This design comes from an exercise in tuning for small area and a short achievable clock period on the open sky130 flow, not from production work.
Where RTL was checked, it was by simulation tests only, not by an equivalence proof against the original.
Some runs may be left out. An edit can pass the tests and still lose a function that they never use.
The RTL of runs 2 and 4 to 8 was laid out without a check of its function.

**Run 1: the metal 1 layer**

Drawn at 1 px/um.
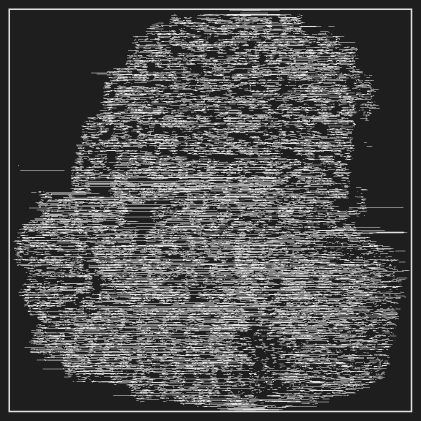
**Run 1: metal layers overlaid**

Drawn at 1 px/um.
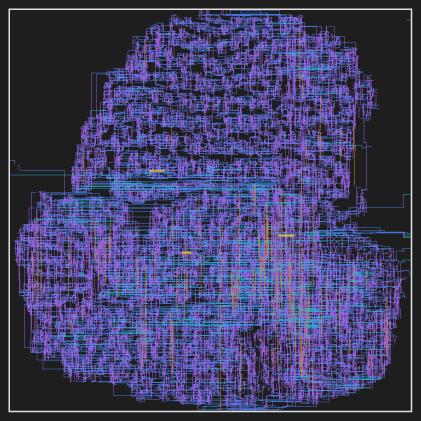
**Run 1: cell outlines without signal wires**

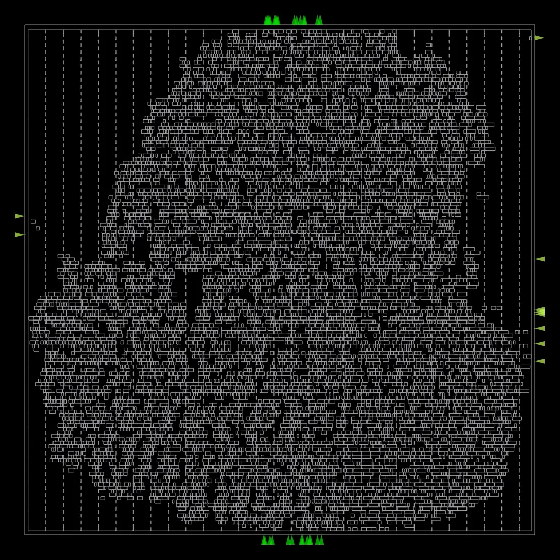
**Run 1: PDN straps and rails**

Drawn at 1 px/um. Pins as bars on the die edge. Tap cells in gray.
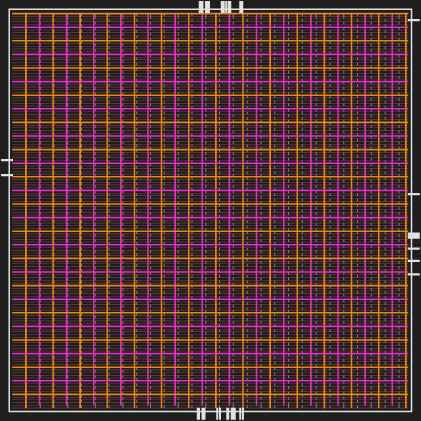
==> flow/design.v <==
`timescale 1ns / 1ps
module clock_divider(
    input logic clk_in,       
    input logic rst,          
    output logic clk_out      
    );
    logic [4:0] counter;
    logic slow_clk;
    always_ff @(posedge clk_in) begin
        if (rst) begin
            counter <= 0;
            slow_clk <= 0;
        end else if (counter == 9) begin
            counter <= 0;
            slow_clk <= ~slow_clk;  
        end else begin
            counter <= counter + 1;
        end
    end
    assign clk_out = (counter == 9) && !slow_clk;
endmodule
`timescale 1ns / 1ps
module bin32_to_bcd(
    input logic [31:0] binary,
    output logic [39:0] bcd  
    );
    logic [71:0] bcd_binary;
    always_comb begin
        bcd_binary = '0;
        bcd_binary[31:0] = binary;
        for(int i=0;i<32;i++) begin
            for(int j=0;j<10;j++) begin
                if(bcd_binary[32 + j*4 +:4] >= 5)
                    bcd_binary[32 + j*4 +:4] += 4'd3;
            end
            bcd_binary = bcd_binary << 1;
        end
        bcd = bcd_binary[71:32];
    end
endmodule
`timescale 1ns / 1ps
module seven_segment(
    input logic [3:0] sw_in,
    output logic [7:0] out
    );
    always_comb begin
        case(sw_in)           
            4'h0: out = 8'b11000000;  
            4'h1: out = 8'b11111001;  
            4'h2: out = 8'b10100100;  
            4'h3: out = 8'b10110000;  
            4'h4: out = 8'b10011001;  
            4'h5: out = 8'b10010010;  
            4'h6: out = 8'b10000010;  
            4'h7: out = 8'b11111000;  
            4'h8: out = 8'b10000000;  
            4'h9: out = 8'b10010000;  
            4'hA: out = 8'b10001000;  
            4'hB: out = 8'b10000011;  
            4'hC: out = 8'b11000110;  
            4'hD: out = 8'b10100001;  
            4'hE: out = 8'b10000110;  
            4'hF: out = 8'b10001110;  
            default: out = 8'b11111111;  
        endcase
    end
endmodule
`timescale 1ns / 1ps
module calculator(
    input logic CLK100MHZ,
    input logic RST,      
    input logic [15:0] SW,
    input logic BTNU,  
    input logic BTND,  
    input logic BTNL,  
    input logic BTNR,  
    input logic BTNC,  
    output logic [7:0] AN,       
    output logic [7:0] out       
    );
    logic CLK5MHZ;
    clock_divider clk_div_inst (
        .clk_in(CLK100MHZ),
        .rst(RST),
        .clk_out(CLK5MHZ)
    );
    typedef enum logic [1:0] {IDLE, BTN_PRESS, RESULT} state_t;
    state_t current_state, next_state;
    typedef enum logic [2:0] {NONE, ADD, SUB, MUL, DIV} op_t;
    op_t current_op;
    logic [2:0] btn_synchronizer;
    logic signed [15:0] a, b;
    logic signed [15:0] sw_s;         
    assign sw_s = SW;
    logic signed [32:0] total;
    logic btn_edge;
    logic is_negative;                
    logic [31:0] val_to_display;      
    logic [39:0] bcd_result;          
    logic [3:0]  current_nibble;      
    logic [19:0] refresh_counter;     
    logic [2:0]  digit_select;        
    logic [7:0]  decoded_segments;    
    always_ff @(posedge CLK100MHZ) begin
        if (RST) begin
            current_state <= IDLE;
            btn_synchronizer <= '0;
        end else if (CLK5MHZ) begin
            current_state <= next_state;
            btn_synchronizer <= ((btn_synchronizer << 1) | BTNU | BTND | BTNL | BTNR | BTNC);  
        end
    end
    always_comb begin
        next_state = current_state;
        btn_edge = (btn_synchronizer[2:1] == 2'b01); 
        case (current_state)
            IDLE:      if(btn_edge && (BTNU | BTND | BTNL | BTNR)) next_state = BTN_PRESS;
            BTN_PRESS: if(btn_edge && BTNC) next_state = RESULT;
            RESULT:    if(btn_edge) next_state = IDLE;
        endcase
    end
    always_ff @(posedge CLK100MHZ) begin
        if (RST) begin
            current_op <= NONE;
            a <= '0;
            b <= '0;
            total <= '0;
        end else if(CLK5MHZ && btn_edge) begin
            if(BTNU) current_op <= ADD;
            else if(BTND) current_op <= SUB;
            else if(BTNL) current_op <= MUL;
            else if(BTNR) current_op <= DIV;
            case(current_state)
                IDLE: if (BTNU | BTND | BTNL | BTNR) a <= SW;
                BTN_PRESS: begin
                    if (BTNC) begin
                        b <= SW;
                        case (current_op)
                            ADD: total <= a + sw_s;
                            SUB: total <= a - sw_s;
                            MUL: total <= a * sw_s;
                            DIV: begin
                                if(SW != 0) total <= a / sw_s;
                                else total <= '0; 
                            end
                            default: total <= '0;
                        endcase
                    end
                end
            endcase
        end
    end
    always_comb begin
        is_negative = 0;  
        val_to_display = 0;
        case(current_state)
            IDLE, BTN_PRESS: begin
                if (SW[15] == 1) begin  
                    val_to_display = {16'b0, ~SW + 16'd1};  
                    is_negative = 1;
                end else begin
                    val_to_display = {16'b0, SW};
                    is_negative = 0;
                end
            end
            RESULT: begin
                if (total < 0) begin
                    val_to_display = -total;
                    is_negative = 1;
                end else begin
                    val_to_display = total[31:0];
                    is_negative = 0;
                end
            end
        endcase
    end
    bin32_to_bcd bcd_conv_inst (
        .binary(val_to_display),
        .bcd(bcd_result)
    );
    always_ff @(posedge CLK100MHZ) begin
        if (RST) refresh_counter <= '0;
        else refresh_counter <= refresh_counter + 1;
    end
    assign digit_select = refresh_counter[19:17]; 
    always_comb begin
        case(digit_select)
            3'd0: current_nibble = bcd_result[3:0];   
            3'd1: current_nibble = bcd_result[7:4];   
            3'd2: current_nibble = bcd_result[11:8];  
            3'd3: current_nibble = bcd_result[15:12]; 
            3'd4: current_nibble = bcd_result[19:16]; 
            3'd5: current_nibble = bcd_result[23:20]; 
            3'd6: current_nibble = bcd_result[27:24]; 
            3'd7: current_nibble = bcd_result[31:28]; 
        endcase
    end
    seven_segment seg_decode_inst (
        .sw_in(current_nibble),
        .out(decoded_segments)  
    );
    always_comb begin
        AN = 8'b11111111; 
        AN[digit_select] = 1'b0; 
        if (digit_select == 3'd7 && is_negative) begin
             out = 8'b10111111; 
        end else begin
             out = decoded_segments;
        end
    end
endmodule
==> flow/run.sh <==
#!/bin/bash
# synth_recipe.tcl (not shown) runs the flow's synth.tcl, then flattens the netlist and writes it again
# the make line also repeats each setting of config.mk as NAME=value (left out here)
make -C /OpenROAD-flow-scripts/flow DESIGN_CONFIG=/design/flow/config.mk WORK_HOME=/design/flow/orfs CLKGATE_MAP_FILE= SYNTH_SCRIPT=/design/flow/synth_recipe.tcl finish
==> flow/config.mk <==
export PLATFORM = sky130hd
export DESIGN_NAME = calculator
export DESIGN_NICKNAME = calculator
export VERILOG_FILES = /design/flow/design.v
export SDC_FILE = /design/flow/constraint.sdc
export NUM_CORES = 8
export LEC_CHECK = 0
export CAP_MARGIN = 20
export CORE_MARGIN = 2
export CORE_UTILIZATION = 40
export SLEW_MARGIN = 20
==> flow/constraint.sdc <==
create_clock -name core_clock -period 160.0 [get_ports {CLK100MHZ}]
set_input_delay 32.0000 -clock core_clock [delete_from_list [all_inputs] [get_ports {CLK100MHZ}]]
set_output_delay 32.0000 -clock core_clock [all_outputs]
set_load 0.01 [all_outputs]
==> results.tsv, run 1 <==
stage	metric	value	unit
min_path	hold_depth	1	
clock_tree	cts_tree	done	
sta	whs	0.4401	ns
grt	first_global_vias	58201	
final_layout	final_cell_area	67550	um^2
clock_tree	cts_made_buffers	9	
sta	maxSlewHeadroom	26.51	%
sta	layout_setup_ws	7.968	ns
sta	max_freq	0.006578	GHz
drt	drtIter0Drc	4445	
drt	wirelength_met1	90720	um
drt	routed-wl-met3	11000	um
critical_path	critPathMostFrequentCell	o21a_1	
critical_path	cp_max_fo	32	
synth	yosysWarningCount	4	
critical_path	timing.rr.start	a[0]	
floorplanning	die-area	160600	um^2
synth	synth_top_family_by_area	adder cells	
final_layout	diodes	0	
critical_path	slowest_stage	or4_1	
synth	synth_xor_area_share	4.847	%
clock_tree	clk_pin_slew	0.07	ns
drt	firstDrtPassIters	6	
synth	yosysTopAreaCellShare	19.95	%
floorplanning	initial_utilization	40.31	%
grt	grt_max_degree	61	
synth	synth_area	62960	um^2
clock_tree	insertion_delay	0.39	ns
placed_design	place_area	66440	um^2
sta	skew	0.007828	ns
synth	synth_compound_area_share	26.76	%
final_layout	layout_common_cells	ha_1 (1002), nand2_1 (721), nor2_1 (689), inv_1 (672), nor3_1 (462)	
critical_path	end_kind	register	
min_path	hold_start	refresh_counter[0]	
run_status	status	timing/DRC/antenna clean	
placed_design	gp_congestion	0.9199	
job	maxCapViolCount	0	
clock_tree	cts_root_buf	clkbuf_16	
sta	setup_viol	0	
final_layout	syn_to_final_growth	7.288	%
synth	ys_dominant_reg_cell	dfxtp_1	
sta	tns	0	ns
critical_path	endpoint	total[25]	
sta	finalMaxSlewViolations	0	
synth	yosys.area.top_type	ha_1	
-- 'the metal 1 layer' (at the start) --
The layer carries 90.7 mm of wire. 9295 nets have wire on it. The longest straight run is 113 um. The wires run mostly horizontal.
drt total wl: 190400 um
met1 usage: 32.41%
vias: 62080

-- 'metal layers overlaid' (at the start) --
Key: M5 = yellow [wire length 35.9 um]; M3 = cyan [wire length 11000 um]; M2 = purple [wire length 84.7 mm]; M1 = blue [wire length 90.7 mm]; M4 = orange [wire length 3960 um]
Routed wire per std cell: 17.95 um
GRT Util Overall: 22.89%

-- 'cell outlines without signal wires' (at the start) --
FP Rows: 145
final core occ: 43.24%
floorplan core area: 156200 um^2
tapcell count: 2058

-- 'PDN straps and rails' (at the start) --
Key: VDD = magenta; VSS = orange
29 straps on met5. 39 signal pins sit on the boundary. The core has 145 rows. 146 met1 rails follow the rows.
Die Y: 400.7 um
die width: 400.7 um

-- run 1: cell type report --
| cell class | instances | area [um^2] | share of cell area (%) |
|---|---|---|---|
| clock buffer | 11 | 232.7 | 0.3445 |
| inverter | 723 | 2733 | 4.045 |
| tap | 2058 | 2575 | 3.812 |
| timing repair inverter | 2 | 10.01 | 0.01482 |
| clock inverter | 5 | 62.56 | 0.09262 |
| sequential | 83 | 1662 | 2.460 |
| timing repair buffer | 170 | 1525 | 2.258 |
| multi-input combinational | 7557 | 58750 | 86.97 |
-- run 1: registers in the layout (all words and copies together) (netlist names) --
register / cells
current_state: 2
total: 33
a: 16
refresh_counter: 20
clk_div_inst.counter: 5
btn_synchronizer: 3
current_op: 3
clk_div_inst.slow_clk: 1
-- run 1: layer usage --
layer	up-vias	GRT usage [%]
li1	30919	-
met1	29422	32.41
met2	1501	37.36
met3	232	2.421
met4	6	4.732
met5	-	0
-- run 1: timing repair --
action | 4_1_cts | 5_1_grt
buffers inserted | 0 | 39
setup endpoints to repair | 0 | 33
resized for setup | 0 | 105
hold buffers | 0 | 0
==> run 2: a larger rewrite; changed files in full <==
==> flow/design.v <==
`timescale 1ns / 1ps
module clock_divider(
    input  logic clk_in,
    input  logic rst,       
    output logic clk_out    
    );
    logic [4:0] counter;
    always_ff @(posedge clk_in) begin
        if (rst || counter == 5'd19) counter <= '0;
        else                         counter <= counter + 5'd1;
    end
    assign clk_out = (counter == 5'd9);
endmodule
`timescale 1ns / 1ps
module dd_add3(input logic [3:0] x, output logic [3:0] y);
    assign y[3] = x[3] | (x[2] & (x[1] | x[0]));
    assign y[2] = (x[3] & x[0]) | (x[2] & ~x[1] & ~x[0]);
    assign y[1] = (x[1] & ~x[2]) | (x[1] & x[0]) | (x[3] & ~x[0]);
    assign y[0] = (x[0] & ~x[2] & ~x[3]) | (~x[0] & (x[3] | (x[2] & x[1])));
endmodule
module bin32_to_bcd #(parameter NBITS = 31, parameter NDIG = 8) (
    input  logic [NBITS-1:0] binary,
    output logic [4*NDIG-1:0] bcd
    );
    logic [4*NDIG-1:0] st [0:NBITS];
    assign st[0] = '0;
    genvar k, j;
    generate
        for (k = 0; k < NBITS; k++) begin : g_stage
            logic [4*NDIG-1:0] corr;
            for (j = 0; j < NDIG; j++) begin : g_dig
                if (((64'd1 << k) - 1) >= (64'd5 * (64'd10 ** j)))
                    dd_add3 u (.x(st[k][4*j +: 4]), .y(corr[4*j +: 4]));
                else
                    assign corr[4*j +: 4] = st[k][4*j +: 4];
            end
            assign st[k+1] = {corr[4*NDIG-2:0], binary[NBITS-1-k]};
        end
    endgenerate
    assign bcd = st[NBITS];
endmodule
`timescale 1ns / 1ps
module seven_segment(
    input  logic [3:0] sw_in,
    output logic [7:0] out
    );
    always_comb begin
        case (sw_in)           
            4'h0: out = 8'b11000000;
            4'h1: out = 8'b11111001;
            4'h2: out = 8'b10100100;
            4'h3: out = 8'b10110000;
            4'h4: out = 8'b10011001;
            4'h5: out = 8'b10010010;
            4'h6: out = 8'b10000010;
            4'h7: out = 8'b11111000;
            4'h8: out = 8'b10000000;
            4'h9: out = 8'b10010000;
            default: out = 8'bxxxxxxxx;
        endcase
    end
endmodule
`timescale 1ns / 1ps
module cl_fa(input logic a, b, c, output logic s, co);
    assign s  = a ^ b ^ c;
    assign co = (a & b) | (a & c) | (b & c);
endmodule
module cl_mul16(
    input  logic [15:0] x, y,
    output logic [31:0] p
    );
    logic [15:0] s [0:15];
    logic [15:0] c [0:15];
    genvar i, j;
    generate
        for (j = 0; j < 16; j++) begin : g_r0
            assign s[0][j] = x[j] & y[0];
            assign c[0][j] = 1'b0;
        end
        for (i = 1; i < 16; i++) begin : g_row
            for (j = 0; j < 16; j++) begin : g_col
                logic hi;
                if (j == 15) assign hi = 1'b0; else assign hi = s[i-1][j+1];
                cl_fa f (.a(x[j] & y[i]), .b(hi), .c(c[i-1][j]), .s(s[i][j]), .co(c[i][j]));
            end
        end
        for (i = 0; i < 16; i++) begin : g_lo
            assign p[i] = s[i][0];
        end
    endgenerate
    logic [15:0] rc;
    generate
        for (j = 0; j < 15; j++) begin : g_fin
            logic ci;
            if (j == 0) assign ci = 1'b0; else assign ci = rc[j-1];
            cl_fa f (.a(s[15][j+1]), .b(c[15][j]), .c(ci), .s(p[16+j]), .co(rc[j]));
        end
    endgenerate
    assign p[31] = rc[14] | c[15][15];
endmodule
module cl_div16(
    input  logic [15:0] n, d,
    output logic [15:0] q
    );
    logic [15:0] hz;    
    assign hz[15] = 1'b1;
    genvar k, j;
    generate
        for (k = 14; k >= 0; k--) begin : g_hz
            assign hz[k] = hz[k+1] & ~d[k+1];
        end
    endgenerate
    logic [15:0] r [0:16];   
    assign r[0] = '0;
    generate
        for (k = 0; k < 16; k++) begin : g_row
            logic [k:0] t;       
            logic [k:0] df;
            logic [k+1:0] cy;    
            if (k == 0) assign t = n[15];
            else        assign t = {r[k][k-1:0], n[15-k]};
            assign cy[0] = 1'b1;
            for (j = 0; j <= k; j++) begin : g_b
                cl_fa f (.a(t[j]), .b(~d[j]), .c(cy[j]), .s(df[j]), .co(cy[j+1]));
            end
            assign q[15-k] = cy[k+1] & hz[k];
            assign r[k+1] = q[15-k] ? {{(15-k){1'b0}}, df} : {{(15-k){1'b0}}, t};
        end
    endgenerate
endmodule
module calculator(
    input logic CLK100MHZ,
    input logic RST,      
    input logic [15:0] SW,
    input logic BTNU,  
    input logic BTND,  
    input logic BTNL,  
    input logic BTNR,  
    input logic BTNC,  
    output logic [7:0] AN,       
    output logic [7:0] out       
    );
    logic tick;
    clock_divider clk_div_inst (.clk_in(CLK100MHZ), .rst(RST), .clk_out(tick));
    localparam logic [1:0] IDLE = 2'd0, OPB = 2'd1, RES = 2'd2;
    logic [1:0] state;
    logic [3:0] op;
    logic [2:0] hist;
    logic       a_neg;
    logic [15:0] a_mag;
    logic       r_neg;
    logic [30:0] r_mag;
    logic [19:0] refresh;
    logic any_op, press;
    assign any_op = BTNU | BTND | BTNL | BTNR;
    assign press  = tick & (hist[2:1] == 2'b01);
    logic [15:0] sw_mag;
    assign sw_mag = SW[15] ? (~SW + 16'd1) : SW;
    logic [31:0] prod;
    logic [15:0] quot;
    cl_mul16 u_mul (.x(a_mag), .y(sw_mag), .p(prod));
    cl_div16 u_div (.n(a_mag), .d(sw_mag), .q(quot));
    logic eff_sub, geq;
    logic [16:0] as_sum;
    logic [16:0] as_mag;
    assign eff_sub = a_neg ^ SW[15] ^ op[1];
    assign geq = (a_mag >= sw_mag);
    assign as_sum = eff_sub ? ({1'b0, a_mag} + {1'b1, ~sw_mag} + {16'd0, geq})
                            : ({1'b0, a_mag} + {1'b0, sw_mag});
    assign as_mag = eff_sub ? {1'b0, as_sum[15:0] ^ {16{~geq}}} : as_sum;
    logic sw_nz;
    assign sw_nz = |SW;
    logic [30:0] res_mag;
    logic        res_neg;
    always_comb begin
        res_mag = '0;
        res_neg = 1'b0;
        if (op[0] | op[1]) begin
            res_mag = {14'd0, as_mag};
            res_neg = eff_sub ? (geq ? a_neg : ~a_neg) : a_neg;
        end else if (op[2]) begin
            res_mag = prod[30:0];
            res_neg = a_neg ^ SW[15];
        end else if (op[3]) begin
            res_mag = {15'd0, quot & {16{sw_nz}}};
            res_neg = a_neg ^ SW[15];
        end
    end
    always_ff @(posedge CLK100MHZ) begin
        if (RST) begin
            state <= IDLE;
            hist  <= '0;
            op    <= '0;
        end else if (tick) begin
            hist <= {hist[1:0], any_op | BTNC};
            if (press) begin
                if      (BTNU) op <= 4'b0001;
                else if (BTND) op <= 4'b0010;
                else if (BTNL) op <= 4'b0100;
                else if (BTNR) op <= 4'b1000;
                case (state)
                    IDLE: if (any_op) state <= OPB;
                    OPB:  if (BTNC)   state <= RES;
                    RES:              state <= IDLE;
                    default: ;
                endcase
            end
        end
    end
    always_ff @(posedge CLK100MHZ) begin
        if (!RST && press && state == IDLE && any_op) begin
            a_neg <= SW[15];
            a_mag <= sw_mag;
        end
        if (!RST && press && state == OPB && BTNC) begin
            r_neg <= res_neg;
            r_mag <= res_mag;
        end
    end
    always_ff @(posedge CLK100MHZ) begin
        if (RST) refresh <= '0;
        else     refresh <= refresh + 20'd1;
    end
    logic [2:0] d;
    assign d = refresh[19:17];
    logic is_res;
    assign is_res = (state == RES);
    logic [30:0] val;
    assign val = is_res ? r_mag : {15'd0, sw_mag};
    logic neg;
    assign neg = is_res ? (r_neg & (|r_mag)) : SW[15];
    logic [31:0] bcd;
    bin32_to_bcd #(.NBITS(31), .NDIG(8)) u_bcd (.binary(val), .bcd(bcd));
    logic [3:0] nib;
    assign nib = bcd[4*d +: 4];
    logic [7:0] seg;
    seven_segment u_seg (.sw_in(nib), .out(seg));
    always_comb begin
        AN = 8'hFF;
        AN[d] = 1'b0;
        out = (d == 3'd7 && neg) ? 8'b10111111 : seg;
    end
endmodule
==> results.tsv, run 2 <==
stage	metric	value	unit
critical_path	r2r_slack	103.72	ns
drt	routed-wl-met3	6401	um
critical_path	slowest_stage	nand2_1	
grt	grt_max_degree	55	
floorplanning	die_w	298.5	um
final_layout	seq_area	2152	um^2
clock_tree	cts_tree	done	
clock_tree	cts-hold-fix-buffers	0	
synth	synth_top_family_by_area	compound AO/OA/AOI/OAI gates	
placed_design	gp_congestion	0.9535	
sta	maxSlewHeadroom	21.29	%
clock_tree	cts_resized	0	
sta	tns	0	ns
final_layout	syn_to_final_growth	4.130	%
final_layout	multi_input_area	30460	um^2
floorplanning	core-area	86350	um^2
job	maxCapViolCount	0	
floorplanning	die-area	89100	um^2
floorplanning	initial_utilization	40.17	%
grt	first_global_vias	32106	
critical_path	cp_max_fo	17	
synth	synth_cell_type_count	153	
drt	drtIter0Drc	3354	
synth	synth_edf_count	49	
clock_tree	cts_root_buf	clkbuf_16	
critical_path	critPathMostFrequentCell	fa_1	
grt	use_met3	2.283	%
synth	yosys.area.top_type	fa_1	
critical_path	crit_cells	178	
critical_path	end_kind	register	
run_status	status	timing/DRC/antenna clean	
final_layout	top_register	r_mag	
synth	synth_compound_area_share	31.43	%
synth	yosysTopAreaCellShare	18.70	%
final_layout	diodes	0	
synth	synth_area	34690	um^2
final_layout	largest_reg_flops	31	
floorplanning	die_y	298.5	um
drt	firstDrtPassIters	6	
synth	ys_dominant_reg_cell	edfxtp_1	
grt	overflow	0	
clock_tree	postCtsSetupBuffers	0	
final_layout	reg_top3	r_mag x31, refresh x20, a_mag x16	
clock_tree	cts_made_buffers	9	
drt	wl_per_cell	19.32	um
synth	synth_xor_area_share	2.723	%
clock_tree	clk_pin_slew	0.07	ns
grt	global_route.peak_usage_layer	met2	
drt	wirelength_met1	50760	um
min_path	hold_depth	1	
final_layout	layout_common_cells	nor2_1 (524), nand2_1 (431), fa_1 (324), a21oi_1 (234), o21ai_0 (231)	
final_layout	post-route-util	41.83	%
floorplanning	std_cell_rows	108	
synth	yosysWarningCount	13	
grt	antenna_found_initial	1	
synth	avgSynthCellArea	7.688	um^2
sta	finalMaxSlewViolations	0	
sta	setup_viol	0	
grt	grt_usage	23.29	%
clock_tree	insertion_delay	0.38	ns
sta	max_freq	0.01093	GHz
grt	grtUsageMet2	36.07	%
sta	skew	0.01188	ns
[run 2: metrics by stage]
| stage | area (um^2) | setup slack (ns) | hold slack (ns) | instances |
|---|---|---|---|---|
| detailed placement | 35800 | 68.29 | 0.4412 | 5498 |
| floorplan | 34690 | 74.49 | 0.4132 | 4512 |
| CTS | 36110 | 68.61 | 0.4509 | 5514 |
| finish | 36120 | 68.51 | 0.4441 | 5515 |
| global route | 36120 | 65.25 | 0.4565 | 5515 |
| global placement | 35790 | 69.37 | 0.4275 | 5498 |
[run 2: worst paths after layout]
kind,startpoint,end
setup / recovery,SW[2],r_mag[0]
setup reg to reg,a_mag[15],r_mag[0]
hold reg to reg,refresh[0],refresh[0]
hold / removal,refresh[0],refresh[0]
[run 2: layout make-up]
cell class                      count  area share [%]
Inverter                          219           2.276
Clock buffer                       11          0.7620
Timing Repair Buffer              112           2.563
Tap cell                         1155           4.001
Sequential cell                    83           5.958
Multi-Input combinational cell   3930           84.34
Clock inverter                      5          0.1039
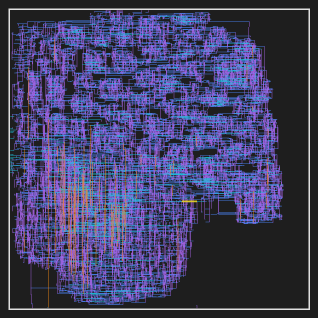
**Above:** run 2 (metal layers overlaid).
Drawn at 1 px/um.
Key: M1 = blue [wire length 50.8 mm]; M2 = purple [wire length 46.6 mm]; M3 = cyan [wire length 6400 um]; M4 = orange [wire length 2760 um]; M5 = yellow [wire length 13.8 um]

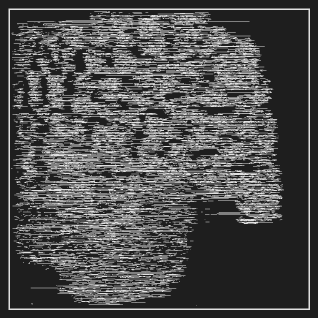
**Above:** run 2 (the metal 1 layer).
Drawn at 1 px/um.
The layer holds 48% of the routed length. The wires run mostly horizontal. 4472 nets have wire on it.
drt total wl: 106600 um
vias: 34991
met1 usage: 34.41%

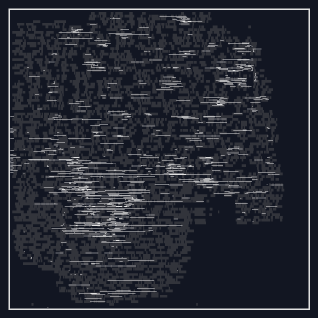
**Above:** run 2 (M3 wires).
Drawn at 1 px/um. Cells faint in the background.
466 nets have wire on it. The longest straight run is 81.9 um. The layer carries 6400 um of wire. The wires run mostly horizontal.

--- run 3 (changed files replaced; the others as in run 2) ---
==> flow/design.v <==
`timescale 1ns / 1ps
module clock_divider(
    input  logic [2:0] cnt,
    output logic [2:0] cnt_next
    );
    assign cnt_next[2] = cnt[1] & cnt[0];
    assign cnt_next[1] = cnt[1] ^ cnt[0];
    assign cnt_next[0] = ~cnt[0] & ~cnt[2];
endmodule
`timescale 1ns / 1ps
module dd_add3(input logic [3:0] x, output logic [3:0] y);
    assign y[3] = x[3] | (x[2] & (x[1] | x[0]));
    assign y[2] = (x[3] & x[0]) | (x[2] & ~x[1] & ~x[0]);
    assign y[1] = (x[1] & ~x[2]) | (x[1] & x[0]) | (x[3] & ~x[0]);
    assign y[0] = (x[0] & ~x[2] & ~x[3]) | (~x[0] & (x[3] | (x[2] & x[1])));
endmodule
module bin32_to_bcd #(parameter NBITS = 31, parameter NDIG = 8) (
    input  logic [NBITS-1:0] binary,
    output logic [4*NDIG-1:0] bcd
    );
    logic [4*NDIG-1:0] st [0:NBITS];
    assign st[0] = '0;
    genvar k, j;
    generate
        for (k = 0; k < NBITS; k++) begin : g_stage
            logic [4*NDIG-1:0] corr;
            for (j = 0; j < NDIG; j++) begin : g_dig
                if (((64'd1 << k) - 1) >= (64'd5 * (64'd10 ** j)))
                    dd_add3 u (.x(st[k][4*j +: 4]), .y(corr[4*j +: 4]));
                else
                    assign corr[4*j +: 4] = st[k][4*j +: 4];
            end
            assign st[k+1] = {corr[4*NDIG-2:0], binary[NBITS-1-k]};
        end
    endgenerate
    assign bcd = st[NBITS];
endmodule
`timescale 1ns / 1ps
module seven_segment(
    input  logic [3:0] sw_in,
    input  logic       inc,
    output logic [7:0] out
    );
    logic [3:0] v;
    always_comb begin
        case ({inc, sw_in})
            5'h00: v = 4'd0;  5'h01: v = 4'd1;  5'h02: v = 4'd2;  5'h03: v = 4'd3;
            5'h04: v = 4'd4;  5'h05: v = 4'd5;  5'h06: v = 4'd6;  5'h07: v = 4'd7;
            5'h08: v = 4'd8;  5'h09: v = 4'd9;
            5'h10: v = 4'd1;  5'h11: v = 4'd2;  5'h12: v = 4'd3;  5'h13: v = 4'd4;
            5'h14: v = 4'd5;  5'h15: v = 4'd6;  5'h16: v = 4'd7;  5'h17: v = 4'd8;
            5'h18: v = 4'd9;  5'h19: v = 4'd0;
            default: v = 4'bxxxx;
        endcase
        case (v)           
            4'h0: out = 8'b11000000;
            4'h1: out = 8'b11111001;
            4'h2: out = 8'b10100100;
            4'h3: out = 8'b10110000;
            4'h4: out = 8'b10011001;
            4'h5: out = 8'b10010010;
            4'h6: out = 8'b10000010;
            4'h7: out = 8'b11111000;
            4'h8: out = 8'b10000000;
            4'h9: out = 8'b10010000;
            default: out = 8'bxxxxxxxx;
        endcase
    end
endmodule
`timescale 1ns / 1ps
module cl_fa(input logic a, b, c, output logic s, co);
    assign s  = a ^ b ^ c;
    assign co = (a & b) | (a & c) | (b & c);
endmodule
module cl_ha(input logic a, b, output logic s, co);
    assign s  = a ^ b;
    assign co = a & b;
endmodule
module cl_mul15(
    input  logic [14:0] x, y,
    output logic [29:0] p
    );
    logic [14:0] s [0:14];
    logic [14:0] c [0:14];
    genvar i, j;
    generate
        for (j = 0; j < 15; j++) begin : g_r0
            assign s[0][j] = x[j] & y[0];
            assign c[0][j] = 1'b0;
        end
        for (i = 1; i < 15; i++) begin : g_row
            for (j = 0; j < 15; j++) begin : g_col
                if (j == 14) begin : g_h
                    cl_ha h (.a(x[j] & y[i]), .b(c[i-1][j]), .s(s[i][j]), .co(c[i][j]));
                end else if (i == 1) begin : g_h1
                    cl_ha h (.a(x[j] & y[i]), .b(s[i-1][j+1]), .s(s[i][j]), .co(c[i][j]));
                end else begin : g_f
                    cl_fa f (.a(x[j] & y[i]), .b(s[i-1][j+1]), .c(c[i-1][j]), .s(s[i][j]), .co(c[i][j]));
                end
            end
        end
        for (i = 0; i < 15; i++) begin : g_lo
            assign p[i] = s[i][0];
        end
    endgenerate
    logic [13:0] rc;
    generate
        for (j = 0; j < 14; j++) begin : g_fin
            if (j == 0) begin : g_h
                cl_ha h (.a(s[14][j+1]), .b(c[14][j]), .s(p[15+j]), .co(rc[j]));
            end else begin : g_f
                cl_fa f (.a(s[14][j+1]), .b(c[14][j]), .c(rc[j-1]), .s(p[15+j]), .co(rc[j]));
            end
        end
    endgenerate
    assign p[29] = rc[13] | c[14][14];
endmodule
module cl_divrow #(parameter W = 1) (
    input  logic [W-1:0] t,
    input  logic [W-1:0] opn,
    input  logic         cin,
    input  logic         hz,
    output logic         q,
    output logic [W-1:0] r
    );
    logic [W:0] cy;
    logic [W-1:0] df;
    assign cy[0] = cin;
    genvar j;
    generate
        for (j = 0; j < W; j++) begin : g_b
            cl_fa f (.a(t[j]), .b(opn[j]), .c(cy[j]), .s(df[j]), .co(cy[j+1]));
        end
    endgenerate
    assign q = cy[W] & hz;
    assign r = q ? df : t;
endmodule
module cl_divlast #(parameter W = 16) (
    input  logic [W-1:0] t,
    input  logic [W-1:0] opn,
    input  logic         cin,
    output logic         q
    );
    logic [W:0] cy;
    assign cy[0] = cin;
    genvar j;
    generate
        for (j = 0; j < W; j++) begin : g_b
            assign cy[j+1] = (t[j] & opn[j]) | (t[j] & cy[j]) | (opn[j] & cy[j]);
        end
    endgenerate
    assign q = cy[W];
endmodule
module calculator(
    input logic CLK100MHZ,
    input logic RST,      
    input logic [15:0] SW,
    input logic BTNU,  
    input logic BTND,  
    input logic BTNL,  
    input logic BTNR,  
    input logic BTNC,  
    output logic [7:0] AN,       
    output logic [7:0] out       
    );
    localparam int CUT = 12;    
    logic [2:0]  cnt5;        
    logic [19:0] refresh;     
    logic [2:0]  hist;        
    logic [1:0]  state;       
    logic [3:0]  op;          
    logic [15:0] a_mag;       
    logic        a_neg;
    logic [30:0] r_mag;       
    logic        r_neg;       
    logic        r_inc;       
    logic        r_div;       
    localparam logic [1:0] IDLE = 2'd0, OPB = 2'd1, RES = 2'd2;
    genvar gi;
    logic [2:0] cnt5_next;
    clock_divider u_cnt (.cnt(cnt5), .cnt_next(cnt5_next));
    logic tick, any_op, press, a_load, calc;
    assign tick   = cnt5[2] & ~refresh[1] & refresh[0];    
    assign any_op = BTNU | BTND | BTNL | BTNR;
    assign press  = tick & ~hist[2] & hist[1];
    assign a_load = press & (state == IDLE) & any_op;
    assign calc   = press & (state == OPB) & BTNC;
    logic [19:0] refresh_next;
    logic [20:0] rfc;
    assign rfc[0] = 1'b1;
    generate
        for (gi = 0; gi < 20; gi++) begin : g_rf
            cl_ha h (.a(refresh[gi]), .b(rfc[gi]), .s(refresh_next[gi]), .co(rfc[gi+1]));
        end
    endgenerate
    logic s;                  
    logic [15:0] u;           
    assign s = SW[15];
    assign u = SW ^ {16{s}};
    logic [15:0] b_mag;       
    logic [16:0] bc;
    assign bc[0] = s;
    generate
        for (gi = 0; gi < 16; gi++) begin : g_inc
            cl_ha h (.a(u[gi]), .b(bc[gi]), .s(b_mag[gi]), .co(bc[gi+1]));
        end
    endgenerate
    logic [29:0] pm;
    cl_mul15 u_mul (.x(a_mag[14:0]), .y(b_mag[14:0]), .p(pm));
    logic [30:0] prod;
    always_comb begin
        prod = {1'b0, pm};
        prod[30:15] = {1'b0, pm[29:15]} | ({16{a_mag[15]}} & b_mag) | ({16{b_mag[15]}} & a_mag);
    end
    logic [15:0] hzu;         
    assign hzu[15] = 1'b1;
    generate
        for (gi = 14; gi >= 0; gi--) begin : g_hzu
            assign hzu[gi] = hzu[gi+1] & ~u[gi+1];
        end
    endgenerate
    logic [15:0] q_pre;
    logic [CUT-1:0] rem_pre [0:CUT];
    assign rem_pre[0] = '0;
    generate
        for (gi = 0; gi < CUT; gi++) begin : g_pre
            logic [gi:0] t, r;
            if (gi == 0) begin : g_t0
                assign t = a_mag[15];
            end else begin : g_t
                assign t = {rem_pre[gi][gi-1:0], a_mag[15-gi]};
            end
            cl_divrow #(.W(gi+1)) row (.t(t), .opn(~u[gi:0]), .cin(~s), .hz(hzu[gi]),
                                       .q(q_pre[15-gi]), .r(r));
            assign rem_pre[gi+1] = {{(CUT-1-gi){1'b0}}, r};
        end
    endgenerate
    assign q_pre[15-CUT:0] = '0;
    localparam int NLO = 16 - CUT;
    logic [30:0] dstate;
    assign dstate = {{(31 - CUT - CUT - NLO){1'b0}}, q_pre[15:16-CUT], rem_pre[CUT], a_mag[NLO-1:0]};
    logic [15:0] hzb;         
    assign hzb[15] = 1'b1;
    generate
        for (gi = 14; gi >= 0; gi--) begin : g_hzb
            assign hzb[gi] = hzb[gi+1] & ~a_mag[gi+1];
        end
    endgenerate
    logic [NLO-1:0] lo_n;
    logic [CUT-1:0] hi_q;
    assign lo_n = r_mag[NLO-1:0];
    assign hi_q = r_mag[NLO+CUT +: CUT];
    logic [15:0] quot;
    logic [15:0] rem_post [CUT:16];
    assign rem_post[CUT] = {{(16-CUT){1'b0}}, r_mag[NLO +: CUT]};
    generate
        for (gi = CUT; gi < 16; gi++) begin : g_post
            logic [gi:0] t;
            assign t = {rem_post[gi][gi-1:0], lo_n[15-gi]};
            if (gi < 15) begin : g_row
                logic [gi:0] r;
                cl_divrow #(.W(gi+1)) row (.t(t), .opn(~a_mag[gi:0]), .cin(1'b1), .hz(hzb[gi]),
                                           .q(quot[15-gi]), .r(r));
                assign rem_post[gi+1] = {{(15-gi){1'b0}}, r};
            end else begin : g_last
                cl_divlast #(.W(16)) row (.t(t), .opn(~a_mag), .cin(1'b1), .q(quot[0]));
            end
        end
    endgenerate
    assign quot[15:16-CUT] = hi_q;
    logic b_nz;               
    assign b_nz = ~hzb[0] | a_mag[0];
    logic eff_sub;
    assign eff_sub = a_neg ^ s ^ op[1];
    logic [16:0] ac;
    logic [15:0] asum;
    assign ac[0] = s ^ eff_sub;
    generate
        for (gi = 0; gi < 16; gi++) begin : g_as
            cl_fa f (.a(a_mag[gi]), .b(u[gi] ^ eff_sub), .c(ac[gi]), .s(asum[gi]), .co(ac[gi+1]));
        end
    endgenerate
    logic as_negd;            
    assign as_negd = eff_sub & ~ac[16];
    logic [16:0] as_m;
    assign as_m = {ac[16] & ~eff_sub, asum ^ {16{as_negd}}};
    logic [30:0] res_m;
    logic        res_neg, res_inc;
    always_comb begin
        res_m = '0;
        res_neg = 1'b0;
        res_inc = 1'b0;
        if (op[0] | op[1]) begin
            res_m = {14'd0, as_m};
            res_neg = a_neg ^ as_negd;
            res_inc = as_negd;
        end else if (op[2]) begin
            res_m = prod;
            res_neg = a_neg ^ s;
        end else if (op[3]) begin
            res_m = dstate;
            res_neg = a_neg ^ s;
        end
    end
    always_ff @(posedge CLK100MHZ) begin
        if (RST) begin
            cnt5    <= '0;
            refresh <= '0;
            state   <= IDLE;
            hist    <= '0;
            op      <= '0;
        end else begin
            cnt5    <= cnt5_next;
            refresh <= refresh_next;
            if (tick) begin
                hist <= {hist[1:0], any_op | BTNC};
                if (press) begin
                    if      (BTNU) op <= 4'b0001;
                    else if (BTND) op <= 4'b0010;
                    else if (BTNL) op <= 4'b0100;
                    else if (BTNR) op <= 4'b1000;
                    case (state)
                        IDLE: if (any_op) state <= OPB;
                        OPB:  if (BTNC)   state <= RES;
                        RES:              state <= IDLE;
                        default: ;
                    endcase
                end
            end
        end
    end
    always_ff @(posedge CLK100MHZ) begin
        if (a_load | calc) a_mag <= b_mag;
        if (a_load) a_neg <= s;
        if (calc) begin
            r_mag <= res_m;
            r_neg <= res_neg;
            r_inc <= res_inc;
            r_div <= op[3];
        end
    end
    logic [2:0] d;
    assign d = refresh[19:17];
    logic is_res;
    assign is_res = (state == RES);
    logic [30:0] val;
    logic        inc, neg;
    always_comb begin
        if (!is_res) begin
            val = {15'd0, u};
            inc = s;
            neg = s;
        end else if (r_div) begin
            val = {15'd0, quot & {16{b_nz}}};
            inc = 1'b0;
            neg = r_neg & (|val);
        end else begin
            val = r_mag;
            inc = r_inc;
            neg = r_neg & ((|val) | inc);
        end
    end
    logic [31:0] bcd;
    bin32_to_bcd #(.NBITS(31), .NDIG(8)) u_bcd (.binary(val), .bcd(bcd));
    logic [3:0] nib;
    assign nib = bcd[4*d +: 4];
    logic [6:0] nine;
    generate
        for (gi = 0; gi < 7; gi++) begin : g_nine
            assign nine[gi] = (bcd[4*gi+3] & bcd[4*gi]) | (3'(gi) >= d);
        end
    endgenerate
    logic cin_d;
    assign cin_d = inc & (&nine);
    logic [7:0] seg;
    seven_segment u_seg (.sw_in(nib), .inc(cin_d), .out(seg));
    always_comb begin
        AN = 8'hFF;
        AN[d] = 1'b0;
        out = (d == 3'd7 && neg) ? 8'b10111111 : seg;
    end
endmodule
==> flow/config.mk <==
export PLATFORM = sky130hd
export DESIGN_NAME = calculator
export DESIGN_NICKNAME = calculator
export VERILOG_FILES = /design/flow/design.v
export SDC_FILE = /design/flow/constraint.sdc
export NUM_CORES = 8
export LEC_CHECK = 0
export CAP_MARGIN = 20
export CORE_MARGIN = 2
export CORE_UTILIZATION = 40
export SLEW_MARGIN = 20
export SYNTH_HIERARCHICAL = 1
export SYNTH_MINIMUM_KEEP_SIZE = 0
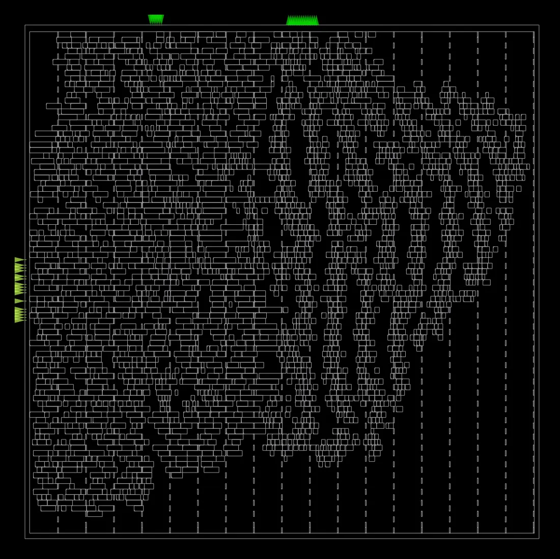
**Above:** run 3 (cell outlines without signal wires).
floorplan core area: 61600 um^2
seq_cells: 83
fraction of area in registers: 8.239%
fillcell total: 5918

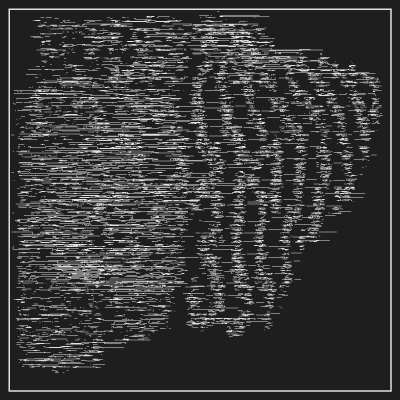
**Above:** run 3 (the metal 1 layer).
Drawn at 1.5 px/um.
The layer holds 43% of the routed length. The longest straight run is 58.9 um. The layer carries 26.3 mm of wire. 2993 nets have wire on it.

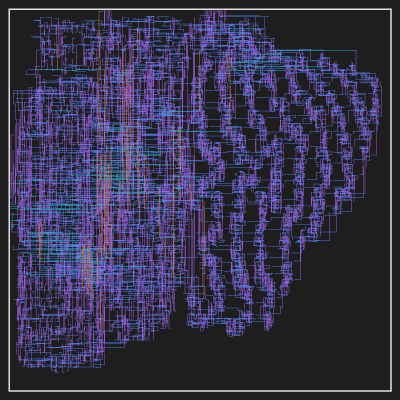
**Above:** run 3 (metal layers overlaid).
Drawn at 1.5 px/um.
Key: M2 = purple [wire length 31.5 mm]; M3 = cyan [wire length 2400 um]; M4 = orange [wire length 1590 um]; M1 = blue [wire length 26.3 mm]
vias: 20348
drt total wl: 61800 um
GRT Util Overall: 19.74%

==> results.tsv, run 3 <==
stage	metric	value	unit
run_status	status	timing/DRC/antenna clean	
grt	antenna_found_initial	0	
sta	tns	0	ns
placed_design	place_ws	85.83	ns
floorplanning	die_w	253.6	um
sta	layout_setup_ws	85.62	ns
critical_path	worstPathArrival	42.38	ns
critical_path	end_kind	output pin	
grt	grtUsageMet2	36.37	%
job	maxCapViolCount	0	
placed_design	dp_cells	3611	
final_layout	syn_to_final_growth	5.832	%
final_layout	reg_top3	r_mag x31, refresh x20, a_mag x16	
final_layout	top_register	r_mag	
clock_tree	cts_root_buf	clkbuf_16	
clock_tree	cts-hold-fix-buffers	0	
placed_design	gp_congestion	0.8978	
sta	hold_viol	0	
floorplanning	std_cell_rows	91	
drt	wirelength_met1	26300	um
sta	skew	0.01330	ns
synth	synth_area	24910	um^2
drt	drtIter0Drc	1131	
sta	maxSlewHeadroom	39.59	%
clock_tree	cts_made_buffers	9	
sta	max_freq	0.01344	GHz
drt	routed-wl-met3	2402	um
final_layout	final_cell_area	26360	um^2
drt	firstDrtPassIters	7	
grt	first_global_vias	20545	
grt	use_met1	24.20	%
sta	whs	0.4957	ns
placed_design	io_buffers	37	
floorplanning	die_y	253.6	um
final_layout	final_cells	3628	
drt	drc	0	
grt	global_route.peak_usage_layer	met2	
sta	finalMaxSlewViolations	0	
placed_design	place_area	26060	um^2
final_layout	drive_above_1_share	12.07	%
final_layout	post-route-util	42.80	%
floorplanning	initial_utilization	40.44	%
grt	overflow	0	
clock_tree	cts_resized	0	
placed_design	dp_hpwl	49890	um
drt	wl_per_cell	17.03	um
final_layout	largest_reg_flops	31	
critical_path	cp_max_fo	23	
final_layout	nets	3225	
critical_path	slowest_stage	clkdlybuf4s50_1	
critical_path	path_delay_family	compound AO/OA/AOI/OAI gates	
critical_path	critPathMostFrequentCell	a21oi_1	
sta	setup_viol	0	
clock_tree	insertion_delay	0.37	ns
synth	yosysWarningCount	16	
grt	grt_max_degree	36	
drt	wl_met2	31510	um
final_layout	layout_common_cells	fa_1 (331), a21oi_1 (281), nand2b_1 (265), and2_1 (245), inv_1 (189)	
synth	avgSynthCellArea	9.006	um^2
clock_tree	postCtsSetupBuffers	0	
critical_path	worstPathRequired	128.00	ns
final_layout	diodes	0	
grt	use_met3	2.233	%
clock_tree	clk_pin_slew	0.07	ns
floorplanning	die-area	64290	um^2
clock_tree	cts_tree	done	
==> run 3: worst paths after layout <==
| kind | startpoint | endpoint | slack [ns] | depth (start not counted) |
|---|---|---|---|---|
| hold reg to reg | hist[2] | hist[2] | 0.50 | 2 |
| setup reg to reg | a_mag[15] | r_mag[5] | 124.61 | 94 |
| hold / removal | hist[2] | hist[2] | 0.50 | 2 |
| setup / recovery | SW[15] | out[3] | 85.62 | 44 |
==> run 3: layout make-up <==
cell class	count	area [um^2]	share of cell area, %
sequential	83	2172	8.239
timing repair buffer	64	571.8	2.169
inverter	190	713.2	2.705
tap	837	1047	3.972
clock inverter	6	48.80	0.1851
clock buffer	10	250.2	0.9492
multi-input combinational	2438	21560	81.78
**Run 3: M3 wires**

Drawn at 1.5 px/um. Cells faint in the background.
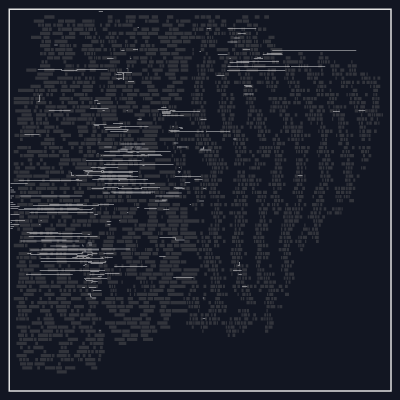

==> run 4: a larger rewrite; changed files in full <==
==> flow/design.v <==
`timescale 1ns / 1ps
module clock_divider(
    input  logic [2:0] cnt,
    output logic [2:0] cnt_next
    );
    assign cnt_next[2] = cnt[1] & cnt[0];
    assign cnt_next[1] = cnt[1] ^ cnt[0];
    assign cnt_next[0] = ~cnt[0] & ~cnt[2];
endmodule
`timescale 1ns / 1ps
module dd_add3(input logic [3:0] x, output logic [3:0] y);
    logic n, xn, p;
    g_a221o u_c (.a1(x[2]), .a2(x[1]), .b1(x[2]), .b2(x[0]), .c1(x[3]), .y(y[3]));
    g_xor2  u_0 (.a(x[0]), .b(y[3]), .y(y[0]));
    g_nor2  u_n (.a(x[1]), .b(x[0]), .y(n));
    g_a22o  u_2 (.a1(x[3]), .a2(x[0]), .b1(x[2]), .b2(n), .y(y[2]));
    g_inv   u_i (.a(x[0]), .y(xn));
    g_nand2 u_p (.a(x[2]), .b(xn), .y(p));
    g_a22o  u_1 (.a1(x[1]), .a2(p), .b1(x[3]), .b2(xn), .y(y[1]));
endmodule
module dd_add3_7(input logic [2:0] x, output logic [3:0] y);
    logic n, xn, p;
    g_o21a  u_c (.a1(x[1]), .a2(x[0]), .b1(x[2]), .y(y[3]));
    g_xor2  u_0 (.a(x[0]), .b(y[3]), .y(y[0]));
    g_nor2  u_n (.a(x[1]), .b(x[0]), .y(n));
    g_and2  u_2 (.a(x[2]), .b(n), .y(y[2]));
    g_inv   u_i (.a(x[0]), .y(xn));
    g_nand2 u_p (.a(x[2]), .b(xn), .y(p));
    g_and2  u_1 (.a(x[1]), .b(p), .y(y[1]));
endmodule
module bin32_to_bcd #(parameter int NBITS = 31, parameter int NDIG = 8) (
    input  logic [NBITS-1:0] binary,
    output logic [4*NDIG-1:0] bcd
    );
    function automatic [63:0] dmax(input integer k, input integer j);
        reg [63:0] v, p;
        integer i;
        begin
            v = (64'd1 << k) - 64'd1;
            p = 64'd1;
            for (i = 0; i < j; i = i + 1) p = p * 64'd10;
            v = v / p;
            dmax = (v > 64'd9) ? 64'd9 : v;
        end
    endfunction
    logic [4*NDIG-1:0] st [0:NBITS];
    assign st[0] = '0;
    genvar k, j;
    generate
        for (k = 0; k < NBITS; k++) begin : g_stage
            logic [4*NDIG-1:0] corr;
            for (j = 0; j < NDIG; j++) begin : g_dig
                if (dmax(k, j) >= 8) begin : g_full
                    dd_add3 u (.x(st[k][4*j +: 4]), .y(corr[4*j +: 4]));
                end else if (dmax(k, j) >= 5) begin : g_7
                    dd_add3_7 u (.x(st[k][4*j +: 3]), .y(corr[4*j +: 4]));
                end else begin : g_pass
                    assign corr[4*j +: 4] = st[k][4*j +: 4];
                end
            end
            assign st[k+1] = {corr[4*NDIG-2:0], binary[NBITS-1-k]};
        end
    endgenerate
    assign bcd = st[NBITS];
endmodule
`timescale 1ns / 1ps
module g_inv  (input logic a, output logic y);              assign y = ~a; endmodule
module g_nand2(input logic a, b, output logic y);           assign y = ~(a & b); endmodule
module g_nor2 (input logic a, b, output logic y);           assign y = ~(a | b); endmodule
module g_and2 (input logic a, b, output logic y);           assign y = a & b; endmodule
module g_xor2 (input logic a, b, output logic y);           assign y = a ^ b; endmodule
module g_a22o (input logic a1, a2, b1, b2, output logic y); assign y = (a1 & a2) | (b1 & b2); endmodule
module g_a221o(input logic a1, a2, b1, b2, c1, output logic y);
    assign y = (a1 & a2) | (b1 & b2) | c1;
endmodule
module g_o21a (input logic a1, a2, b1, output logic y);     assign y = (a1 | a2) & b1; endmodule
module g_mux2i(input logic a0, a1, s, output logic y);      assign y = ~(s ? a1 : a0); endmodule
module seg_line #(parameter logic [15:0] TT = 16'h0) (input logic [3:0] v, output logic y);
    assign y = TT[v];
endmodule
module seven_segment(
    input  logic [3:0] sw_in,
    output logic [6:0] out
    );
    seg_line #(.TT(16'b1111000000010010)) u_a (.v(sw_in), .y(out[0]));
    seg_line #(.TT(16'b1110000001100000)) u_b (.v(sw_in), .y(out[1]));
    seg_line #(.TT(16'b1100110000000100)) u_c (.v(sw_in), .y(out[2]));
    seg_line #(.TT(16'b1000000010010010)) u_d (.v(sw_in), .y(out[3]));
    seg_line #(.TT(16'b1010101010111010)) u_e (.v(sw_in), .y(out[4]));
    seg_line #(.TT(16'b1000100010001110)) u_f (.v(sw_in), .y(out[5]));
    seg_line #(.TT(16'b0000000010000011)) u_g (.v(sw_in), .y(out[6]));
endmodule
`timescale 1ns / 1ps
module cl_fa(input logic a, b, c, output logic s, co);
    assign s  = a ^ b ^ c;
    assign co = (a & b) | (a & c) | (b & c);
endmodule
module cl_ha(input logic a, b, output logic s, co);
    assign s  = a ^ b;
    assign co = a & b;
endmodule
module cl_mul15(
    input  logic [14:0] x, y,
    output logic [29:0] p
    );
    logic [14:0] s [0:14];
    logic [14:0] c [0:14];
    genvar i, j;
    generate
        for (j = 0; j < 15; j++) begin : g_r0
            assign s[0][j] = x[j] & y[0];
            assign c[0][j] = 1'b0;
        end
        for (i = 1; i < 15; i++) begin : g_row
            for (j = 0; j < 15; j++) begin : g_col
                if (j == 14) begin : g_h
                    cl_ha h (.a(x[j] & y[i]), .b(c[i-1][j]), .s(s[i][j]), .co(c[i][j]));
                end else if (i == 1) begin : g_h1
                    cl_ha h (.a(x[j] & y[i]), .b(s[i-1][j+1]), .s(s[i][j]), .co(c[i][j]));
                end else begin : g_f
                    cl_fa f (.a(x[j] & y[i]), .b(s[i-1][j+1]), .c(c[i-1][j]), .s(s[i][j]), .co(c[i][j]));
                end
            end
        end
        for (i = 0; i < 15; i++) begin : g_lo
            assign p[i] = s[i][0];
        end
    endgenerate
    logic [13:0] rc;
    generate
        for (j = 0; j < 14; j++) begin : g_fin
            if (j == 0) begin : g_h
                cl_ha h (.a(s[14][j+1]), .b(c[14][j]), .s(p[15+j]), .co(rc[j]));
            end else begin : g_f
                cl_fa f (.a(s[14][j+1]), .b(c[14][j]), .c(rc[j-1]), .s(p[15+j]), .co(rc[j]));
            end
        end
    endgenerate
    assign p[29] = rc[13] | c[14][14];
endmodule
module cl_divrow #(parameter int W = 1, parameter bit P = 0) (
    input  logic [W-1:0] t,
    input  logic [W-1:0] opx,
    input  logic         cinx,
    input  logic         hzx,
    output logic         q,
    output logic [W-1:0] r
    );
    logic [W:0] cy;
    logic [W-1:0] df;
    assign cy[0] = cinx;
    genvar j;
    generate
        for (j = 0; j < W; j++) begin : g_b
            cl_fa f (.a(t[j]), .b(opx[j]), .c(cy[j]), .s(df[j]), .co(cy[j+1]));
        end
        if (P == 0) begin : g_q0
            assign q = cy[W] & hzx;
        end else begin : g_q1
            assign q = ~(cy[W] | hzx);
        end
        for (j = 0; j < W; j++) begin : g_m
            g_mux2i m (.a0(t[j]), .a1(df[j]), .s(q), .y(r[j]));
        end
    endgenerate
endmodule
module cl_divlast #(parameter int W = 16, parameter bit P = 0) (
    input  logic [W-1:0] t,
    input  logic [W-1:0] opx,
    input  logic         cinx,
    output logic         q
    );
    logic [W:0] cy;
    assign cy[0] = cinx;
    genvar j;
    generate
        for (j = 0; j < W; j++) begin : g_b
            assign cy[j+1] = (t[j] & opx[j]) | (t[j] & cy[j]) | (opx[j] & cy[j]);
        end
    endgenerate
    assign q = cy[W] ^ P;
endmodule
module calculator(
    input logic CLK100MHZ,
    input logic RST,      
    input logic [15:0] SW,
    input logic BTNU,  
    input logic BTND,  
    input logic BTNL,  
    input logic BTNR,  
    input logic BTNC,  
    output logic [7:0] AN,       
    output logic [7:0] out       
    );
    localparam int CUT = 11;    
    localparam int NLO = 16 - CUT;
    logic [2:0]  cnt5;        
    logic [19:0] refresh;     
    logic [2:0]  hist;        
    logic [1:0]  state;       
    logic [3:0]  op;          
    logic [15:0] a_mag;       
    logic        a_neg;
    logic [30:0] r_mag;       
    logic        r_neg;       
    logic        r_div;       
    localparam logic [1:0] IDLE = 2'd0, OPB = 2'd1, RES = 2'd2;
    genvar gi;
    logic [2:0] cnt5_next;
    clock_divider u_cnt (.cnt(cnt5), .cnt_next(cnt5_next));
    logic tick, any_op, press, a_load, calc;
    assign tick   = cnt5[2] & ~refresh[1] & refresh[0];    
    assign any_op = BTNU | BTND | BTNL | BTNR;
    assign press  = tick & ~hist[2] & hist[1];
    assign a_load = press & (state == IDLE) & any_op;
    assign calc   = press & (state == OPB) & BTNC;
    logic [19:0] refresh_next;
    logic [20:0] rfc;
    assign rfc[0] = 1'b1;
    generate
        for (gi = 0; gi < 20; gi++) begin : g_rf
            cl_ha h (.a(refresh[gi]), .b(rfc[gi]), .s(refresh_next[gi]), .co(rfc[gi+1]));
        end
    endgenerate
    logic s;
    assign s = SW[15];
    logic [15:0] lo_or;       
    logic [3:0] g4;
    assign g4[0] = |SW[3:0];
    assign g4[1] = |SW[7:4];
    assign g4[2] = |SW[11:8];
    assign g4[3] = |SW[15:12];
    generate
        for (gi = 0; gi < 16; gi++) begin : g_lor
            if (gi == 0) begin : g_z
                assign lo_or[gi] = 1'b0;
            end else begin : g_n
                logic part, grp;
                if (gi % 4 == 0) assign part = 1'b0;
                else             assign part = |SW[gi-1 : gi - gi % 4];
                if (gi < 4)       assign grp = 1'b0;
                else              assign grp = |g4[gi/4 - 1 : 0];
                assign lo_or[gi] = part | grp;
            end
        end
    endgenerate
    logic [15:0] b_mag;
    assign b_mag = SW ^ ({16{s}} & lo_or);
    logic b_nz;
    assign b_nz = |g4;
    logic [29:0] pm;
    cl_mul15 u_mul (.x(a_mag[14:0]), .y(b_mag[14:0]), .p(pm));
    logic [30:0] prod;
    always_comb begin
        prod = {1'b0, pm};
        prod[30:15] = {1'b0, pm[29:15]} | ({16{a_mag[15]}} & b_mag) | ({16{b_mag[15]}} & a_mag);
    end
    logic [15:0] hzs, hzr;    
    assign hzs[15] = 1'b1;
    assign hzr[15] = 1'b1;
    generate
        for (gi = 14; gi >= 0; gi--) begin : g_hz
            assign hzs[gi] = hzs[gi+1] & ~b_mag[gi+1];
            assign hzr[gi] = hzr[gi+1] & ~a_mag[gi+1];
        end
    endgenerate
    logic [15:0] q_pre;
    logic [15:0] rem_pre [0:CUT];
    assign rem_pre[0] = '0;
    generate
        for (gi = 0; gi < CUT; gi++) begin : g_pre
            localparam bit P = gi % 2;
            logic [gi:0] t, r;
            logic nb;
            assign nb = a_mag[15-gi] ^ P;
            if (gi == 0) begin : g_t0
                assign t = nb;
            end else begin : g_t
                assign t = {rem_pre[gi][gi-1:0], nb};
            end
            cl_divrow #(.W(gi+1), .P(P)) row (.t(t), .opx(b_mag[gi:0] ^ {(gi+1){~P}}), .cinx(~P),
                                              .hzx(hzs[gi] ^ P), .q(q_pre[15-gi]), .r(r));
            assign rem_pre[gi+1] = {{(15-gi){1'b0}}, r};
        end
    endgenerate
    logic [30:0] dstate;
    assign dstate = {{(31 - CUT - CUT - NLO){1'b0}}, q_pre[15:16-CUT], rem_pre[CUT][CUT-1:0], a_mag[NLO-1:0]};
    logic [15:0] quot;
    logic [15:0] rem_post [CUT:16];
    assign rem_post[CUT] = {{(16-CUT){1'b0}}, r_mag[NLO +: CUT]};
    generate
        for (gi = CUT; gi < 16; gi++) begin : g_post
            localparam bit P = gi % 2;
            logic [gi:0] t;
            assign t = {rem_post[gi][gi-1:0], r_mag[15-gi] ^ P};
            if (gi < 15) begin : g_row
                logic [gi:0] r;
                cl_divrow #(.W(gi+1), .P(P)) row (.t(t), .opx(a_mag[gi:0] ^ {(gi+1){~P}}), .cinx(~P),
                                                  .hzx(hzr[gi] ^ P), .q(quot[15-gi]), .r(r));
                assign rem_post[gi+1] = {{(15-gi){1'b0}}, r};
            end else begin : g_last
                cl_divlast #(.W(16), .P(P)) row (.t(t), .opx(a_mag ^ {16{~P}}), .cinx(~P), .q(quot[0]));
            end
        end
    endgenerate
    assign quot[15:16-CUT] = r_mag[NLO+CUT +: CUT];
    logic d_nz;               
    assign d_nz = |a_mag;
    logic eff_sub;
    assign eff_sub = a_neg ^ s ^ op[1];
    logic [16:0] gc;          
    assign gc[0] = 1'b1;
    generate
        for (gi = 0; gi < 16; gi++) begin : g_ge
            assign gc[gi+1] = (a_mag[gi] & ~b_mag[gi]) | (a_mag[gi] & gc[gi]) | (~b_mag[gi] & gc[gi]);
        end
    endgenerate
    logic geq, flip;
    assign geq  = gc[16];
    assign flip = eff_sub & ~geq;
    logic [16:0] ac;
    logic [15:0] asum;
    assign ac[0] = eff_sub & geq;
    generate
        for (gi = 0; gi < 16; gi++) begin : g_as
            cl_fa f (.a(a_mag[gi]), .b(b_mag[gi] ^ eff_sub), .c(ac[gi]), .s(asum[gi]), .co(ac[gi+1]));
        end
    endgenerate
    logic [16:0] as_m;
    assign as_m = {ac[16] & ~eff_sub, asum ^ {16{flip}}};
    logic [30:0] res_m;
    logic        res_neg;
    always_comb begin
        res_m = '0;
        res_neg = 1'b0;
        if (op[0] | op[1]) begin
            res_m = {14'd0, as_m};
            res_neg = a_neg ^ flip;
        end else if (op[2]) begin
            res_m = prod;
            res_neg = a_neg ^ s;
        end else if (op[3]) begin
            res_m = dstate;
            res_neg = a_neg ^ s;
        end
    end
    always_ff @(posedge CLK100MHZ) begin
        if (RST) begin
            cnt5    <= '0;
            refresh <= '0;
            state   <= IDLE;
            hist    <= '0;
            op      <= '0;
        end else begin
            cnt5    <= cnt5_next;
            refresh <= refresh_next;
            if (tick) begin
                hist <= {hist[1:0], any_op | BTNC};
                if (press) begin
                    if      (BTNU) op <= 4'b0001;
                    else if (BTND) op <= 4'b0010;
                    else if (BTNL) op <= 4'b0100;
                    else if (BTNR) op <= 4'b1000;
                    case (state)
                        IDLE: if (any_op) state <= OPB;
                        OPB:  if (BTNC)   state <= RES;
                        RES:              state <= IDLE;
                        default: ;
                    endcase
                end
            end
        end
    end
    always_ff @(posedge CLK100MHZ) begin
        if (a_load | calc) a_mag <= b_mag;
        if (a_load) a_neg <= s;
        if (calc) begin
            r_mag <= res_m;
            r_neg <= res_neg;
            r_div <= op[3];
        end
    end
    logic [2:0] d;
    assign d = refresh[19:17];
    logic is_res;
    assign is_res = (state == RES);
    logic [30:0] val;
    logic        neg;
    always_comb begin
        if (!is_res) begin
            val = {15'd0, b_mag};
            neg = s;
        end else if (r_div) begin
            val = {15'd0, quot & {16{d_nz}}};
            neg = r_neg & (|val);
        end else begin
            val = r_mag;
            neg = r_neg & (|val);
        end
    end
    logic [31:0] bcd;
    bin32_to_bcd #(.NBITS(31), .NDIG(8)) u_bcd (.binary(val), .bcd(bcd));
    logic [7:0] dsel;
    always_comb begin
        dsel = '0;
        dsel[d] = 1'b1;
    end
    logic minus;
    assign minus = dsel[7] & neg;
    logic [3:0] nib;
    always_comb begin
        nib = {4{minus}};
        for (int i = 0; i < 8; i++) nib = nib | ({4{dsel[i]}} & bcd[4*i +: 4]);
    end
    logic [6:0] seg;
    seven_segment u_seg (.sw_in(nib), .out(seg));
    assign AN  = ~dsel;
    assign out = {1'b1, seg};
endmodule
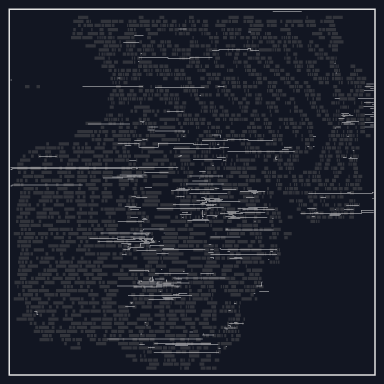
**Above:** run 4 (M3 wires).
Drawn at 1.5 px/um. Cells faint in the background.
The layer carries 2730 um of wire. The longest straight run is 112 um. The wires run mostly horizontal. The layer holds 4.6% of the routed length. 174 nets have wire on it.
drt total wl: 58930 um
met3 usage: 2.665%
vias: 18580

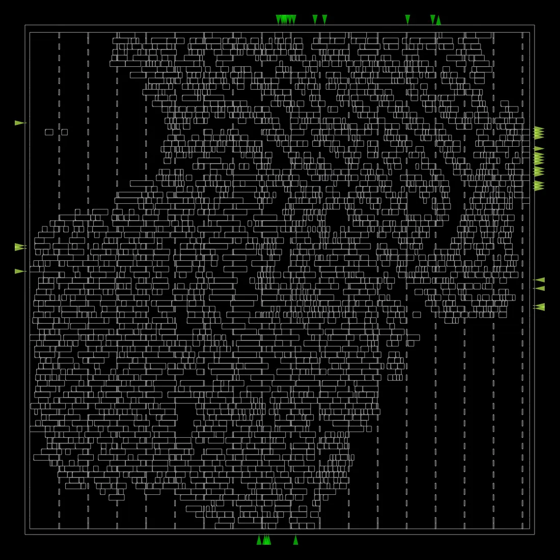
**Above:** run 4 (cell outlines without signal wires).
final core occ: 43.13%
floorplan core area: 56390 um^2
seq_cells: 82

==> results.tsv, run 4 <==
stage	metric	value	unit
clock_tree	clk_pin_slew	0.06	ns
critical_path	endpoint	out[3]	
final_layout	reg_top3	r_mag x31, refresh x20, a_mag x16	
placed_design	place_ws	81.91	ns
final_layout	top_register	r_mag	
critical_path	end_kind	output pin	
floorplanning	die-area	58980	um^2
grt	use_met1	25.32	%
critical_path	slowest_stage	clkdlybuf4s50_1	
clock_tree	cts_root_buf	clkbuf_16	
final_layout	syn_to_final_growth	6.562	%
sta	finalMaxSlewViolations	0	
placed_design	gp_congestion	0.9209	
grt	overflow	0	
critical_path	r2r_slack	130.48	ns
synth	synth_edf_count	50	
min_path	hold_depth	2	
placed_design	io_buffers	37	
grt	antenna_found_initial	4	
final_layout	final_cells	3250	
synth	yosysWarningCount	15	
synth	synth_cell_type_count	82	
floorplanning	die_y	242.9	um
grt	grtUsageMet2	34.64	%
critical_path	timing.rr.start	a_mag[15]	
clock_tree	cts_made_buffers	9	
critical_path	cp_max_fo	20	
sta	skew	0.007638	ns
critical_path	worstPathArrival	46.09	ns
drt	wl_met2	28300	um
drt	drc	0	
critical_path	reg2reg_depth	84	
synth	ys_dominant_reg_cell	edfxtp_1	
floorplanning	initial_utilization	40.48	%
clock_tree	insertion_delay	0.37	ns
clock_tree	cts-hold-fix-buffers	0	
clock_tree	postCtsSetupBuffers	0	
critical_path	path_delay_family	compound AO/OA/AOI/OAI gates	
clock_tree	cts_tree	done	
synth	synth_area	22820	um^2
grt	global_route.peak_usage_layer	met2	
run_status	status	timing/DRC/antenna clean	
grt	grt_max_degree	36	
sta	layout_setup_ws	81.91	ns
job	maxCapViolCount	0	
clock_tree	cts_resized	0	
synth	avgSynthCellArea	9.225	um^2
floorplanning	std_cell_rows	87	
placed_design	dp_cells	3231	
sta	hold_viol	0	
sta	maxSlewHeadroom	36.54	%
final_layout	drive_above_1_share	3.974	%
critical_path	crit_cells	44	
min_path	hold_start	hist[2]	
sta	max_freq	0.01280	GHz
final_layout	final_cell_area	24320	um^2
drt	drtIter0Drc	1040	
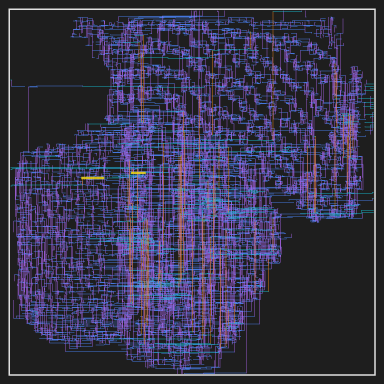
**Above:** run 4 (metal layers overlaid).
Drawn at 1.5 px/um.
Key: M2 = purple [wire length 28.3 mm]; M5 = yellow [wire length 22.1 um]; M3 = cyan [wire length 2730 um]; M4 = orange [wire length 2530 um]; M1 = blue [wire length 25.3 mm]
Routed wire per std cell: 18.13 um
GRT Util Overall: 20.12%

## run 4: kinds of logic after synthesis
logic type      share of synthesized area (%)
compound gates                          22.39
xor+xnor                                6.409
fa+ha+maj                               32.48
buf+inv                                 5.531
flops                                   9.385
mux                                     5.756
other cells                           0.04934
simple gates                            18.00
## run 4: area by class of cell
cell class	count	area, um^2
fillers	5572	32070
multi-input cells	2135	19560
flip-flops and latches	82	2142
well taps	756	945.9
repair buffers	83	710.7
inverters	175	656.9
clock buffers	9	225.2
clock inverters	7	76.32
diodes	3	7.507
## run 4: worst min-delay path, stage by stage (launching register included)
cell and delay (ns):
dfxtp_1 0.33, mux2i_1 0.07, nor2_1 0.08
## run 4: Yosys stat by module (local to each module, per instance), excerpt
module | cells inside | flops+latches | copies in the design
cl_fa | 1 | 0 | 331
g_mux2i | 1 | 0 | 120
g_xor2 | 1 | 0 | 133
g_and2 | 1 | 0 | 12
calculator | 700 | 82 | 1
cl_ha | 1 | 0 | 49
cl_mul15 | 272 | 0 | 1
g_o21a | 1 | 0 | 6
clock_divider | 2 | 0 | 1
g_inv | 1 | 0 | 133
g_a22o | 1 | 0 | 254
--- run 5 (diff from run 4) ---
--- a/flow/design.v
+++ b/flow/design.v
@@ -10,8 +10,10 @@
 `timescale 1ns / 1ps
 module dd_add3(input logic [3:0] x, output logic [3:0] y);
     logic n, xn, p;
-    g_a221o u_c (.a1(x[2]), .a2(x[1]), .b1(x[2]), .b2(x[0]), .c1(x[3]), .y(y[3]));
-    g_xor2  u_0 (.a(x[0]), .b(y[3]), .y(y[0]));
+    logic t;
+    g_o21ai  u_t (.a1(x[1]), .a2(x[0]), .b1(x[2]), .y(t));
+    g_nand2b u_c (.an(x[3]), .b(t), .y(y[3]));
+    g_xor2   u_0 (.a(x[0]), .b(y[3]), .y(y[0]));
     g_nor2  u_n (.a(x[1]), .b(x[0]), .y(n));
     g_a22o  u_2 (.a1(x[3]), .a2(x[0]), .b1(x[2]), .b2(n), .y(y[2]));
     g_inv   u_i (.a(x[0]), .y(xn));
@@ -28,8 +30,10 @@
     g_nand2 u_p (.a(x[2]), .b(xn), .y(p));
     g_and2  u_1 (.a(x[1]), .b(p), .y(y[1]));
 endmodule
-module bin32_to_bcd #(parameter int NBITS = 31, parameter int NDIG = 8) (
+module bin32_to_bcd #(parameter int NBITS = 31, parameter int NDIG = 8, parameter int INJ = 18) (
     input  logic [NBITS-1:0] binary,
+    input  logic             inj,        
+    input  logic [2:0]       inj_val,    
     output logic [4*NDIG-1:0] bcd
     );
     function automatic [63:0] dmax(input integer k, input integer j);
@@ -48,14 +52,28 @@
     genvar k, j;
     generate
         for (k = 0; k < NBITS; k++) begin : g_stage
-            logic [4*NDIG-1:0] corr;
+            logic [4*NDIG-1:0] cur, corr;
+            if (k == INJ) begin : g_inj
+                for (j = 0; j < NDIG; j++) begin : g_d
+                    if (dmax(k, j) == 0) begin : g_z
+                        assign cur[4*j +: 4] = st[k][4*j +: 4];
+                    end else if (j == 0) begin : g_0
+                        assign cur[3] = st[k][3] & ~inj;
+                        assign cur[2:0] = inj ? inj_val : st[k][2:0];
+                    end else begin : g_n
+                        assign cur[4*j +: 4] = st[k][4*j +: 4] & {4{~inj}};
+                    end
+                end
+            end else begin : g_pass
+                assign cur = st[k];
+            end
             for (j = 0; j < NDIG; j++) begin : g_dig
                 if (dmax(k, j) >= 8) begin : g_full
-                    dd_add3 u (.x(st[k][4*j +: 4]), .y(corr[4*j +: 4]));
+                    dd_add3 u (.x(cur[4*j +: 4]), .y(corr[4*j +: 4]));
                 end else if (dmax(k, j) >= 5) begin : g_7
-                    dd_add3_7 u (.x(st[k][4*j +: 3]), .y(corr[4*j +: 4]));
+                    dd_add3_7 u (.x(cur[4*j +: 3]), .y(corr[4*j +: 4]));
                 end else begin : g_pass
-                    assign corr[4*j +: 4] = st[k][4*j +: 4];
+                    assign corr[4*j +: 4] = cur[4*j +: 4];
                 end
             end
             assign st[k+1] = {corr[4*NDIG-2:0], binary[NBITS-1-k]};
@@ -75,20 +93,44 @@
 endmodule
 module g_o21a (input logic a1, a2, b1, output logic y);     assign y = (a1 | a2) & b1; endmodule
 module g_mux2i(input logic a0, a1, s, output logic y);      assign y = ~(s ? a1 : a0); endmodule
-module seg_line #(parameter logic [15:0] TT = 16'h0) (input logic [3:0] v, output logic y);
-    assign y = TT[v];
-endmodule
+module g_o21ai(input logic a1, a2, b1, output logic y);     assign y = ~((a1 | a2) & b1); endmodule
+module g_nand2b(input logic an, b, output logic y);         assign y = ~(~an & b); endmodule
+module g_nand3(input logic a, b, c, output logic y);        assign y = ~(a & b & c); endmodule
+module g_xnor2(input logic a, b, output logic y);           assign y = ~(a ^ b); endmodule
+module g_or2  (input logic a, b, output logic y);           assign y = a | b; endmodule
+module g_a21o (input logic a1, a2, b1, output logic y);     assign y = (a1 & a2) | b1; endmodule
+module g_a21oi(input logic a1, a2, b1, output logic y);     assign y = ~((a1 & a2) | b1); endmodule
+module g_o22a (input logic a1, a2, b1, b2, output logic y); assign y = (a1 | a2) & (b1 | b2); endmodule
+module g_a31oi(input logic a1, a2, a3, b1, output logic y); assign y = ~((a1 & a2 & a3) | b1); endmodule
+module g_o31ai(input logic a1, a2, a3, b1, output logic y); assign y = ~((a1 | a2 | a3) & b1); endmodule
+module g_nor4 (input logic a, b, c, d, output logic y);     assign y = ~(a | b | c | d); endmodule
+module g_nor3 (input logic a, b, c, output logic y);        assign y = ~(a | b | c); endmodule
+module g_nand4(input logic a, b, c, d, output logic y);     assign y = ~(a & b & c & d); endmodule
+module g_maj3 (input logic a, b, c, output logic y);        assign y = (a & b) | (a & c) | (b & c); endmodule
 module seven_segment(
     input  logic [3:0] sw_in,
     output logic [6:0] out
     );
-    seg_line #(.TT(16'b1111000000010010)) u_a (.v(sw_in), .y(out[0]));
-    seg_line #(.TT(16'b1110000001100000)) u_b (.v(sw_in), .y(out[1]));
-    seg_line #(.TT(16'b1100110000000100)) u_c (.v(sw_in), .y(out[2]));
-    seg_line #(.TT(16'b1000000010010010)) u_d (.v(sw_in), .y(out[3]));
-    seg_line #(.TT(16'b1010101010111010)) u_e (.v(sw_in), .y(out[4]));
-    seg_line #(.TT(16'b1000100010001110)) u_f (.v(sw_in), .y(out[5]));
-    seg_line #(.TT(16'b0000000010000011)) u_g (.v(sw_in), .y(out[6]));
+    logic [3:0] x;
+    assign x = sw_in;
+    logic a0, a1, b0, b1, c0, d0, d1, e0, f0, g0, g1, x3n;
+    g_nor2  u_a0 (.a(x[3]), .b(~x[0]), .y(a0));
+    g_a21oi u_a1 (.a1(x[0]), .a2(x[2]), .b1(x[1]), .y(a1));
+    g_o22a  u_a  (.a1(x[2]), .a2(a0), .b1(a1), .b2(x[3]), .y(out[0]));
+    g_inv   u_b0 (.a(x[3]), .y(x3n));
+    g_o21ai u_b1 (.a1(x[0]), .a2(x[1]), .b1(x[2]), .y(b1));
+    g_a31oi u_b  (.a1(x[0]), .a2(x[1]), .a3(x3n), .b1(b1), .y(out[1]));
+    g_nor2  u_c0 (.a(x[0]), .b(x[2]), .y(c0));
+    g_o21a  u_c  (.a1(x[3]), .a2(c0), .b1(x[1]), .y(out[2]));
+    g_nand3 u_d0 (.a(x[0]), .b(x[1]), .c(x[2]), .y(d0));
+    g_xnor2 u_d1 (.a(x[0]), .b(x[2]), .y(d1));
+    g_o31ai u_d  (.a1(x[1]), .a2(x[3]), .a3(d1), .b1(d0), .y(out[3]));
+    g_nor2  u_e0 (.a(x[1]), .b(x[3]), .y(e0));
+    g_a21o  u_e  (.a1(x[2]), .a2(e0), .b1(x[0]), .y(out[4]));
+    g_nor2  u_f0 (.a(x[2]), .b(x[3]), .y(f0));
+    g_maj3  u_f  (.a(x[1]), .b(x[0]), .c(f0), .y(out[5]));
+    g_or2   u_g1 (.a(x[1]), .b(x[2]), .y(g1));
+    g_a21oi u_g  (.a1(d0), .a2(g1), .b1(x[3]), .y(out[6]));
 endmodule
 `timescale 1ns / 1ps
 module cl_fa(input logic a, b, c, output logic s, co);
@@ -180,6 +222,58 @@
     endgenerate
     assign q = cy[W] ^ P;
 endmodule
+module cl_absmag(
+    input  logic [15:0] x,
+    output logic [15:0] m
+    );
+    logic s;
+    assign s = x[15];
+    logic [2:0] ng;           
+    genvar i;
+    generate
+        for (i = 0; i < 3; i++) begin : g_ng
+            g_nor4 u (.a(x[4*i]), .b(x[4*i+1]), .c(x[4*i+2]), .d(x[4*i+3]), .y(ng[i]));
+        end
+    endgenerate
+    logic n12, n13, n14;      
+    g_inv   u_n12 (.a(x[12]), .y(n12));
+    g_nor2  u_n13 (.a(x[12]), .b(x[13]), .y(n13));
+    g_nor3  u_n14 (.a(x[12]), .b(x[13]), .c(x[14]), .y(n14));
+    logic lo13, lo14, lo15;   
+    g_nand4 u_l13 (.a(ng[0]), .b(ng[1]), .c(ng[2]), .d(n12), .y(lo13));
+    g_nand4 u_l14 (.a(ng[0]), .b(ng[1]), .c(ng[2]), .d(n13), .y(lo14));
+    g_nand4 u_l15 (.a(ng[0]), .b(ng[1]), .c(ng[2]), .d(n14), .y(lo15));
+    logic sn;
+    g_inv   u_sn  (.a(s), .y(sn));
+    g_nor2  u_m15 (.a(sn), .b(lo15), .y(m[15]));
+    logic t13, t14;
+    g_and2  u_t13 (.a(s), .b(lo13), .y(t13));
+    g_and2  u_t14 (.a(s), .b(lo14), .y(t14));
+    g_xor2  u_m13 (.a(x[13]), .b(t13), .y(m[13]));
+    g_xor2  u_m14 (.a(x[14]), .b(t14), .y(m[14]));
+    logic [12:0] lo;
+    generate
+        for (i = 0; i < 13; i++) begin : g_lo
+            if (i == 0) begin : g_z
+                assign lo[i] = 1'b0;
+            end else begin : g_n
+                logic part, grp;
+                if (i % 4 == 0) begin : g_p0
+                    assign part = 1'b0;
+                end else begin : g_p
+                    assign part = |x[i-1 : i - i % 4];
+                end
+                if (i < 4) begin : g_g0
+                    assign grp = 1'b0;
+                end else begin : g_g
+                    assign grp = ~&ng[i/4 - 1 : 0];
+                end
+                assign lo[i] = part | grp;
+            end
+        end
+    endgenerate
+    assign m[12:0] = x[12:0] ^ ({13{s}} & lo);
+endmodule
 module calculator(
     input logic CLK100MHZ,
     input logic RST,      
@@ -224,30 +318,8 @@
     endgenerate
     logic s;
     assign s = SW[15];
-    logic [15:0] lo_or;       
-    logic [3:0] g4;
-    assign g4[0] = |SW[3:0];
-    assign g4[1] = |SW[7:4];
-    assign g4[2] = |SW[11:8];
-    assign g4[3] = |SW[15:12];
-    generate
-        for (gi = 0; gi < 16; gi++) begin : g_lor
-            if (gi == 0) begin : g_z
-                assign lo_or[gi] = 1'b0;
-            end else begin : g_n
-                logic part, grp;
-                if (gi % 4 == 0) assign part = 1'b0;
-                else             assign part = |SW[gi-1 : gi - gi % 4];
-                if (gi < 4)       assign grp = 1'b0;
-                else              assign grp = |g4[gi/4 - 1 : 0];
-                assign lo_or[gi] = part | grp;
-            end
-        end
-    endgenerate
     logic [15:0] b_mag;
-    assign b_mag = SW ^ ({16{s}} & lo_or);
-    logic b_nz;
-    assign b_nz = |g4;
+    cl_absmag u_abs (.x(SW), .m(b_mag));
     logic [29:0] pm;
     cl_mul15 u_mul (.x(a_mag[14:0]), .y(b_mag[14:0]), .p(pm));
     logic [30:0] prod;
@@ -384,22 +456,17 @@
     assign d = refresh[19:17];
     logic is_res;
     assign is_res = (state == RES);
+    logic [15:0] rlo;         
+    assign rlo = r_div ? (quot & {16{d_nz}}) : r_mag[15:0];
     logic [30:0] val;
-    logic        neg;
-    always_comb begin
-        if (!is_res) begin
-            val = {15'd0, b_mag};
-            neg = s;
-        end else if (r_div) begin
-            val = {15'd0, quot & {16{d_nz}}};
-            neg = r_neg & (|val);
-        end else begin
-            val = r_mag;
-            neg = r_neg & (|val);
-        end
-    end
+    assign val[30:16] = r_mag[30:16] & {15{~r_div}};
+    assign val[15:13] = rlo[15:13];
+    assign val[12:0]  = is_res ? rlo[12:0] : b_mag[12:0];
+    logic neg;
+    assign neg = is_res ? (r_neg & ((|val[30:16]) | (|rlo))) : s;
     logic [31:0] bcd;
-    bin32_to_bcd #(.NBITS(31), .NDIG(8)) u_bcd (.binary(val), .bcd(bcd));
+    bin32_to_bcd #(.NBITS(31), .NDIG(8), .INJ(18)) u_bcd (.binary(val), .inj(~is_res),
+                                                          .inj_val(b_mag[15:13]), .bcd(bcd));
     logic [7:0] dsel;
     always_comb begin
         dsel = '0;
==> results.tsv, run 5 <==
stage	metric	value	unit
floorplanning	die-area	58630	um^2
critical_path	slowest_stage	nor4_2	
final_layout	multi_input_cells	2188	
grt	grt_max_degree	51	
synth	synth_area	22690	um^2
sta	hold_viol	0	
sta	max_freq	0.01324	GHz
clock_tree	cts_made_buffers	9	
critical_path	timing.rr.start	a_mag[15]	
final_layout	drive_above_1_share	4.583	%
grt	antenna_found_initial	1	
run_status	status	timing/DRC/antenna clean	
clock_tree	postCtsSetupBuffers	0	
clock_tree	clk_pin_slew	0.06	ns
synth	avgSynthCellArea	8.988	um^2
sta	finalMaxSlewViolations	0	
final_layout	multi_input_area	19470	um^2
critical_path	cp_max_fo	28	
final_layout	largest_reg_flops	31	
final_layout	seq_cells	82	
min_path	hold_path_end	op[0]	
clock_tree	insertion_delay	0.34	ns
critical_path	endpoint	out[6]	
clock_tree	cts_root_buf	clkbuf_16	
critical_path	critPathLaunch	SW[0]	
placed_design	io_buffers	37	
critical_path	end_kind	output pin	
drt	drc	0	
grt	grt_usage	20.49	%
sta	skew	0.008789	ns
final_layout	syn_to_final_growth	6.955	%
synth	yosys.area.top_type	fa_1	
placed_design	dp_cells	3293	
placed_design	place_area	23970	um^2
final_layout	top_register	r_mag	
sta	tns	0	ns
final_layout	diodes	0	
final_layout	layout_common_cells	fa_1 (331), a22o_1 (275), and2_1 (248), nand2_1 (190), inv_1 (178)	
floorplanning	initial_utilization	40.31	%
drt	firstDrtPassIters	7	
critical_path	worstPathRequired	128.00	ns
synth	ys_dominant_reg_cell	edfxtp_1	
[run 5: cell count changes after synthesis, moves of 18 or more]
cell	before	now
o21ai_1	0	141
a221o_1	127	1
nand2b_1	20	134
nand2_1	241	190
o21ai_0	38	5
nor2b_1	28	54
o211ai_1	25	3
a22o_1	257	275
[run 5: routing by layer]
metal	GRT usage (%)	part of all wire, %
met2	35.32	48
met4	6.881	3.7
met1	26.76	44
met5	0	0.022
met3	2.260	4.6
[run 5: cells by family (layout without fill, tap and decap cells)]
family / Yosys count / after routing / synth area share (%)
AOI/OAI and AO/OA: 561 / 561 / 18.58
adders and majority gates: 393 / 393 / 32.60
xor gates and xnor gates: 167 / 167 / 6.448
muxes: 134 / 134 / 5.979
and+or+nand+nor: 914 / 914 / 21.47
DFF: 82 / 82 / 9.442
buffers and inverters: 270 / 283 / 5.438
other: 3 / 19 / 0.04964
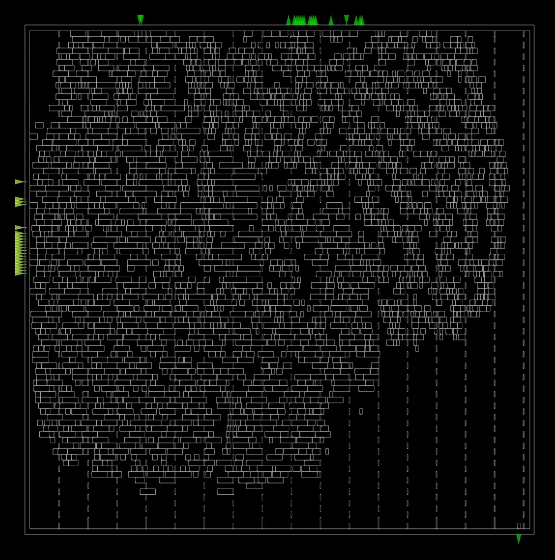
**Above:** run 5 (cell outlines without signal wires).
final core occ: 43.11%
floorplan core area: 56280 um^2
fillcell total: 5528
fraction of area in registers: 8.828%

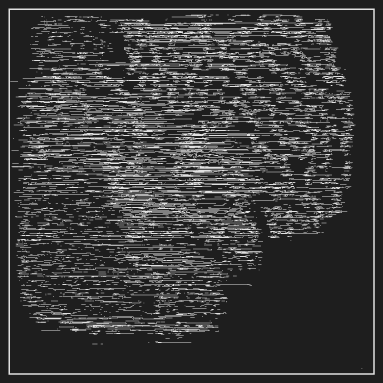
**Above:** run 5 (the metal 1 layer).
Drawn at 1.5 px/um.
The longest straight run is 71.8 um. 2732 nets have wire on it. The wires run mostly horizontal. The layer holds 44% of the routed length.
vias: 18512
drt total wl: 59810 um

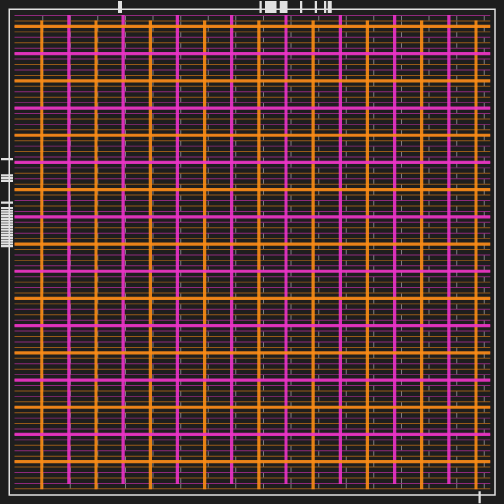
**Above:** run 5 (PDN straps and rails).
Drawn at 2 px/um. Pins as bars on the die edge. Tap cells in gray.
Key: VDD = magenta; VSS = orange
17 straps on met5. 39 signal pins sit on the boundary. The core has 87 rows. 756 tap cells. 17 straps on met4.
die width: 242.1 um
Die Y: 242.1 um

--- run 6 (diff from run 5) ---
--- a/flow/design.v
+++ b/flow/design.v
@@ -58,8 +58,13 @@
                     if (dmax(k, j) == 0) begin : g_z
                         assign cur[4*j +: 4] = st[k][4*j +: 4];
                     end else if (j == 0) begin : g_0
+                        logic [2:0] ta, tb;
                         assign cur[3] = st[k][3] & ~inj;
-                        assign cur[2:0] = inj ? inj_val : st[k][2:0];
+                        for (genvar b = 0; b < 3; b++) begin : g_b
+                            g_nand2 ua (.a(inj), .b(inj_val[b]), .y(ta[b]));
+                            g_nand2 ub (.a(~inj), .b(st[k][b]), .y(tb[b]));
+                            g_nand2 uc (.a(ta[b]), .b(tb[b]), .y(cur[b]));
+                        end
                     end else begin : g_n
                         assign cur[4*j +: 4] = st[k][4*j +: 4] & {4{~inj}};
                     end
@@ -106,6 +111,7 @@
 module g_nor4 (input logic a, b, c, d, output logic y);     assign y = ~(a | b | c | d); endmodule
 module g_nor3 (input logic a, b, c, output logic y);        assign y = ~(a | b | c); endmodule
 module g_nand4(input logic a, b, c, d, output logic y);     assign y = ~(a & b & c & d); endmodule
+module g_a222oi(input logic a1, a2, b1, b2, c1, c2, output logic y); assign y = ~((a1 & a2) | (b1 & b2) | (c1 & c2)); endmodule
 module g_maj3 (input logic a, b, c, output logic y);        assign y = (a & b) | (a & c) | (b & c); endmodule
 module seven_segment(
     input  logic [3:0] sw_in,
@@ -141,44 +147,54 @@
     assign s  = a ^ b;
     assign co = a & b;
 endmodule
+module cl_han(input logic an, bn, output logic sn, con);
+    g_xnor2 u_s (.a(an), .b(bn), .y(sn));
+    g_or2   u_c (.a(an), .b(bn), .y(con));
+endmodule
 module cl_mul15(
     input  logic [14:0] x, y,
-    output logic [29:0] p
+    output logic [29:0] pn
     );
-    logic [14:0] s [0:14];
-    logic [14:0] c [0:14];
+    logic [14:0] s [0:14];    
+    logic [14:0] c [0:14];    
+    logic [14:0] pp [0:14];   
     genvar i, j;
     generate
+        for (i = 0; i < 15; i++) begin : g_pp
+            for (j = 0; j < 15; j++) begin : g_c
+                g_nand2 u (.a(x[j]), .b(y[i]), .y(pp[i][j]));
+            end
+        end
         for (j = 0; j < 15; j++) begin : g_r0
-            assign s[0][j] = x[j] & y[0];
-            assign c[0][j] = 1'b0;
+            assign s[0][j] = pp[0][j];
+            assign c[0][j] = 1'b1;
         end
         for (i = 1; i < 15; i++) begin : g_row
             for (j = 0; j < 15; j++) begin : g_col
                 if (j == 14) begin : g_h
-                    cl_ha h (.a(x[j] & y[i]), .b(c[i-1][j]), .s(s[i][j]), .co(c[i][j]));
+                    cl_han h (.an(pp[i][j]), .bn(c[i-1][j]), .sn(s[i][j]), .con(c[i][j]));
                 end else if (i == 1) begin : g_h1
-                    cl_ha h (.a(x[j] & y[i]), .b(s[i-1][j+1]), .s(s[i][j]), .co(c[i][j]));
+                    cl_han h (.an(pp[i][j]), .bn(s[i-1][j+1]), .sn(s[i][j]), .con(c[i][j]));
                 end else begin : g_f
-                    cl_fa f (.a(x[j] & y[i]), .b(s[i-1][j+1]), .c(c[i-1][j]), .s(s[i][j]), .co(c[i][j]));
+                    cl_fa f (.a(pp[i][j]), .b(s[i-1][j+1]), .c(c[i-1][j]), .s(s[i][j]), .co(c[i][j]));
                 end
             end
         end
         for (i = 0; i < 15; i++) begin : g_lo
-            assign p[i] = s[i][0];
+            assign pn[i] = s[i][0];
         end
     endgenerate
     logic [13:0] rc;
     generate
         for (j = 0; j < 14; j++) begin : g_fin
             if (j == 0) begin : g_h
-                cl_ha h (.a(s[14][j+1]), .b(c[14][j]), .s(p[15+j]), .co(rc[j]));
+                cl_han h (.an(s[14][j+1]), .bn(c[14][j]), .sn(pn[15+j]), .con(rc[j]));
             end else begin : g_f
-                cl_fa f (.a(s[14][j+1]), .b(c[14][j]), .c(rc[j-1]), .s(p[15+j]), .co(rc[j]));
+                cl_fa f (.a(s[14][j+1]), .b(c[14][j]), .c(rc[j-1]), .s(pn[15+j]), .co(rc[j]));
             end
         end
     endgenerate
-    assign p[29] = rc[13] | c[14][14];
+    g_and2 u_top (.a(rc[13]), .b(c[14][14]), .y(pn[29]));
 endmodule
 module cl_divrow #(parameter int W = 1, parameter bit P = 0) (
     input  logic [W-1:0] t,
@@ -226,6 +242,23 @@
     input  logic [15:0] x,
     output logic [15:0] m
     );
+    logic [15:0] lo;          
+    genvar i;
+    generate
+        for (i = 0; i < 16; i++) begin : g_lo
+            if (i == 0) begin : g_z
+                assign lo[i] = 1'b0;
+            end else begin : g_n
+                assign lo[i] = |x[i-1:0];
+            end
+        end
+    endgenerate
+    assign m = x ^ ({16{x[15]}} & lo);
+endmodule
+module cl_abstop(
+    input  logic [15:0] x,
+    output logic [2:0]  m        
+    );
     logic s;
     assign s = x[15];
     logic [2:0] ng;           
@@ -245,34 +278,12 @@
     g_nand4 u_l15 (.a(ng[0]), .b(ng[1]), .c(ng[2]), .d(n14), .y(lo15));
     logic sn;
     g_inv   u_sn  (.a(s), .y(sn));
-    g_nor2  u_m15 (.a(sn), .b(lo15), .y(m[15]));
+    g_nor2  u_m15 (.a(sn), .b(lo15), .y(m[2]));
     logic t13, t14;
     g_and2  u_t13 (.a(s), .b(lo13), .y(t13));
     g_and2  u_t14 (.a(s), .b(lo14), .y(t14));
-    g_xor2  u_m13 (.a(x[13]), .b(t13), .y(m[13]));
-    g_xor2  u_m14 (.a(x[14]), .b(t14), .y(m[14]));
-    logic [12:0] lo;
-    generate
-        for (i = 0; i < 13; i++) begin : g_lo
-            if (i == 0) begin : g_z
-                assign lo[i] = 1'b0;
-            end else begin : g_n
-                logic part, grp;
-                if (i % 4 == 0) begin : g_p0
-                    assign part = 1'b0;
-                end else begin : g_p
-                    assign part = |x[i-1 : i - i % 4];
-                end
-                if (i < 4) begin : g_g0
-                    assign grp = 1'b0;
-                end else begin : g_g
-                    assign grp = ~&ng[i/4 - 1 : 0];
-                end
-                assign lo[i] = part | grp;
-            end
-        end
-    endgenerate
-    assign m[12:0] = x[12:0] ^ ({13{s}} & lo);
+    g_xor2  u_m13 (.a(x[13]), .b(t13), .y(m[0]));
+    g_xor2  u_m14 (.a(x[14]), .b(t14), .y(m[1]));
 endmodule
 module calculator(
     input logic CLK100MHZ,
@@ -320,12 +331,14 @@
     assign s = SW[15];
     logic [15:0] b_mag;
     cl_absmag u_abs (.x(SW), .m(b_mag));
-    logic [29:0] pm;
-    cl_mul15 u_mul (.x(a_mag[14:0]), .y(b_mag[14:0]), .p(pm));
-    logic [30:0] prod;
+    logic [2:0] b_top;        
+    cl_abstop u_abst (.x(SW), .m(b_top));
+    logic [29:0] pmn;
+    cl_mul15 u_mul (.x(a_mag[14:0]), .y(b_mag[14:0]), .pn(pmn));
+    logic [30:0] prodn;
     always_comb begin
-        prod = {1'b0, pm};
-        prod[30:15] = {1'b0, pm[29:15]} | ({16{a_mag[15]}} & b_mag) | ({16{b_mag[15]}} & a_mag);
+        prodn = {1'b1, pmn};
+        prodn[30:15] = {1'b1, pmn[29:15]} & ~({16{a_mag[15]}} & b_mag) & ~({16{b_mag[15]}} & a_mag);
     end
     logic [15:0] hzs, hzr;    
     assign hzs[15] = 1'b1;
@@ -403,13 +416,13 @@
     logic [30:0] res_m;
     logic        res_neg;
     always_comb begin
-        res_m = '0;
+        res_m = '1;
         res_neg = 1'b0;
         if (op[0] | op[1]) begin
-            res_m = {14'd0, as_m};
+            res_m = ~{14'd0, as_m};
             res_neg = a_neg ^ flip;
         end else if (op[2]) begin
-            res_m = prod;
+            res_m = prodn;
             res_neg = a_neg ^ s;
         end else if (op[3]) begin
             res_m = dstate;
@@ -457,16 +470,16 @@
     logic is_res;
     assign is_res = (state == RES);
     logic [15:0] rlo;         
-    assign rlo = r_div ? (quot & {16{d_nz}}) : r_mag[15:0];
+    assign rlo = r_div ? (quot & {16{d_nz}}) : ~r_mag[15:0];
     logic [30:0] val;
-    assign val[30:16] = r_mag[30:16] & {15{~r_div}};
+    assign val[30:16] = ~(r_mag[30:16] | {15{r_div}});
     assign val[15:13] = rlo[15:13];
     assign val[12:0]  = is_res ? rlo[12:0] : b_mag[12:0];
     logic neg;
     assign neg = is_res ? (r_neg & ((|val[30:16]) | (|rlo))) : s;
     logic [31:0] bcd;
     bin32_to_bcd #(.NBITS(31), .NDIG(8), .INJ(18)) u_bcd (.binary(val), .inj(~is_res),
-                                                          .inj_val(b_mag[15:13]), .bcd(bcd));
+                                                          .inj_val(b_top), .bcd(bcd));
     logic [7:0] dsel;
     always_comb begin
         dsel = '0;
@@ -475,10 +488,19 @@
     logic minus;
     assign minus = dsel[7] & neg;
     logic [3:0] nib;
-    always_comb begin
-        nib = {4{minus}};
-        for (int i = 0; i < 8; i++) nib = nib | ({4{dsel[i]}} & bcd[4*i +: 4]);
-    end
+    genvar gb;
+    generate
+        for (gb = 0; gb < 4; gb++) begin : g_nib
+            logic t0, t1, t2;
+            g_a222oi u0 (.a1(dsel[0]), .a2(bcd[gb]),      .b1(dsel[1]), .b2(bcd[4+gb]),
+                         .c1(dsel[2]), .c2(bcd[8+gb]),    .y(t0));
+            g_a222oi u1 (.a1(dsel[3]), .a2(bcd[12+gb]),   .b1(dsel[4]), .b2(bcd[16+gb]),
+                         .c1(dsel[5]), .c2(bcd[20+gb]),   .y(t1));
+            g_a222oi u2 (.a1(dsel[6]), .a2(bcd[24+gb]),   .b1(dsel[7]), .b2(bcd[28+gb]),
+                         .c1(minus),   .c2(1'b1),         .y(t2));
+            g_nand3  u3 (.a(t0), .b(t1), .c(t2), .y(nib[gb]));
+        end
+    endgenerate
     logic [6:0] seg;
     seven_segment u_seg (.sw_in(nib), .out(seg));
     assign AN  = ~dsel;
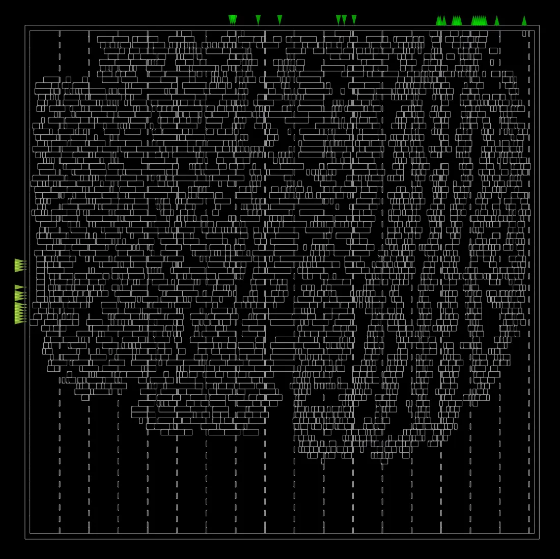
**Above:** run 6 (cell outlines without signal wires).
post-route insts no fill: 3458
tapcell count: 756
final core occ: 43.46%
floorplan core area: 56170 um^2
fraction of area in registers: 8.776%

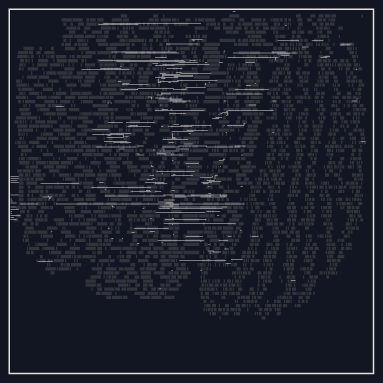
**Above:** run 6 (M3 wires).
Drawn at 1.5 px/um. Cells faint in the background.
The longest straight run is 125 um. The layer holds 4.0% of the routed length. The wires run mostly horizontal.

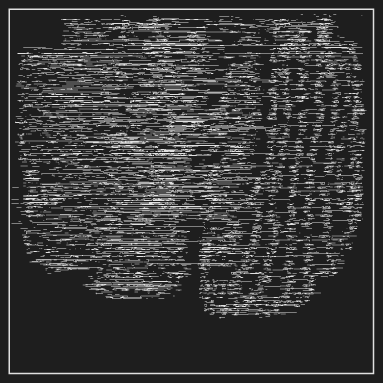
**Above:** run 6 (the metal 1 layer).
Drawn at 1.5 px/um.
The layer carries 25.2 mm of wire. The wires run mostly horizontal. The layer holds 42% of the routed length. 2847 nets have wire on it. The longest straight run is 70.8 um.

==> results.tsv, run 6 <==
stage	metric	value	unit
synth	yosysWarningCount	18	
drt	wirelength	60610	um
synth	synth_edf_count	50	
final_layout	reg_top3	r_mag x31, refresh x20, a_mag x16	
run_status	status	timing/DRC/antenna clean	
final_layout	drive_above_1_share	5.774	%
floorplanning	die-area	58520	um^2
final_layout	final_cell_area	24410	um^2
clock_tree	cts_tree	done	
placed_design	gp_congestion	0.9294	
drt	firstDrtPassIters	7	
grt	grt_max_degree	51	
critical_path	end_kind	output pin	
critical_path	crit_cells	52	
clock_tree	cts-hold-fix-buffers	0	
clock_tree	clk_pin_slew	0.07	ns
sta	setup_viol	0	
clock_tree	postCtsSetupBuffers	0	
synth	avgSynthCellArea	8.563	um^2
drt	wl_per_cell	17.53	um
placed_design	io_buffers	37	
final_layout	syn_to_final_growth	7.803	%
synth	synth_area	22640	um^2
placed_design	place_ws	85.11	ns
final_layout	largest_reg_flops	31	
floorplanning	initial_utilization	40.31	%
final_layout	diodes	0	
floorplanning	die_w	241.9	um
synth	yosys.area.top_type	fa_1	
min_path	hold_path_end	op[1]	
synth	yosysTopAreaCellShare	29.27	%
clock_tree	cts_root_buf	clkbuf_16	
drt	drc	0	
sta	tns	0	ns
critical_path	endpoint	out[6]	
synth	ys_dominant_reg_cell	edfxtp_1	
placed_design	dp_cells	3442	
sta	whs	0.5108	ns
sta	skew	0.009393	ns
grt	grt_usage	20.92	%
grt	first_global_vias	20080	
clock_tree	cts_resized	0	
drt	vias	19398	
critical_path	slowest_stage	clkdlybuf4s50_1	
critical_path	r2r_slack	129.39	ns
grt	antenna_found_initial	0	
critical_path	worstPathRequired	128.00	ns
synth	synth_cell_type_count	77	
final_layout	layout_common_cells	nand2_1 (430), fa_1 (331), a22o_1 (255), nor2_1 (211), inv_1 (183)	
sta	maxSlewHeadroom	31.01	%
critical_path	r2r_end	r_mag[13]	
clock_tree	insertion_delay	0.34	ns
sta	hold_viol	0	
floorplanning	std_cell_rows	87	
critical_path	worstPathArrival	43.07	ns
grt	overflow	0	
job	maxCapViolCount	0	
critical_path	path_delay_family	simple AND/OR/NAND/NOR gates	
placed_design	dp_hpwl	47000	um
critical_path	critPathLaunch	SW[0]	
drt	drtIter0Drc	1129	
[run 6: cell count changes in the layout (fill, tap and decap cells not counted), moves of 28 or more]
cell and change:
a21oi_1 +28, and2_1 -224, ha_1 -29, nand2_1 +240, nor2_1 +38, o21ai_0 +35
xnor2_1 +31
[run 6: kinds of logic after synthesis]
kind of cell	synth area share [%]
AND/OR/NAND/NOR	21.38
other	0.04973
flip-flops	9.461
AO/OA/AOI/OAI	19.70
multiplexers	5.703
buffers and inverters	5.078
XOR/XNOR	7.620
adder cells (fa/ha/maj)	31.01
[run 6: layer usage]
layer / share of wire, % / wire length [um] / vias up / track usage, %
met2: 51 / 30860 / 413 / 38.47
met1: 42 / 25220 / 9656 / 25.44
met5: 0 / 0 / - / 0
met4: 3.5 / 2124 / 0 / 7.444
met3: 4.0 / 2411 / 108 / 1.861
li1: - / - / 9221 / -
[run 6: cell type report]
cell class | count | area [um^2]
clock buffer | 10 | 250.2
clock inverter | 6 | 77.57
fill | 5596 | 31760
inverter | 185 | 694.4
multi-input combinational | 2330 | 19540
sequential | 82 | 2142
tap | 756 | 945.9
timing repair buffer | 89 | 755.7
**Run 6: metal layers overlaid**

Drawn at 1.5 px/um.
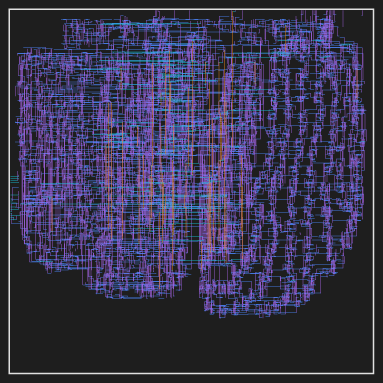

--- run 7 (diff from run 6) ---
--- a/flow/design.v
+++ b/flow/design.v
@@ -20,6 +20,16 @@
     g_nand2 u_p (.a(x[2]), .b(xn), .y(p));
     g_a22o  u_1 (.a1(x[1]), .a2(p), .b1(x[3]), .b2(xn), .y(y[1]));
 endmodule
+module dd_add3_s(input logic [3:0] x, output logic [3:0] y);
+    logic n, xn, p;
+    g_a221o u_c (.a1(x[2]), .a2(x[1]), .b1(x[2]), .b2(x[0]), .c1(x[3]), .y(y[3]));
+    g_xor2  u_0 (.a(x[0]), .b(y[3]), .y(y[0]));
+    g_nor2  u_n (.a(x[1]), .b(x[0]), .y(n));
+    g_a22o  u_2 (.a1(x[3]), .a2(x[0]), .b1(x[2]), .b2(n), .y(y[2]));
+    g_inv   u_i (.a(x[0]), .y(xn));
+    g_nand2 u_p (.a(x[2]), .b(xn), .y(p));
+    g_a22o  u_1 (.a1(x[1]), .a2(p), .b1(x[3]), .b2(xn), .y(y[1]));
+endmodule
 module dd_add3_7(input logic [2:0] x, output logic [3:0] y);
     logic n, xn, p;
     g_o21a  u_c (.a1(x[1]), .a2(x[0]), .b1(x[2]), .y(y[3]));
@@ -73,7 +83,9 @@
                 assign cur = st[k];
             end
             for (j = 0; j < NDIG; j++) begin : g_dig
-                if (dmax(k, j) >= 8) begin : g_full
+                if (dmax(k, j) >= 8 && k < INJ) begin : g_slow
+                    dd_add3_s u (.x(cur[4*j +: 4]), .y(corr[4*j +: 4]));
+                end else if (dmax(k, j) >= 8) begin : g_full
                     dd_add3 u (.x(cur[4*j +: 4]), .y(corr[4*j +: 4]));
                 end else if (dmax(k, j) >= 5) begin : g_7
                     dd_add3_7 u (.x(cur[4*j +: 3]), .y(corr[4*j +: 4]));
@@ -172,7 +184,8 @@
         for (i = 1; i < 15; i++) begin : g_row
             for (j = 0; j < 15; j++) begin : g_col
                 if (j == 14) begin : g_h
-                    cl_han h (.an(pp[i][j]), .bn(c[i-1][j]), .sn(s[i][j]), .con(c[i][j]));
+                    assign s[i][j] = pp[i][j];
+                    assign c[i][j] = 1'b1;
                 end else if (i == 1) begin : g_h1
                     cl_han h (.an(pp[i][j]), .bn(s[i-1][j+1]), .sn(s[i][j]), .con(c[i][j]));
                 end else begin : g_f
@@ -194,22 +207,26 @@
             end
         end
     endgenerate
-    g_and2 u_top (.a(rc[13]), .b(c[14][14]), .y(pn[29]));
+    assign pn[29] = rc[13];
 endmodule
 module cl_divrow #(parameter int W = 1, parameter bit P = 0) (
     input  logic [W-1:0] t,
     input  logic [W-1:0] opx,
-    input  logic         cinx,
     input  logic         hzx,
     output logic         q,
     output logic [W-1:0] r
     );
     logic [W:0] cy;
     logic [W-1:0] df;
-    assign cy[0] = cinx;
     genvar j;
     generate
-        for (j = 0; j < W; j++) begin : g_b
+        if (P == 0) begin : g_b0
+            g_xnor2 u_s (.a(t[0]), .b(opx[0]), .y(df[0]));
+            g_or2   u_c (.a(t[0]), .b(opx[0]), .y(cy[1]));
+        end else begin : g_b0
+            cl_ha h (.a(t[0]), .b(opx[0]), .s(df[0]), .co(cy[1]));
+        end
+        for (j = 1; j < W; j++) begin : g_b
             cl_fa f (.a(t[j]), .b(opx[j]), .c(cy[j]), .s(df[j]), .co(cy[j+1]));
         end
         if (P == 0) begin : g_q0
@@ -309,6 +326,7 @@
     logic [30:0] r_mag;       
     logic        r_neg;       
     logic        r_div;       
+    assign r_div = ~(r_mag[30] | r_mag[29]);
     localparam logic [1:0] IDLE = 2'd0, OPB = 2'd1, RES = 2'd2;
     genvar gi;
     logic [2:0] cnt5_next;
@@ -321,9 +339,10 @@
     assign calc   = press & (state == OPB) & BTNC;
     logic [19:0] refresh_next;
     logic [20:0] rfc;
-    assign rfc[0] = 1'b1;
+    assign refresh_next[0] = ~refresh[0];
+    assign rfc[1] = refresh[0];
     generate
-        for (gi = 0; gi < 20; gi++) begin : g_rf
+        for (gi = 1; gi < 20; gi++) begin : g_rf
             cl_ha h (.a(refresh[gi]), .b(rfc[gi]), .s(refresh_next[gi]), .co(rfc[gi+1]));
         end
     endgenerate
@@ -363,8 +382,7 @@
             end else begin : g_t
                 assign t = {rem_pre[gi][gi-1:0], nb};
             end
-            cl_divrow #(.W(gi+1), .P(P)) row (.t(t), .opx(b_mag[gi:0] ^ {(gi+1){~P}}), .cinx(~P),
-                                              .hzx(hzs[gi] ^ P), .q(q_pre[15-gi]), .r(r));
+            cl_divrow #(.W(gi+1), .P(P)) row (.t(t), .opx(b_mag[gi:0] ^ {(gi+1){~P}}), .hzx(hzs[gi] ^ P), .q(q_pre[15-gi]), .r(r));
             assign rem_pre[gi+1] = {{(15-gi){1'b0}}, r};
         end
     endgenerate
@@ -380,8 +398,7 @@
             assign t = {rem_post[gi][gi-1:0], r_mag[15-gi] ^ P};
             if (gi < 15) begin : g_row
                 logic [gi:0] r;
-                cl_divrow #(.W(gi+1), .P(P)) row (.t(t), .opx(a_mag[gi:0] ^ {(gi+1){~P}}), .cinx(~P),
-                                                  .hzx(hzr[gi] ^ P), .q(quot[15-gi]), .r(r));
+                cl_divrow #(.W(gi+1), .P(P)) row (.t(t), .opx(a_mag[gi:0] ^ {(gi+1){~P}}), .hzx(hzr[gi] ^ P), .q(quot[15-gi]), .r(r));
                 assign rem_post[gi+1] = {{(15-gi){1'b0}}, r};
             end else begin : g_last
                 cl_divlast #(.W(16), .P(P)) row (.t(t), .opx(a_mag ^ {16{~P}}), .cinx(~P), .q(quot[0]));
@@ -462,7 +479,6 @@
         if (calc) begin
             r_mag <= res_m;
             r_neg <= res_neg;
-            r_div <= op[3];
         end
     end
     logic [2:0] d;
@@ -497,7 +513,7 @@
             g_a222oi u1 (.a1(dsel[3]), .a2(bcd[12+gb]),   .b1(dsel[4]), .b2(bcd[16+gb]),
                          .c1(dsel[5]), .c2(bcd[20+gb]),   .y(t1));
             g_a222oi u2 (.a1(dsel[6]), .a2(bcd[24+gb]),   .b1(dsel[7]), .b2(bcd[28+gb]),
-                         .c1(minus),   .c2(1'b1),         .y(t2));
+                         .c1(minus),   .c2(minus),         .y(t2));
             g_nand3  u3 (.a(t0), .b(t1), .c(t2), .y(nib[gb]));
         end
     endgenerate
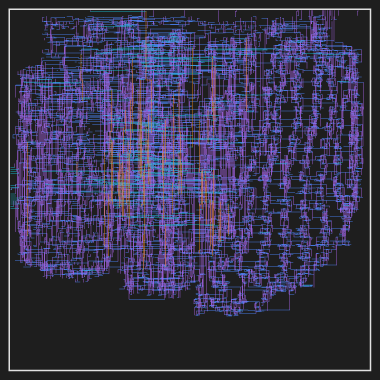
**Above:** run 7 (metal layers overlaid).
Drawn at 1.5 px/um.
Key: M1 = blue [wire length 25.2 mm]; M3 = cyan [wire length 2840 um]; M4 = orange [wire length 2070 um]; M2 = purple [wire length 30.7 mm]

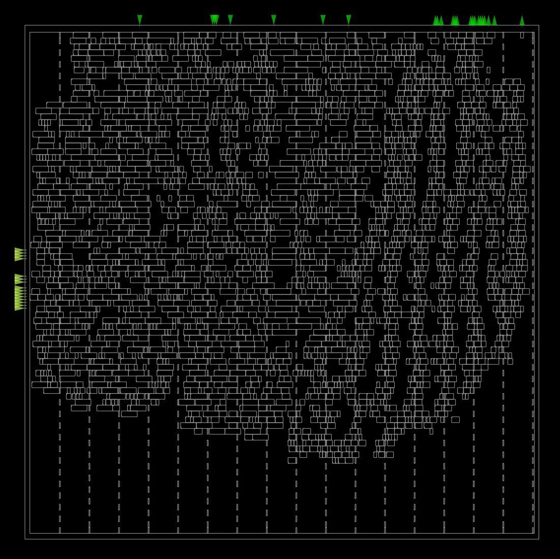
**Above:** run 7 (cell outlines without signal wires).
seq_cells: 81
post-route insts no fill: 3366
final core occ: 43.37%
tapcell count: 748
floorplan core area: 55090 um^2

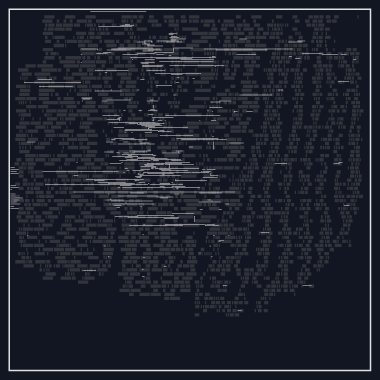
**Above:** run 7 (M3 wires).
Drawn at 1.5 px/um. Cells faint in the background.
The longest straight run is 108 um. The wires run mostly horizontal. The layer holds 4.7% of the routed length. The layer carries 2840 um of wire. 172 nets have wire on it.

==> results.tsv, run 7 <==
stage	metric	value	unit
sta	max_freq	0.01333	GHz
final_layout	largest_class	multi-input gates	
drt	wl_met2	30690	um
grt	global_route.peak_usage_layer	met2	
synth	avgSynthCellArea	8.616	um^2
final_layout	syn_to_final_growth	7.329	%
critical_path	timing.rr.start	a_mag[15]	
final_layout	buffers	87	
drt	firstDrtPassIters	5	
final_layout	multi_input_area	19100	um^2
synth	synth_cell_type_count	80	
min_path	hold_depth	1	
drt	wl_per_cell	18.05	um
placed_design	place_ws	85.10	ns
placed_design	dp_hpwl	46770	um
floorplanning	die_y	239.9	um
placed_design	dp_cells	3350	
drt	wirelength	60770	um
floorplanning	die-area	57560	um^2
grt	use_met1	25.43	%
final_layout	final_cell_area	23890	um^2
critical_path	critPathMostFrequentCell	xor2_1	
drt	drc	0	
grt	grtUsageMet2	39.05	%
final_layout	drive_above_1_share	5.882	%
critical_path	slowest_stage	clkdlybuf4s50_1	
critical_path	critPathLaunch	SW[0]	
drt	routed.top_layer	met4	
synth	ys_dominant_reg_cell	edfxtp_1	
run_status	status	timing/DRC/antenna clean	
clock_tree	cts_tree	done	
critical_path	reg2reg_depth	85	
final_layout	nets	2987	
placed_design	place_area	23590	um^2
critical_path	worstPathRequired	128.00	ns
sta	maxSlewHeadroom	23.92	%
final_layout	nFillCells	5432	
clock_tree	postCtsSetupBuffers	0	
sta	tns	0	ns
placed_design	io_buffers	37	
critical_path	r2r_end	r_mag[11]	
placed_design	gp_congestion	0.9450	
critical_path	end_kind	output pin	
drt	vias	19276	
synth	yosysTopAreaCellShare	28.42	%
final_layout	clkbuf_count	11	
synth	yosys.area.top_type	fa_1	
grt	use_met3	2.641	%
==> run 7: changes by cell type in the layout (fill, tap and decap cells not counted), moves of 15 or more <==
cell / previous run / this run
nand2b_1: 136 / 97
fa_1: 331 / 316
a221o_1: 0 / 40
conb_1: 24 / 2
o21ai_1: 131 / 91
==> run 7: worst max path at each step <==
stage          endpoint  slack, ns  cells after the start
2_1_floorplan    out[6]      87.64                     45
3_3_place_gp     out[6]      85.46                     52
3_5_place_dp     out[6]      85.10                     52
4_1_cts          out[6]      85.08                     52
5_1_grt          out[6]      83.86                     52
6_report         out[6]      84.96                     52
==> run 7: cells by family (layout without fill, tap and decap cells) <==
group | after synthesis | count (layout) | share of synthesized area [%]
simple gates | 966 | 966 | 20.50
compound gates | 606 | 606 | 20.92
other cells | 2 | 2 | 0.03373
xor+xnor | 191 | 191 | 7.514
mux | 129 | 129 | 5.800
flops | 81 | 81 | 9.487
fa+ha+maj | 354 | 354 | 30.53
buf+inv | 255 | 289 | 5.216
--- run 8 (diff from run 7) ---
--- a/flow/config.mk
+++ b/flow/config.mk
@@ -8,6 +8,7 @@
 export CAP_MARGIN = 20
 export CORE_MARGIN = 2
 export CORE_UTILIZATION = 40
+export CTS_BUF_LIST = sky130_fd_sc_hd__clkbuf_4 sky130_fd_sc_hd__clkbuf_8
 export SLEW_MARGIN = 20
 export SYNTH_HIERARCHICAL = 1
 export SYNTH_MINIMUM_KEEP_SIZE = 0
==> results.tsv, run 8 <==
stage	metric	value	unit
final_layout	seq_share	8.875	%
clock_tree	cts_resized	0	
critical_path	cp_max_fo	30	
final_layout	nets	2987	
final_layout	seq_area	2112	um^2
critical_path	worstPathArrival	43.04	ns
grt	grtUsageMet2	39.24	%
drt	drtIter0Drc	1297	
clock_tree	clockBufferDepth	2	
final_layout	largest_class	multi-input gates	
final_layout	reg_top3	r_mag x31, refresh x20, a_mag x16	
synth	yosysTopAreaCellShare	28.42	%
final_layout	largest_reg_flops	31	
drt	wirelength_met1	25180	um
clock_tree	cts_made_buffers	9	
sta	hold_viol	0	
synth	ys_dominant_reg_cell	edfxtp_1	
final_layout	multi_input_area_share	80.26	%
final_layout	final_cell_area	23800	um^2
final_layout	diodes	0	
grt	grt_max_degree	51	
clock_tree	cts_tree	done	
synth	synth_edf_count	49	
placed_design	io_buffers	37	
job	maxCapViolCount	0	
final_layout	buffers	87	
floorplanning	core-area	55090	um^2
synth	yosysWarningCount	18	
clock_tree	cts-hold-fix-buffers	0	
floorplanning	std_cell_rows	86	
drt	routed-wl-met3	2773	um
final_layout	inverters	186	
critical_path	endpoint	out[6]	
sta	max_freq	0.01333	GHz
placed_design	gp_congestion	0.9450	
grt	global_route.peak_usage_layer	met2	
synth	yosys.area.top_type	fa_1	
floorplanning	taps	748	
clock_tree	insertion_delay	0.37	ns
synth	synth_area	22260	um^2
final_layout	seq_cells	81	
clock_tree	postCtsSetupBuffers	0	
critical_path	timing.rr.start	a_mag[15]	
drt	firstDrtPassIters	8	
clock_tree	clk_pin_slew	0.09	ns
critical_path	end_kind	output pin	
grt	antenna_found_initial	1	
sta	whs	0.4644	ns
critical_path	r2r_end	r_mag[11]	
final_layout	drive_above_1_share	5.882	%
critical_path	critPathLaunch	SW[0]	
final_layout	multi_input_cells	2248	
floorplanning	initial_utilization	40.41	%
final_layout	clkbuf_count	10	
run_status	status	timing/DRC/antenna clean	
grt	first_global_vias	19313	
sta	maxSlewHeadroom	26.08	%
final_layout	layout_common_cells	nand2_1 (431), fa_1 (316), a22o_1 (255), nor2_1 (210), inv_1 (184)	
placed_design	dp_hpwl	46770	um
drt	wl_met2	30770	um
final_layout	nFillCells	5443	
grt	overflow	0	
drt	drc	0	
grt	use_met1	25.50	%
floorplanning	die-area	57560	um^2
final_layout	syn_to_final_growth	6.896	%
synth	synth_cell_type_count	80	
sta	tns	0	ns
critical_path	critPathMostFrequentCell	xor2_1	
critical_path	reg2reg_depth	85	
critical_path	r2r_slack	129.88	ns
sta	setup_viol	0	
final_layout	final-clk-cell-share	0.8885	%
critical_path	path_delay_family	simple AND/OR/NAND/NOR gates	
sta	finalMaxSlewViolations	0	
final_layout	multi_input_area	19100	um^2
## run 8: cells by family (layout without fill, tap and decap cells)
| logic type | after synthesis | after routing | synth area share [%] |
|---|---|---|---|
| XOR/XNOR | 191 | 191 | 7.514 |
| other | 2 | 2 | 0.03373 |
| AO/OA/AOI/OAI | 606 | 606 | 20.92 |
| buffers and inverters | 255 | 289 | 5.216 |
| multiplexers | 129 | 129 | 5.800 |
| flip-flops | 81 | 81 | 9.487 |
| adder cells (fa/ha/maj) | 354 | 354 | 30.53 |
| AND/OR/NAND/NOR | 966 | 966 | 20.50 |
## run 8: how the worst min path moves through the flow
stage / start / end / slack [ns] / cells after the start
final: refresh[0] / refresh[0] / 0.46 / 1
after global routing: refresh[0] / refresh[0] / 0.50 / 1
after CTS: refresh[0] / refresh[0] / 0.46 / 1
after detailed placement: refresh[0] / refresh[0] / 0.44 / 1
after global placement: refresh[0] / refresh[0] / 0.43 / 1
after floorplan: refresh[0] / refresh[0] / 0.42 / 1
## run 8: through the flow
step	util (%)	std cells	setup WS [ns]
finish	43.20	3366	84.96
global route	43.20	3366	83.86
CTS	43.20	3366	85.08
detailed placement	42.81	3350	85.10
global placement	42.81	3350	85.46
floorplan	-	2584	87.64
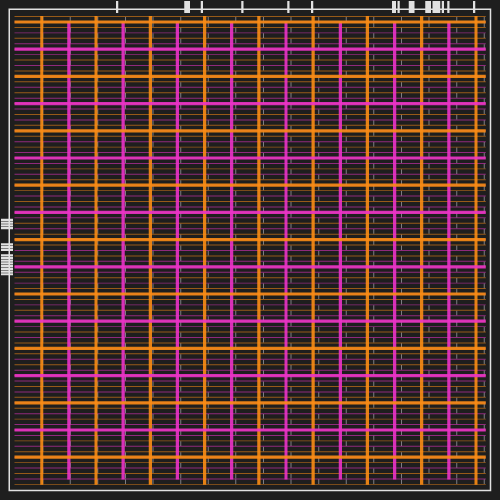
**Above:** run 8 (PDN straps and rails).
Drawn at 2 px/um. Pins as bars on the die edge. Tap cells in gray.
Key: VDD = magenta; VSS = orange
39 signal pins sit on the boundary. 17 straps on met5. The core has 86 rows. 748 tap cells.
Die Y: 239.9 um
die width: 239.9 um

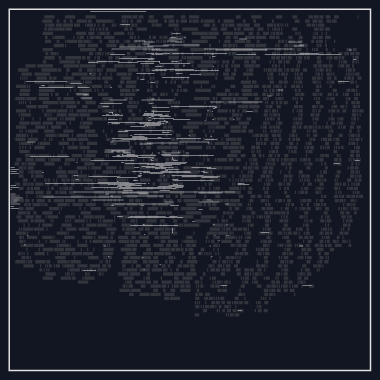
**Above:** run 8 (M3 wires).
Drawn at 1.5 px/um. Cells faint in the background.
The layer holds 4.6% of the routed length. The layer carries 2770 um of wire. 162 nets have wire on it. The longest straight run is 108 um.
met3 usage: 2.675%
vias: 19234
drt total wl: 60700 um

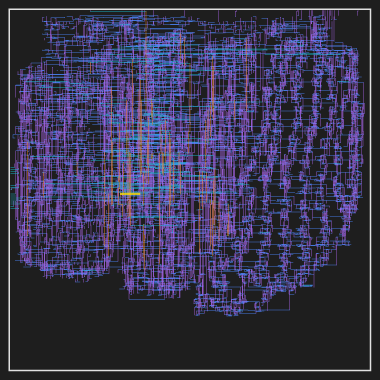
**Above:** run 8 (metal layers overlaid).
Drawn at 1.5 px/um.
Key: M1 = blue [wire length 25.2 mm]; M4 = orange [wire length 1960 um]; M2 = purple [wire length 30.8 mm]; M3 = cyan [wire length 2770 um]; M5 = yellow [wire length 12.0 um]
Routed wire per std cell: 18.03 um
GRT Util Overall: 21.24%


## Gallery

PDN straps and rails.
image #1
Drawn at 2 px/um. Pins as bars on the die edge. Tap cells in gray.
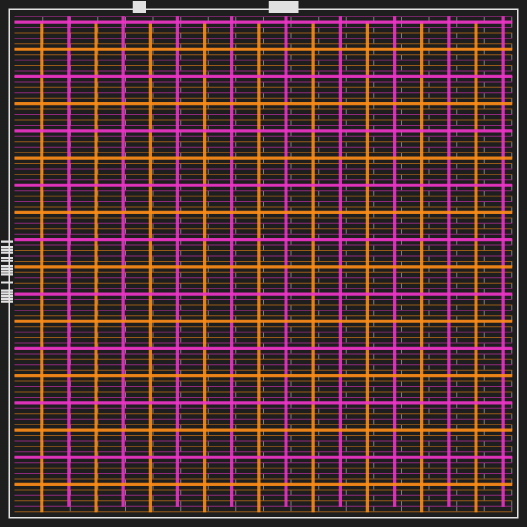
image #2
Drawn at 2 px/um. Pins as bars on the die edge. Tap cells in gray.
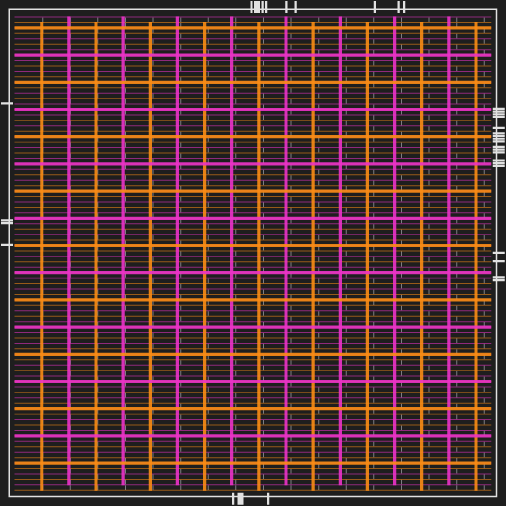
image #3
Drawn at 2 px/um. Pins as bars on the die edge. Tap cells in gray.
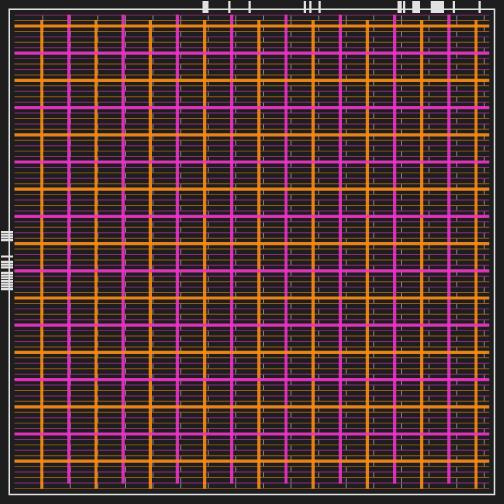
image #4
Drawn at 1.5 px/um. Pins as bars on the die edge. Tap cells in gray.
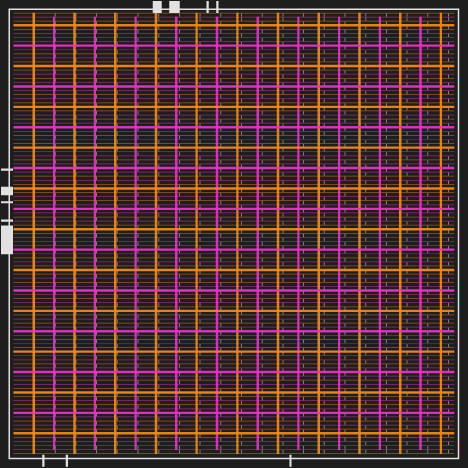
| picture | from |
|---|---|
| image #4 | run 2 |
| image #2 | run 4 |
| image #3 | run 6 |
| image #1 | run 3 |
- largest die: image #4

Key to image #2:
Key: VDD = magenta; VSS = orange
39 signal pins sit on the boundary. 17 straps on met5. 88 met1 rails follow the rows. 756 tap cells. The core has 87 rows.

[static timing again, ports no longer ideal]
In the flow no input, the clock included, has a driving cell. The finished layouts below were timed again as built, in two steps.
Step 1 sets driving cells, clkbuf_16 on the clock port and buf_2 on the other inputs (assumed; they add their load-dependent delay and slew).
Step 2 times the ports against the registers' clock, not the clock port: input delays grow and output delays shrink by t, the midpoint of the rising clock arrivals with the driver on.
Slacks: ideal / step 1 / step 2; pairs: ideal / step 1.
run	t (ns)	slack for setup (ns)	hold WS [ns]	clock arrival spread, ns	worst register clock-pin slew, ns
run 1	0.463	7.968 / 8.019 / 7.556	0.440 / 0.440 / 0.440	0.009 / 0.009	0.07 / 0.07
run 2	0.441	68.506 / 68.549 / 68.108	0.444 / 0.444 / 0.444	0.016 / 0.016	0.07 / 0.07
run 3	0.400	85.618 / 85.594 / 85.594	0.496 / 0.496 / 0.496	0.013 / 0.013	0.07 / 0.07
run 4	0.414	81.905 / 81.864 / 81.864	0.508 / 0.508 / 0.508	0.010 / 0.010	0.07 / 0.07
run 5	0.385	84.450 / 84.428 / 84.428	0.492 / 0.492 / 0.492	0.010 / 0.009	0.07 / 0.07
run 6	0.386	84.926 / 84.904 / 84.904	0.511 / 0.511 / 0.511	0.009 / 0.010	0.07 / 0.07
run 7	0.389	84.962 / 84.941 / 84.941	0.457 / 0.457 / 0.457	0.010 / 0.011	0.07 / 0.07
run 8	0.402	84.960 / 84.939 / 84.939	0.464 / 0.464 / 0.464	0.010 / 0.010	0.09 / 0.09
After both steps setup and hold are still met in every run listed. The setup slack of run 1, which loses most, moves by +0.051 ns with the drivers and by -0.412 ns with both steps.
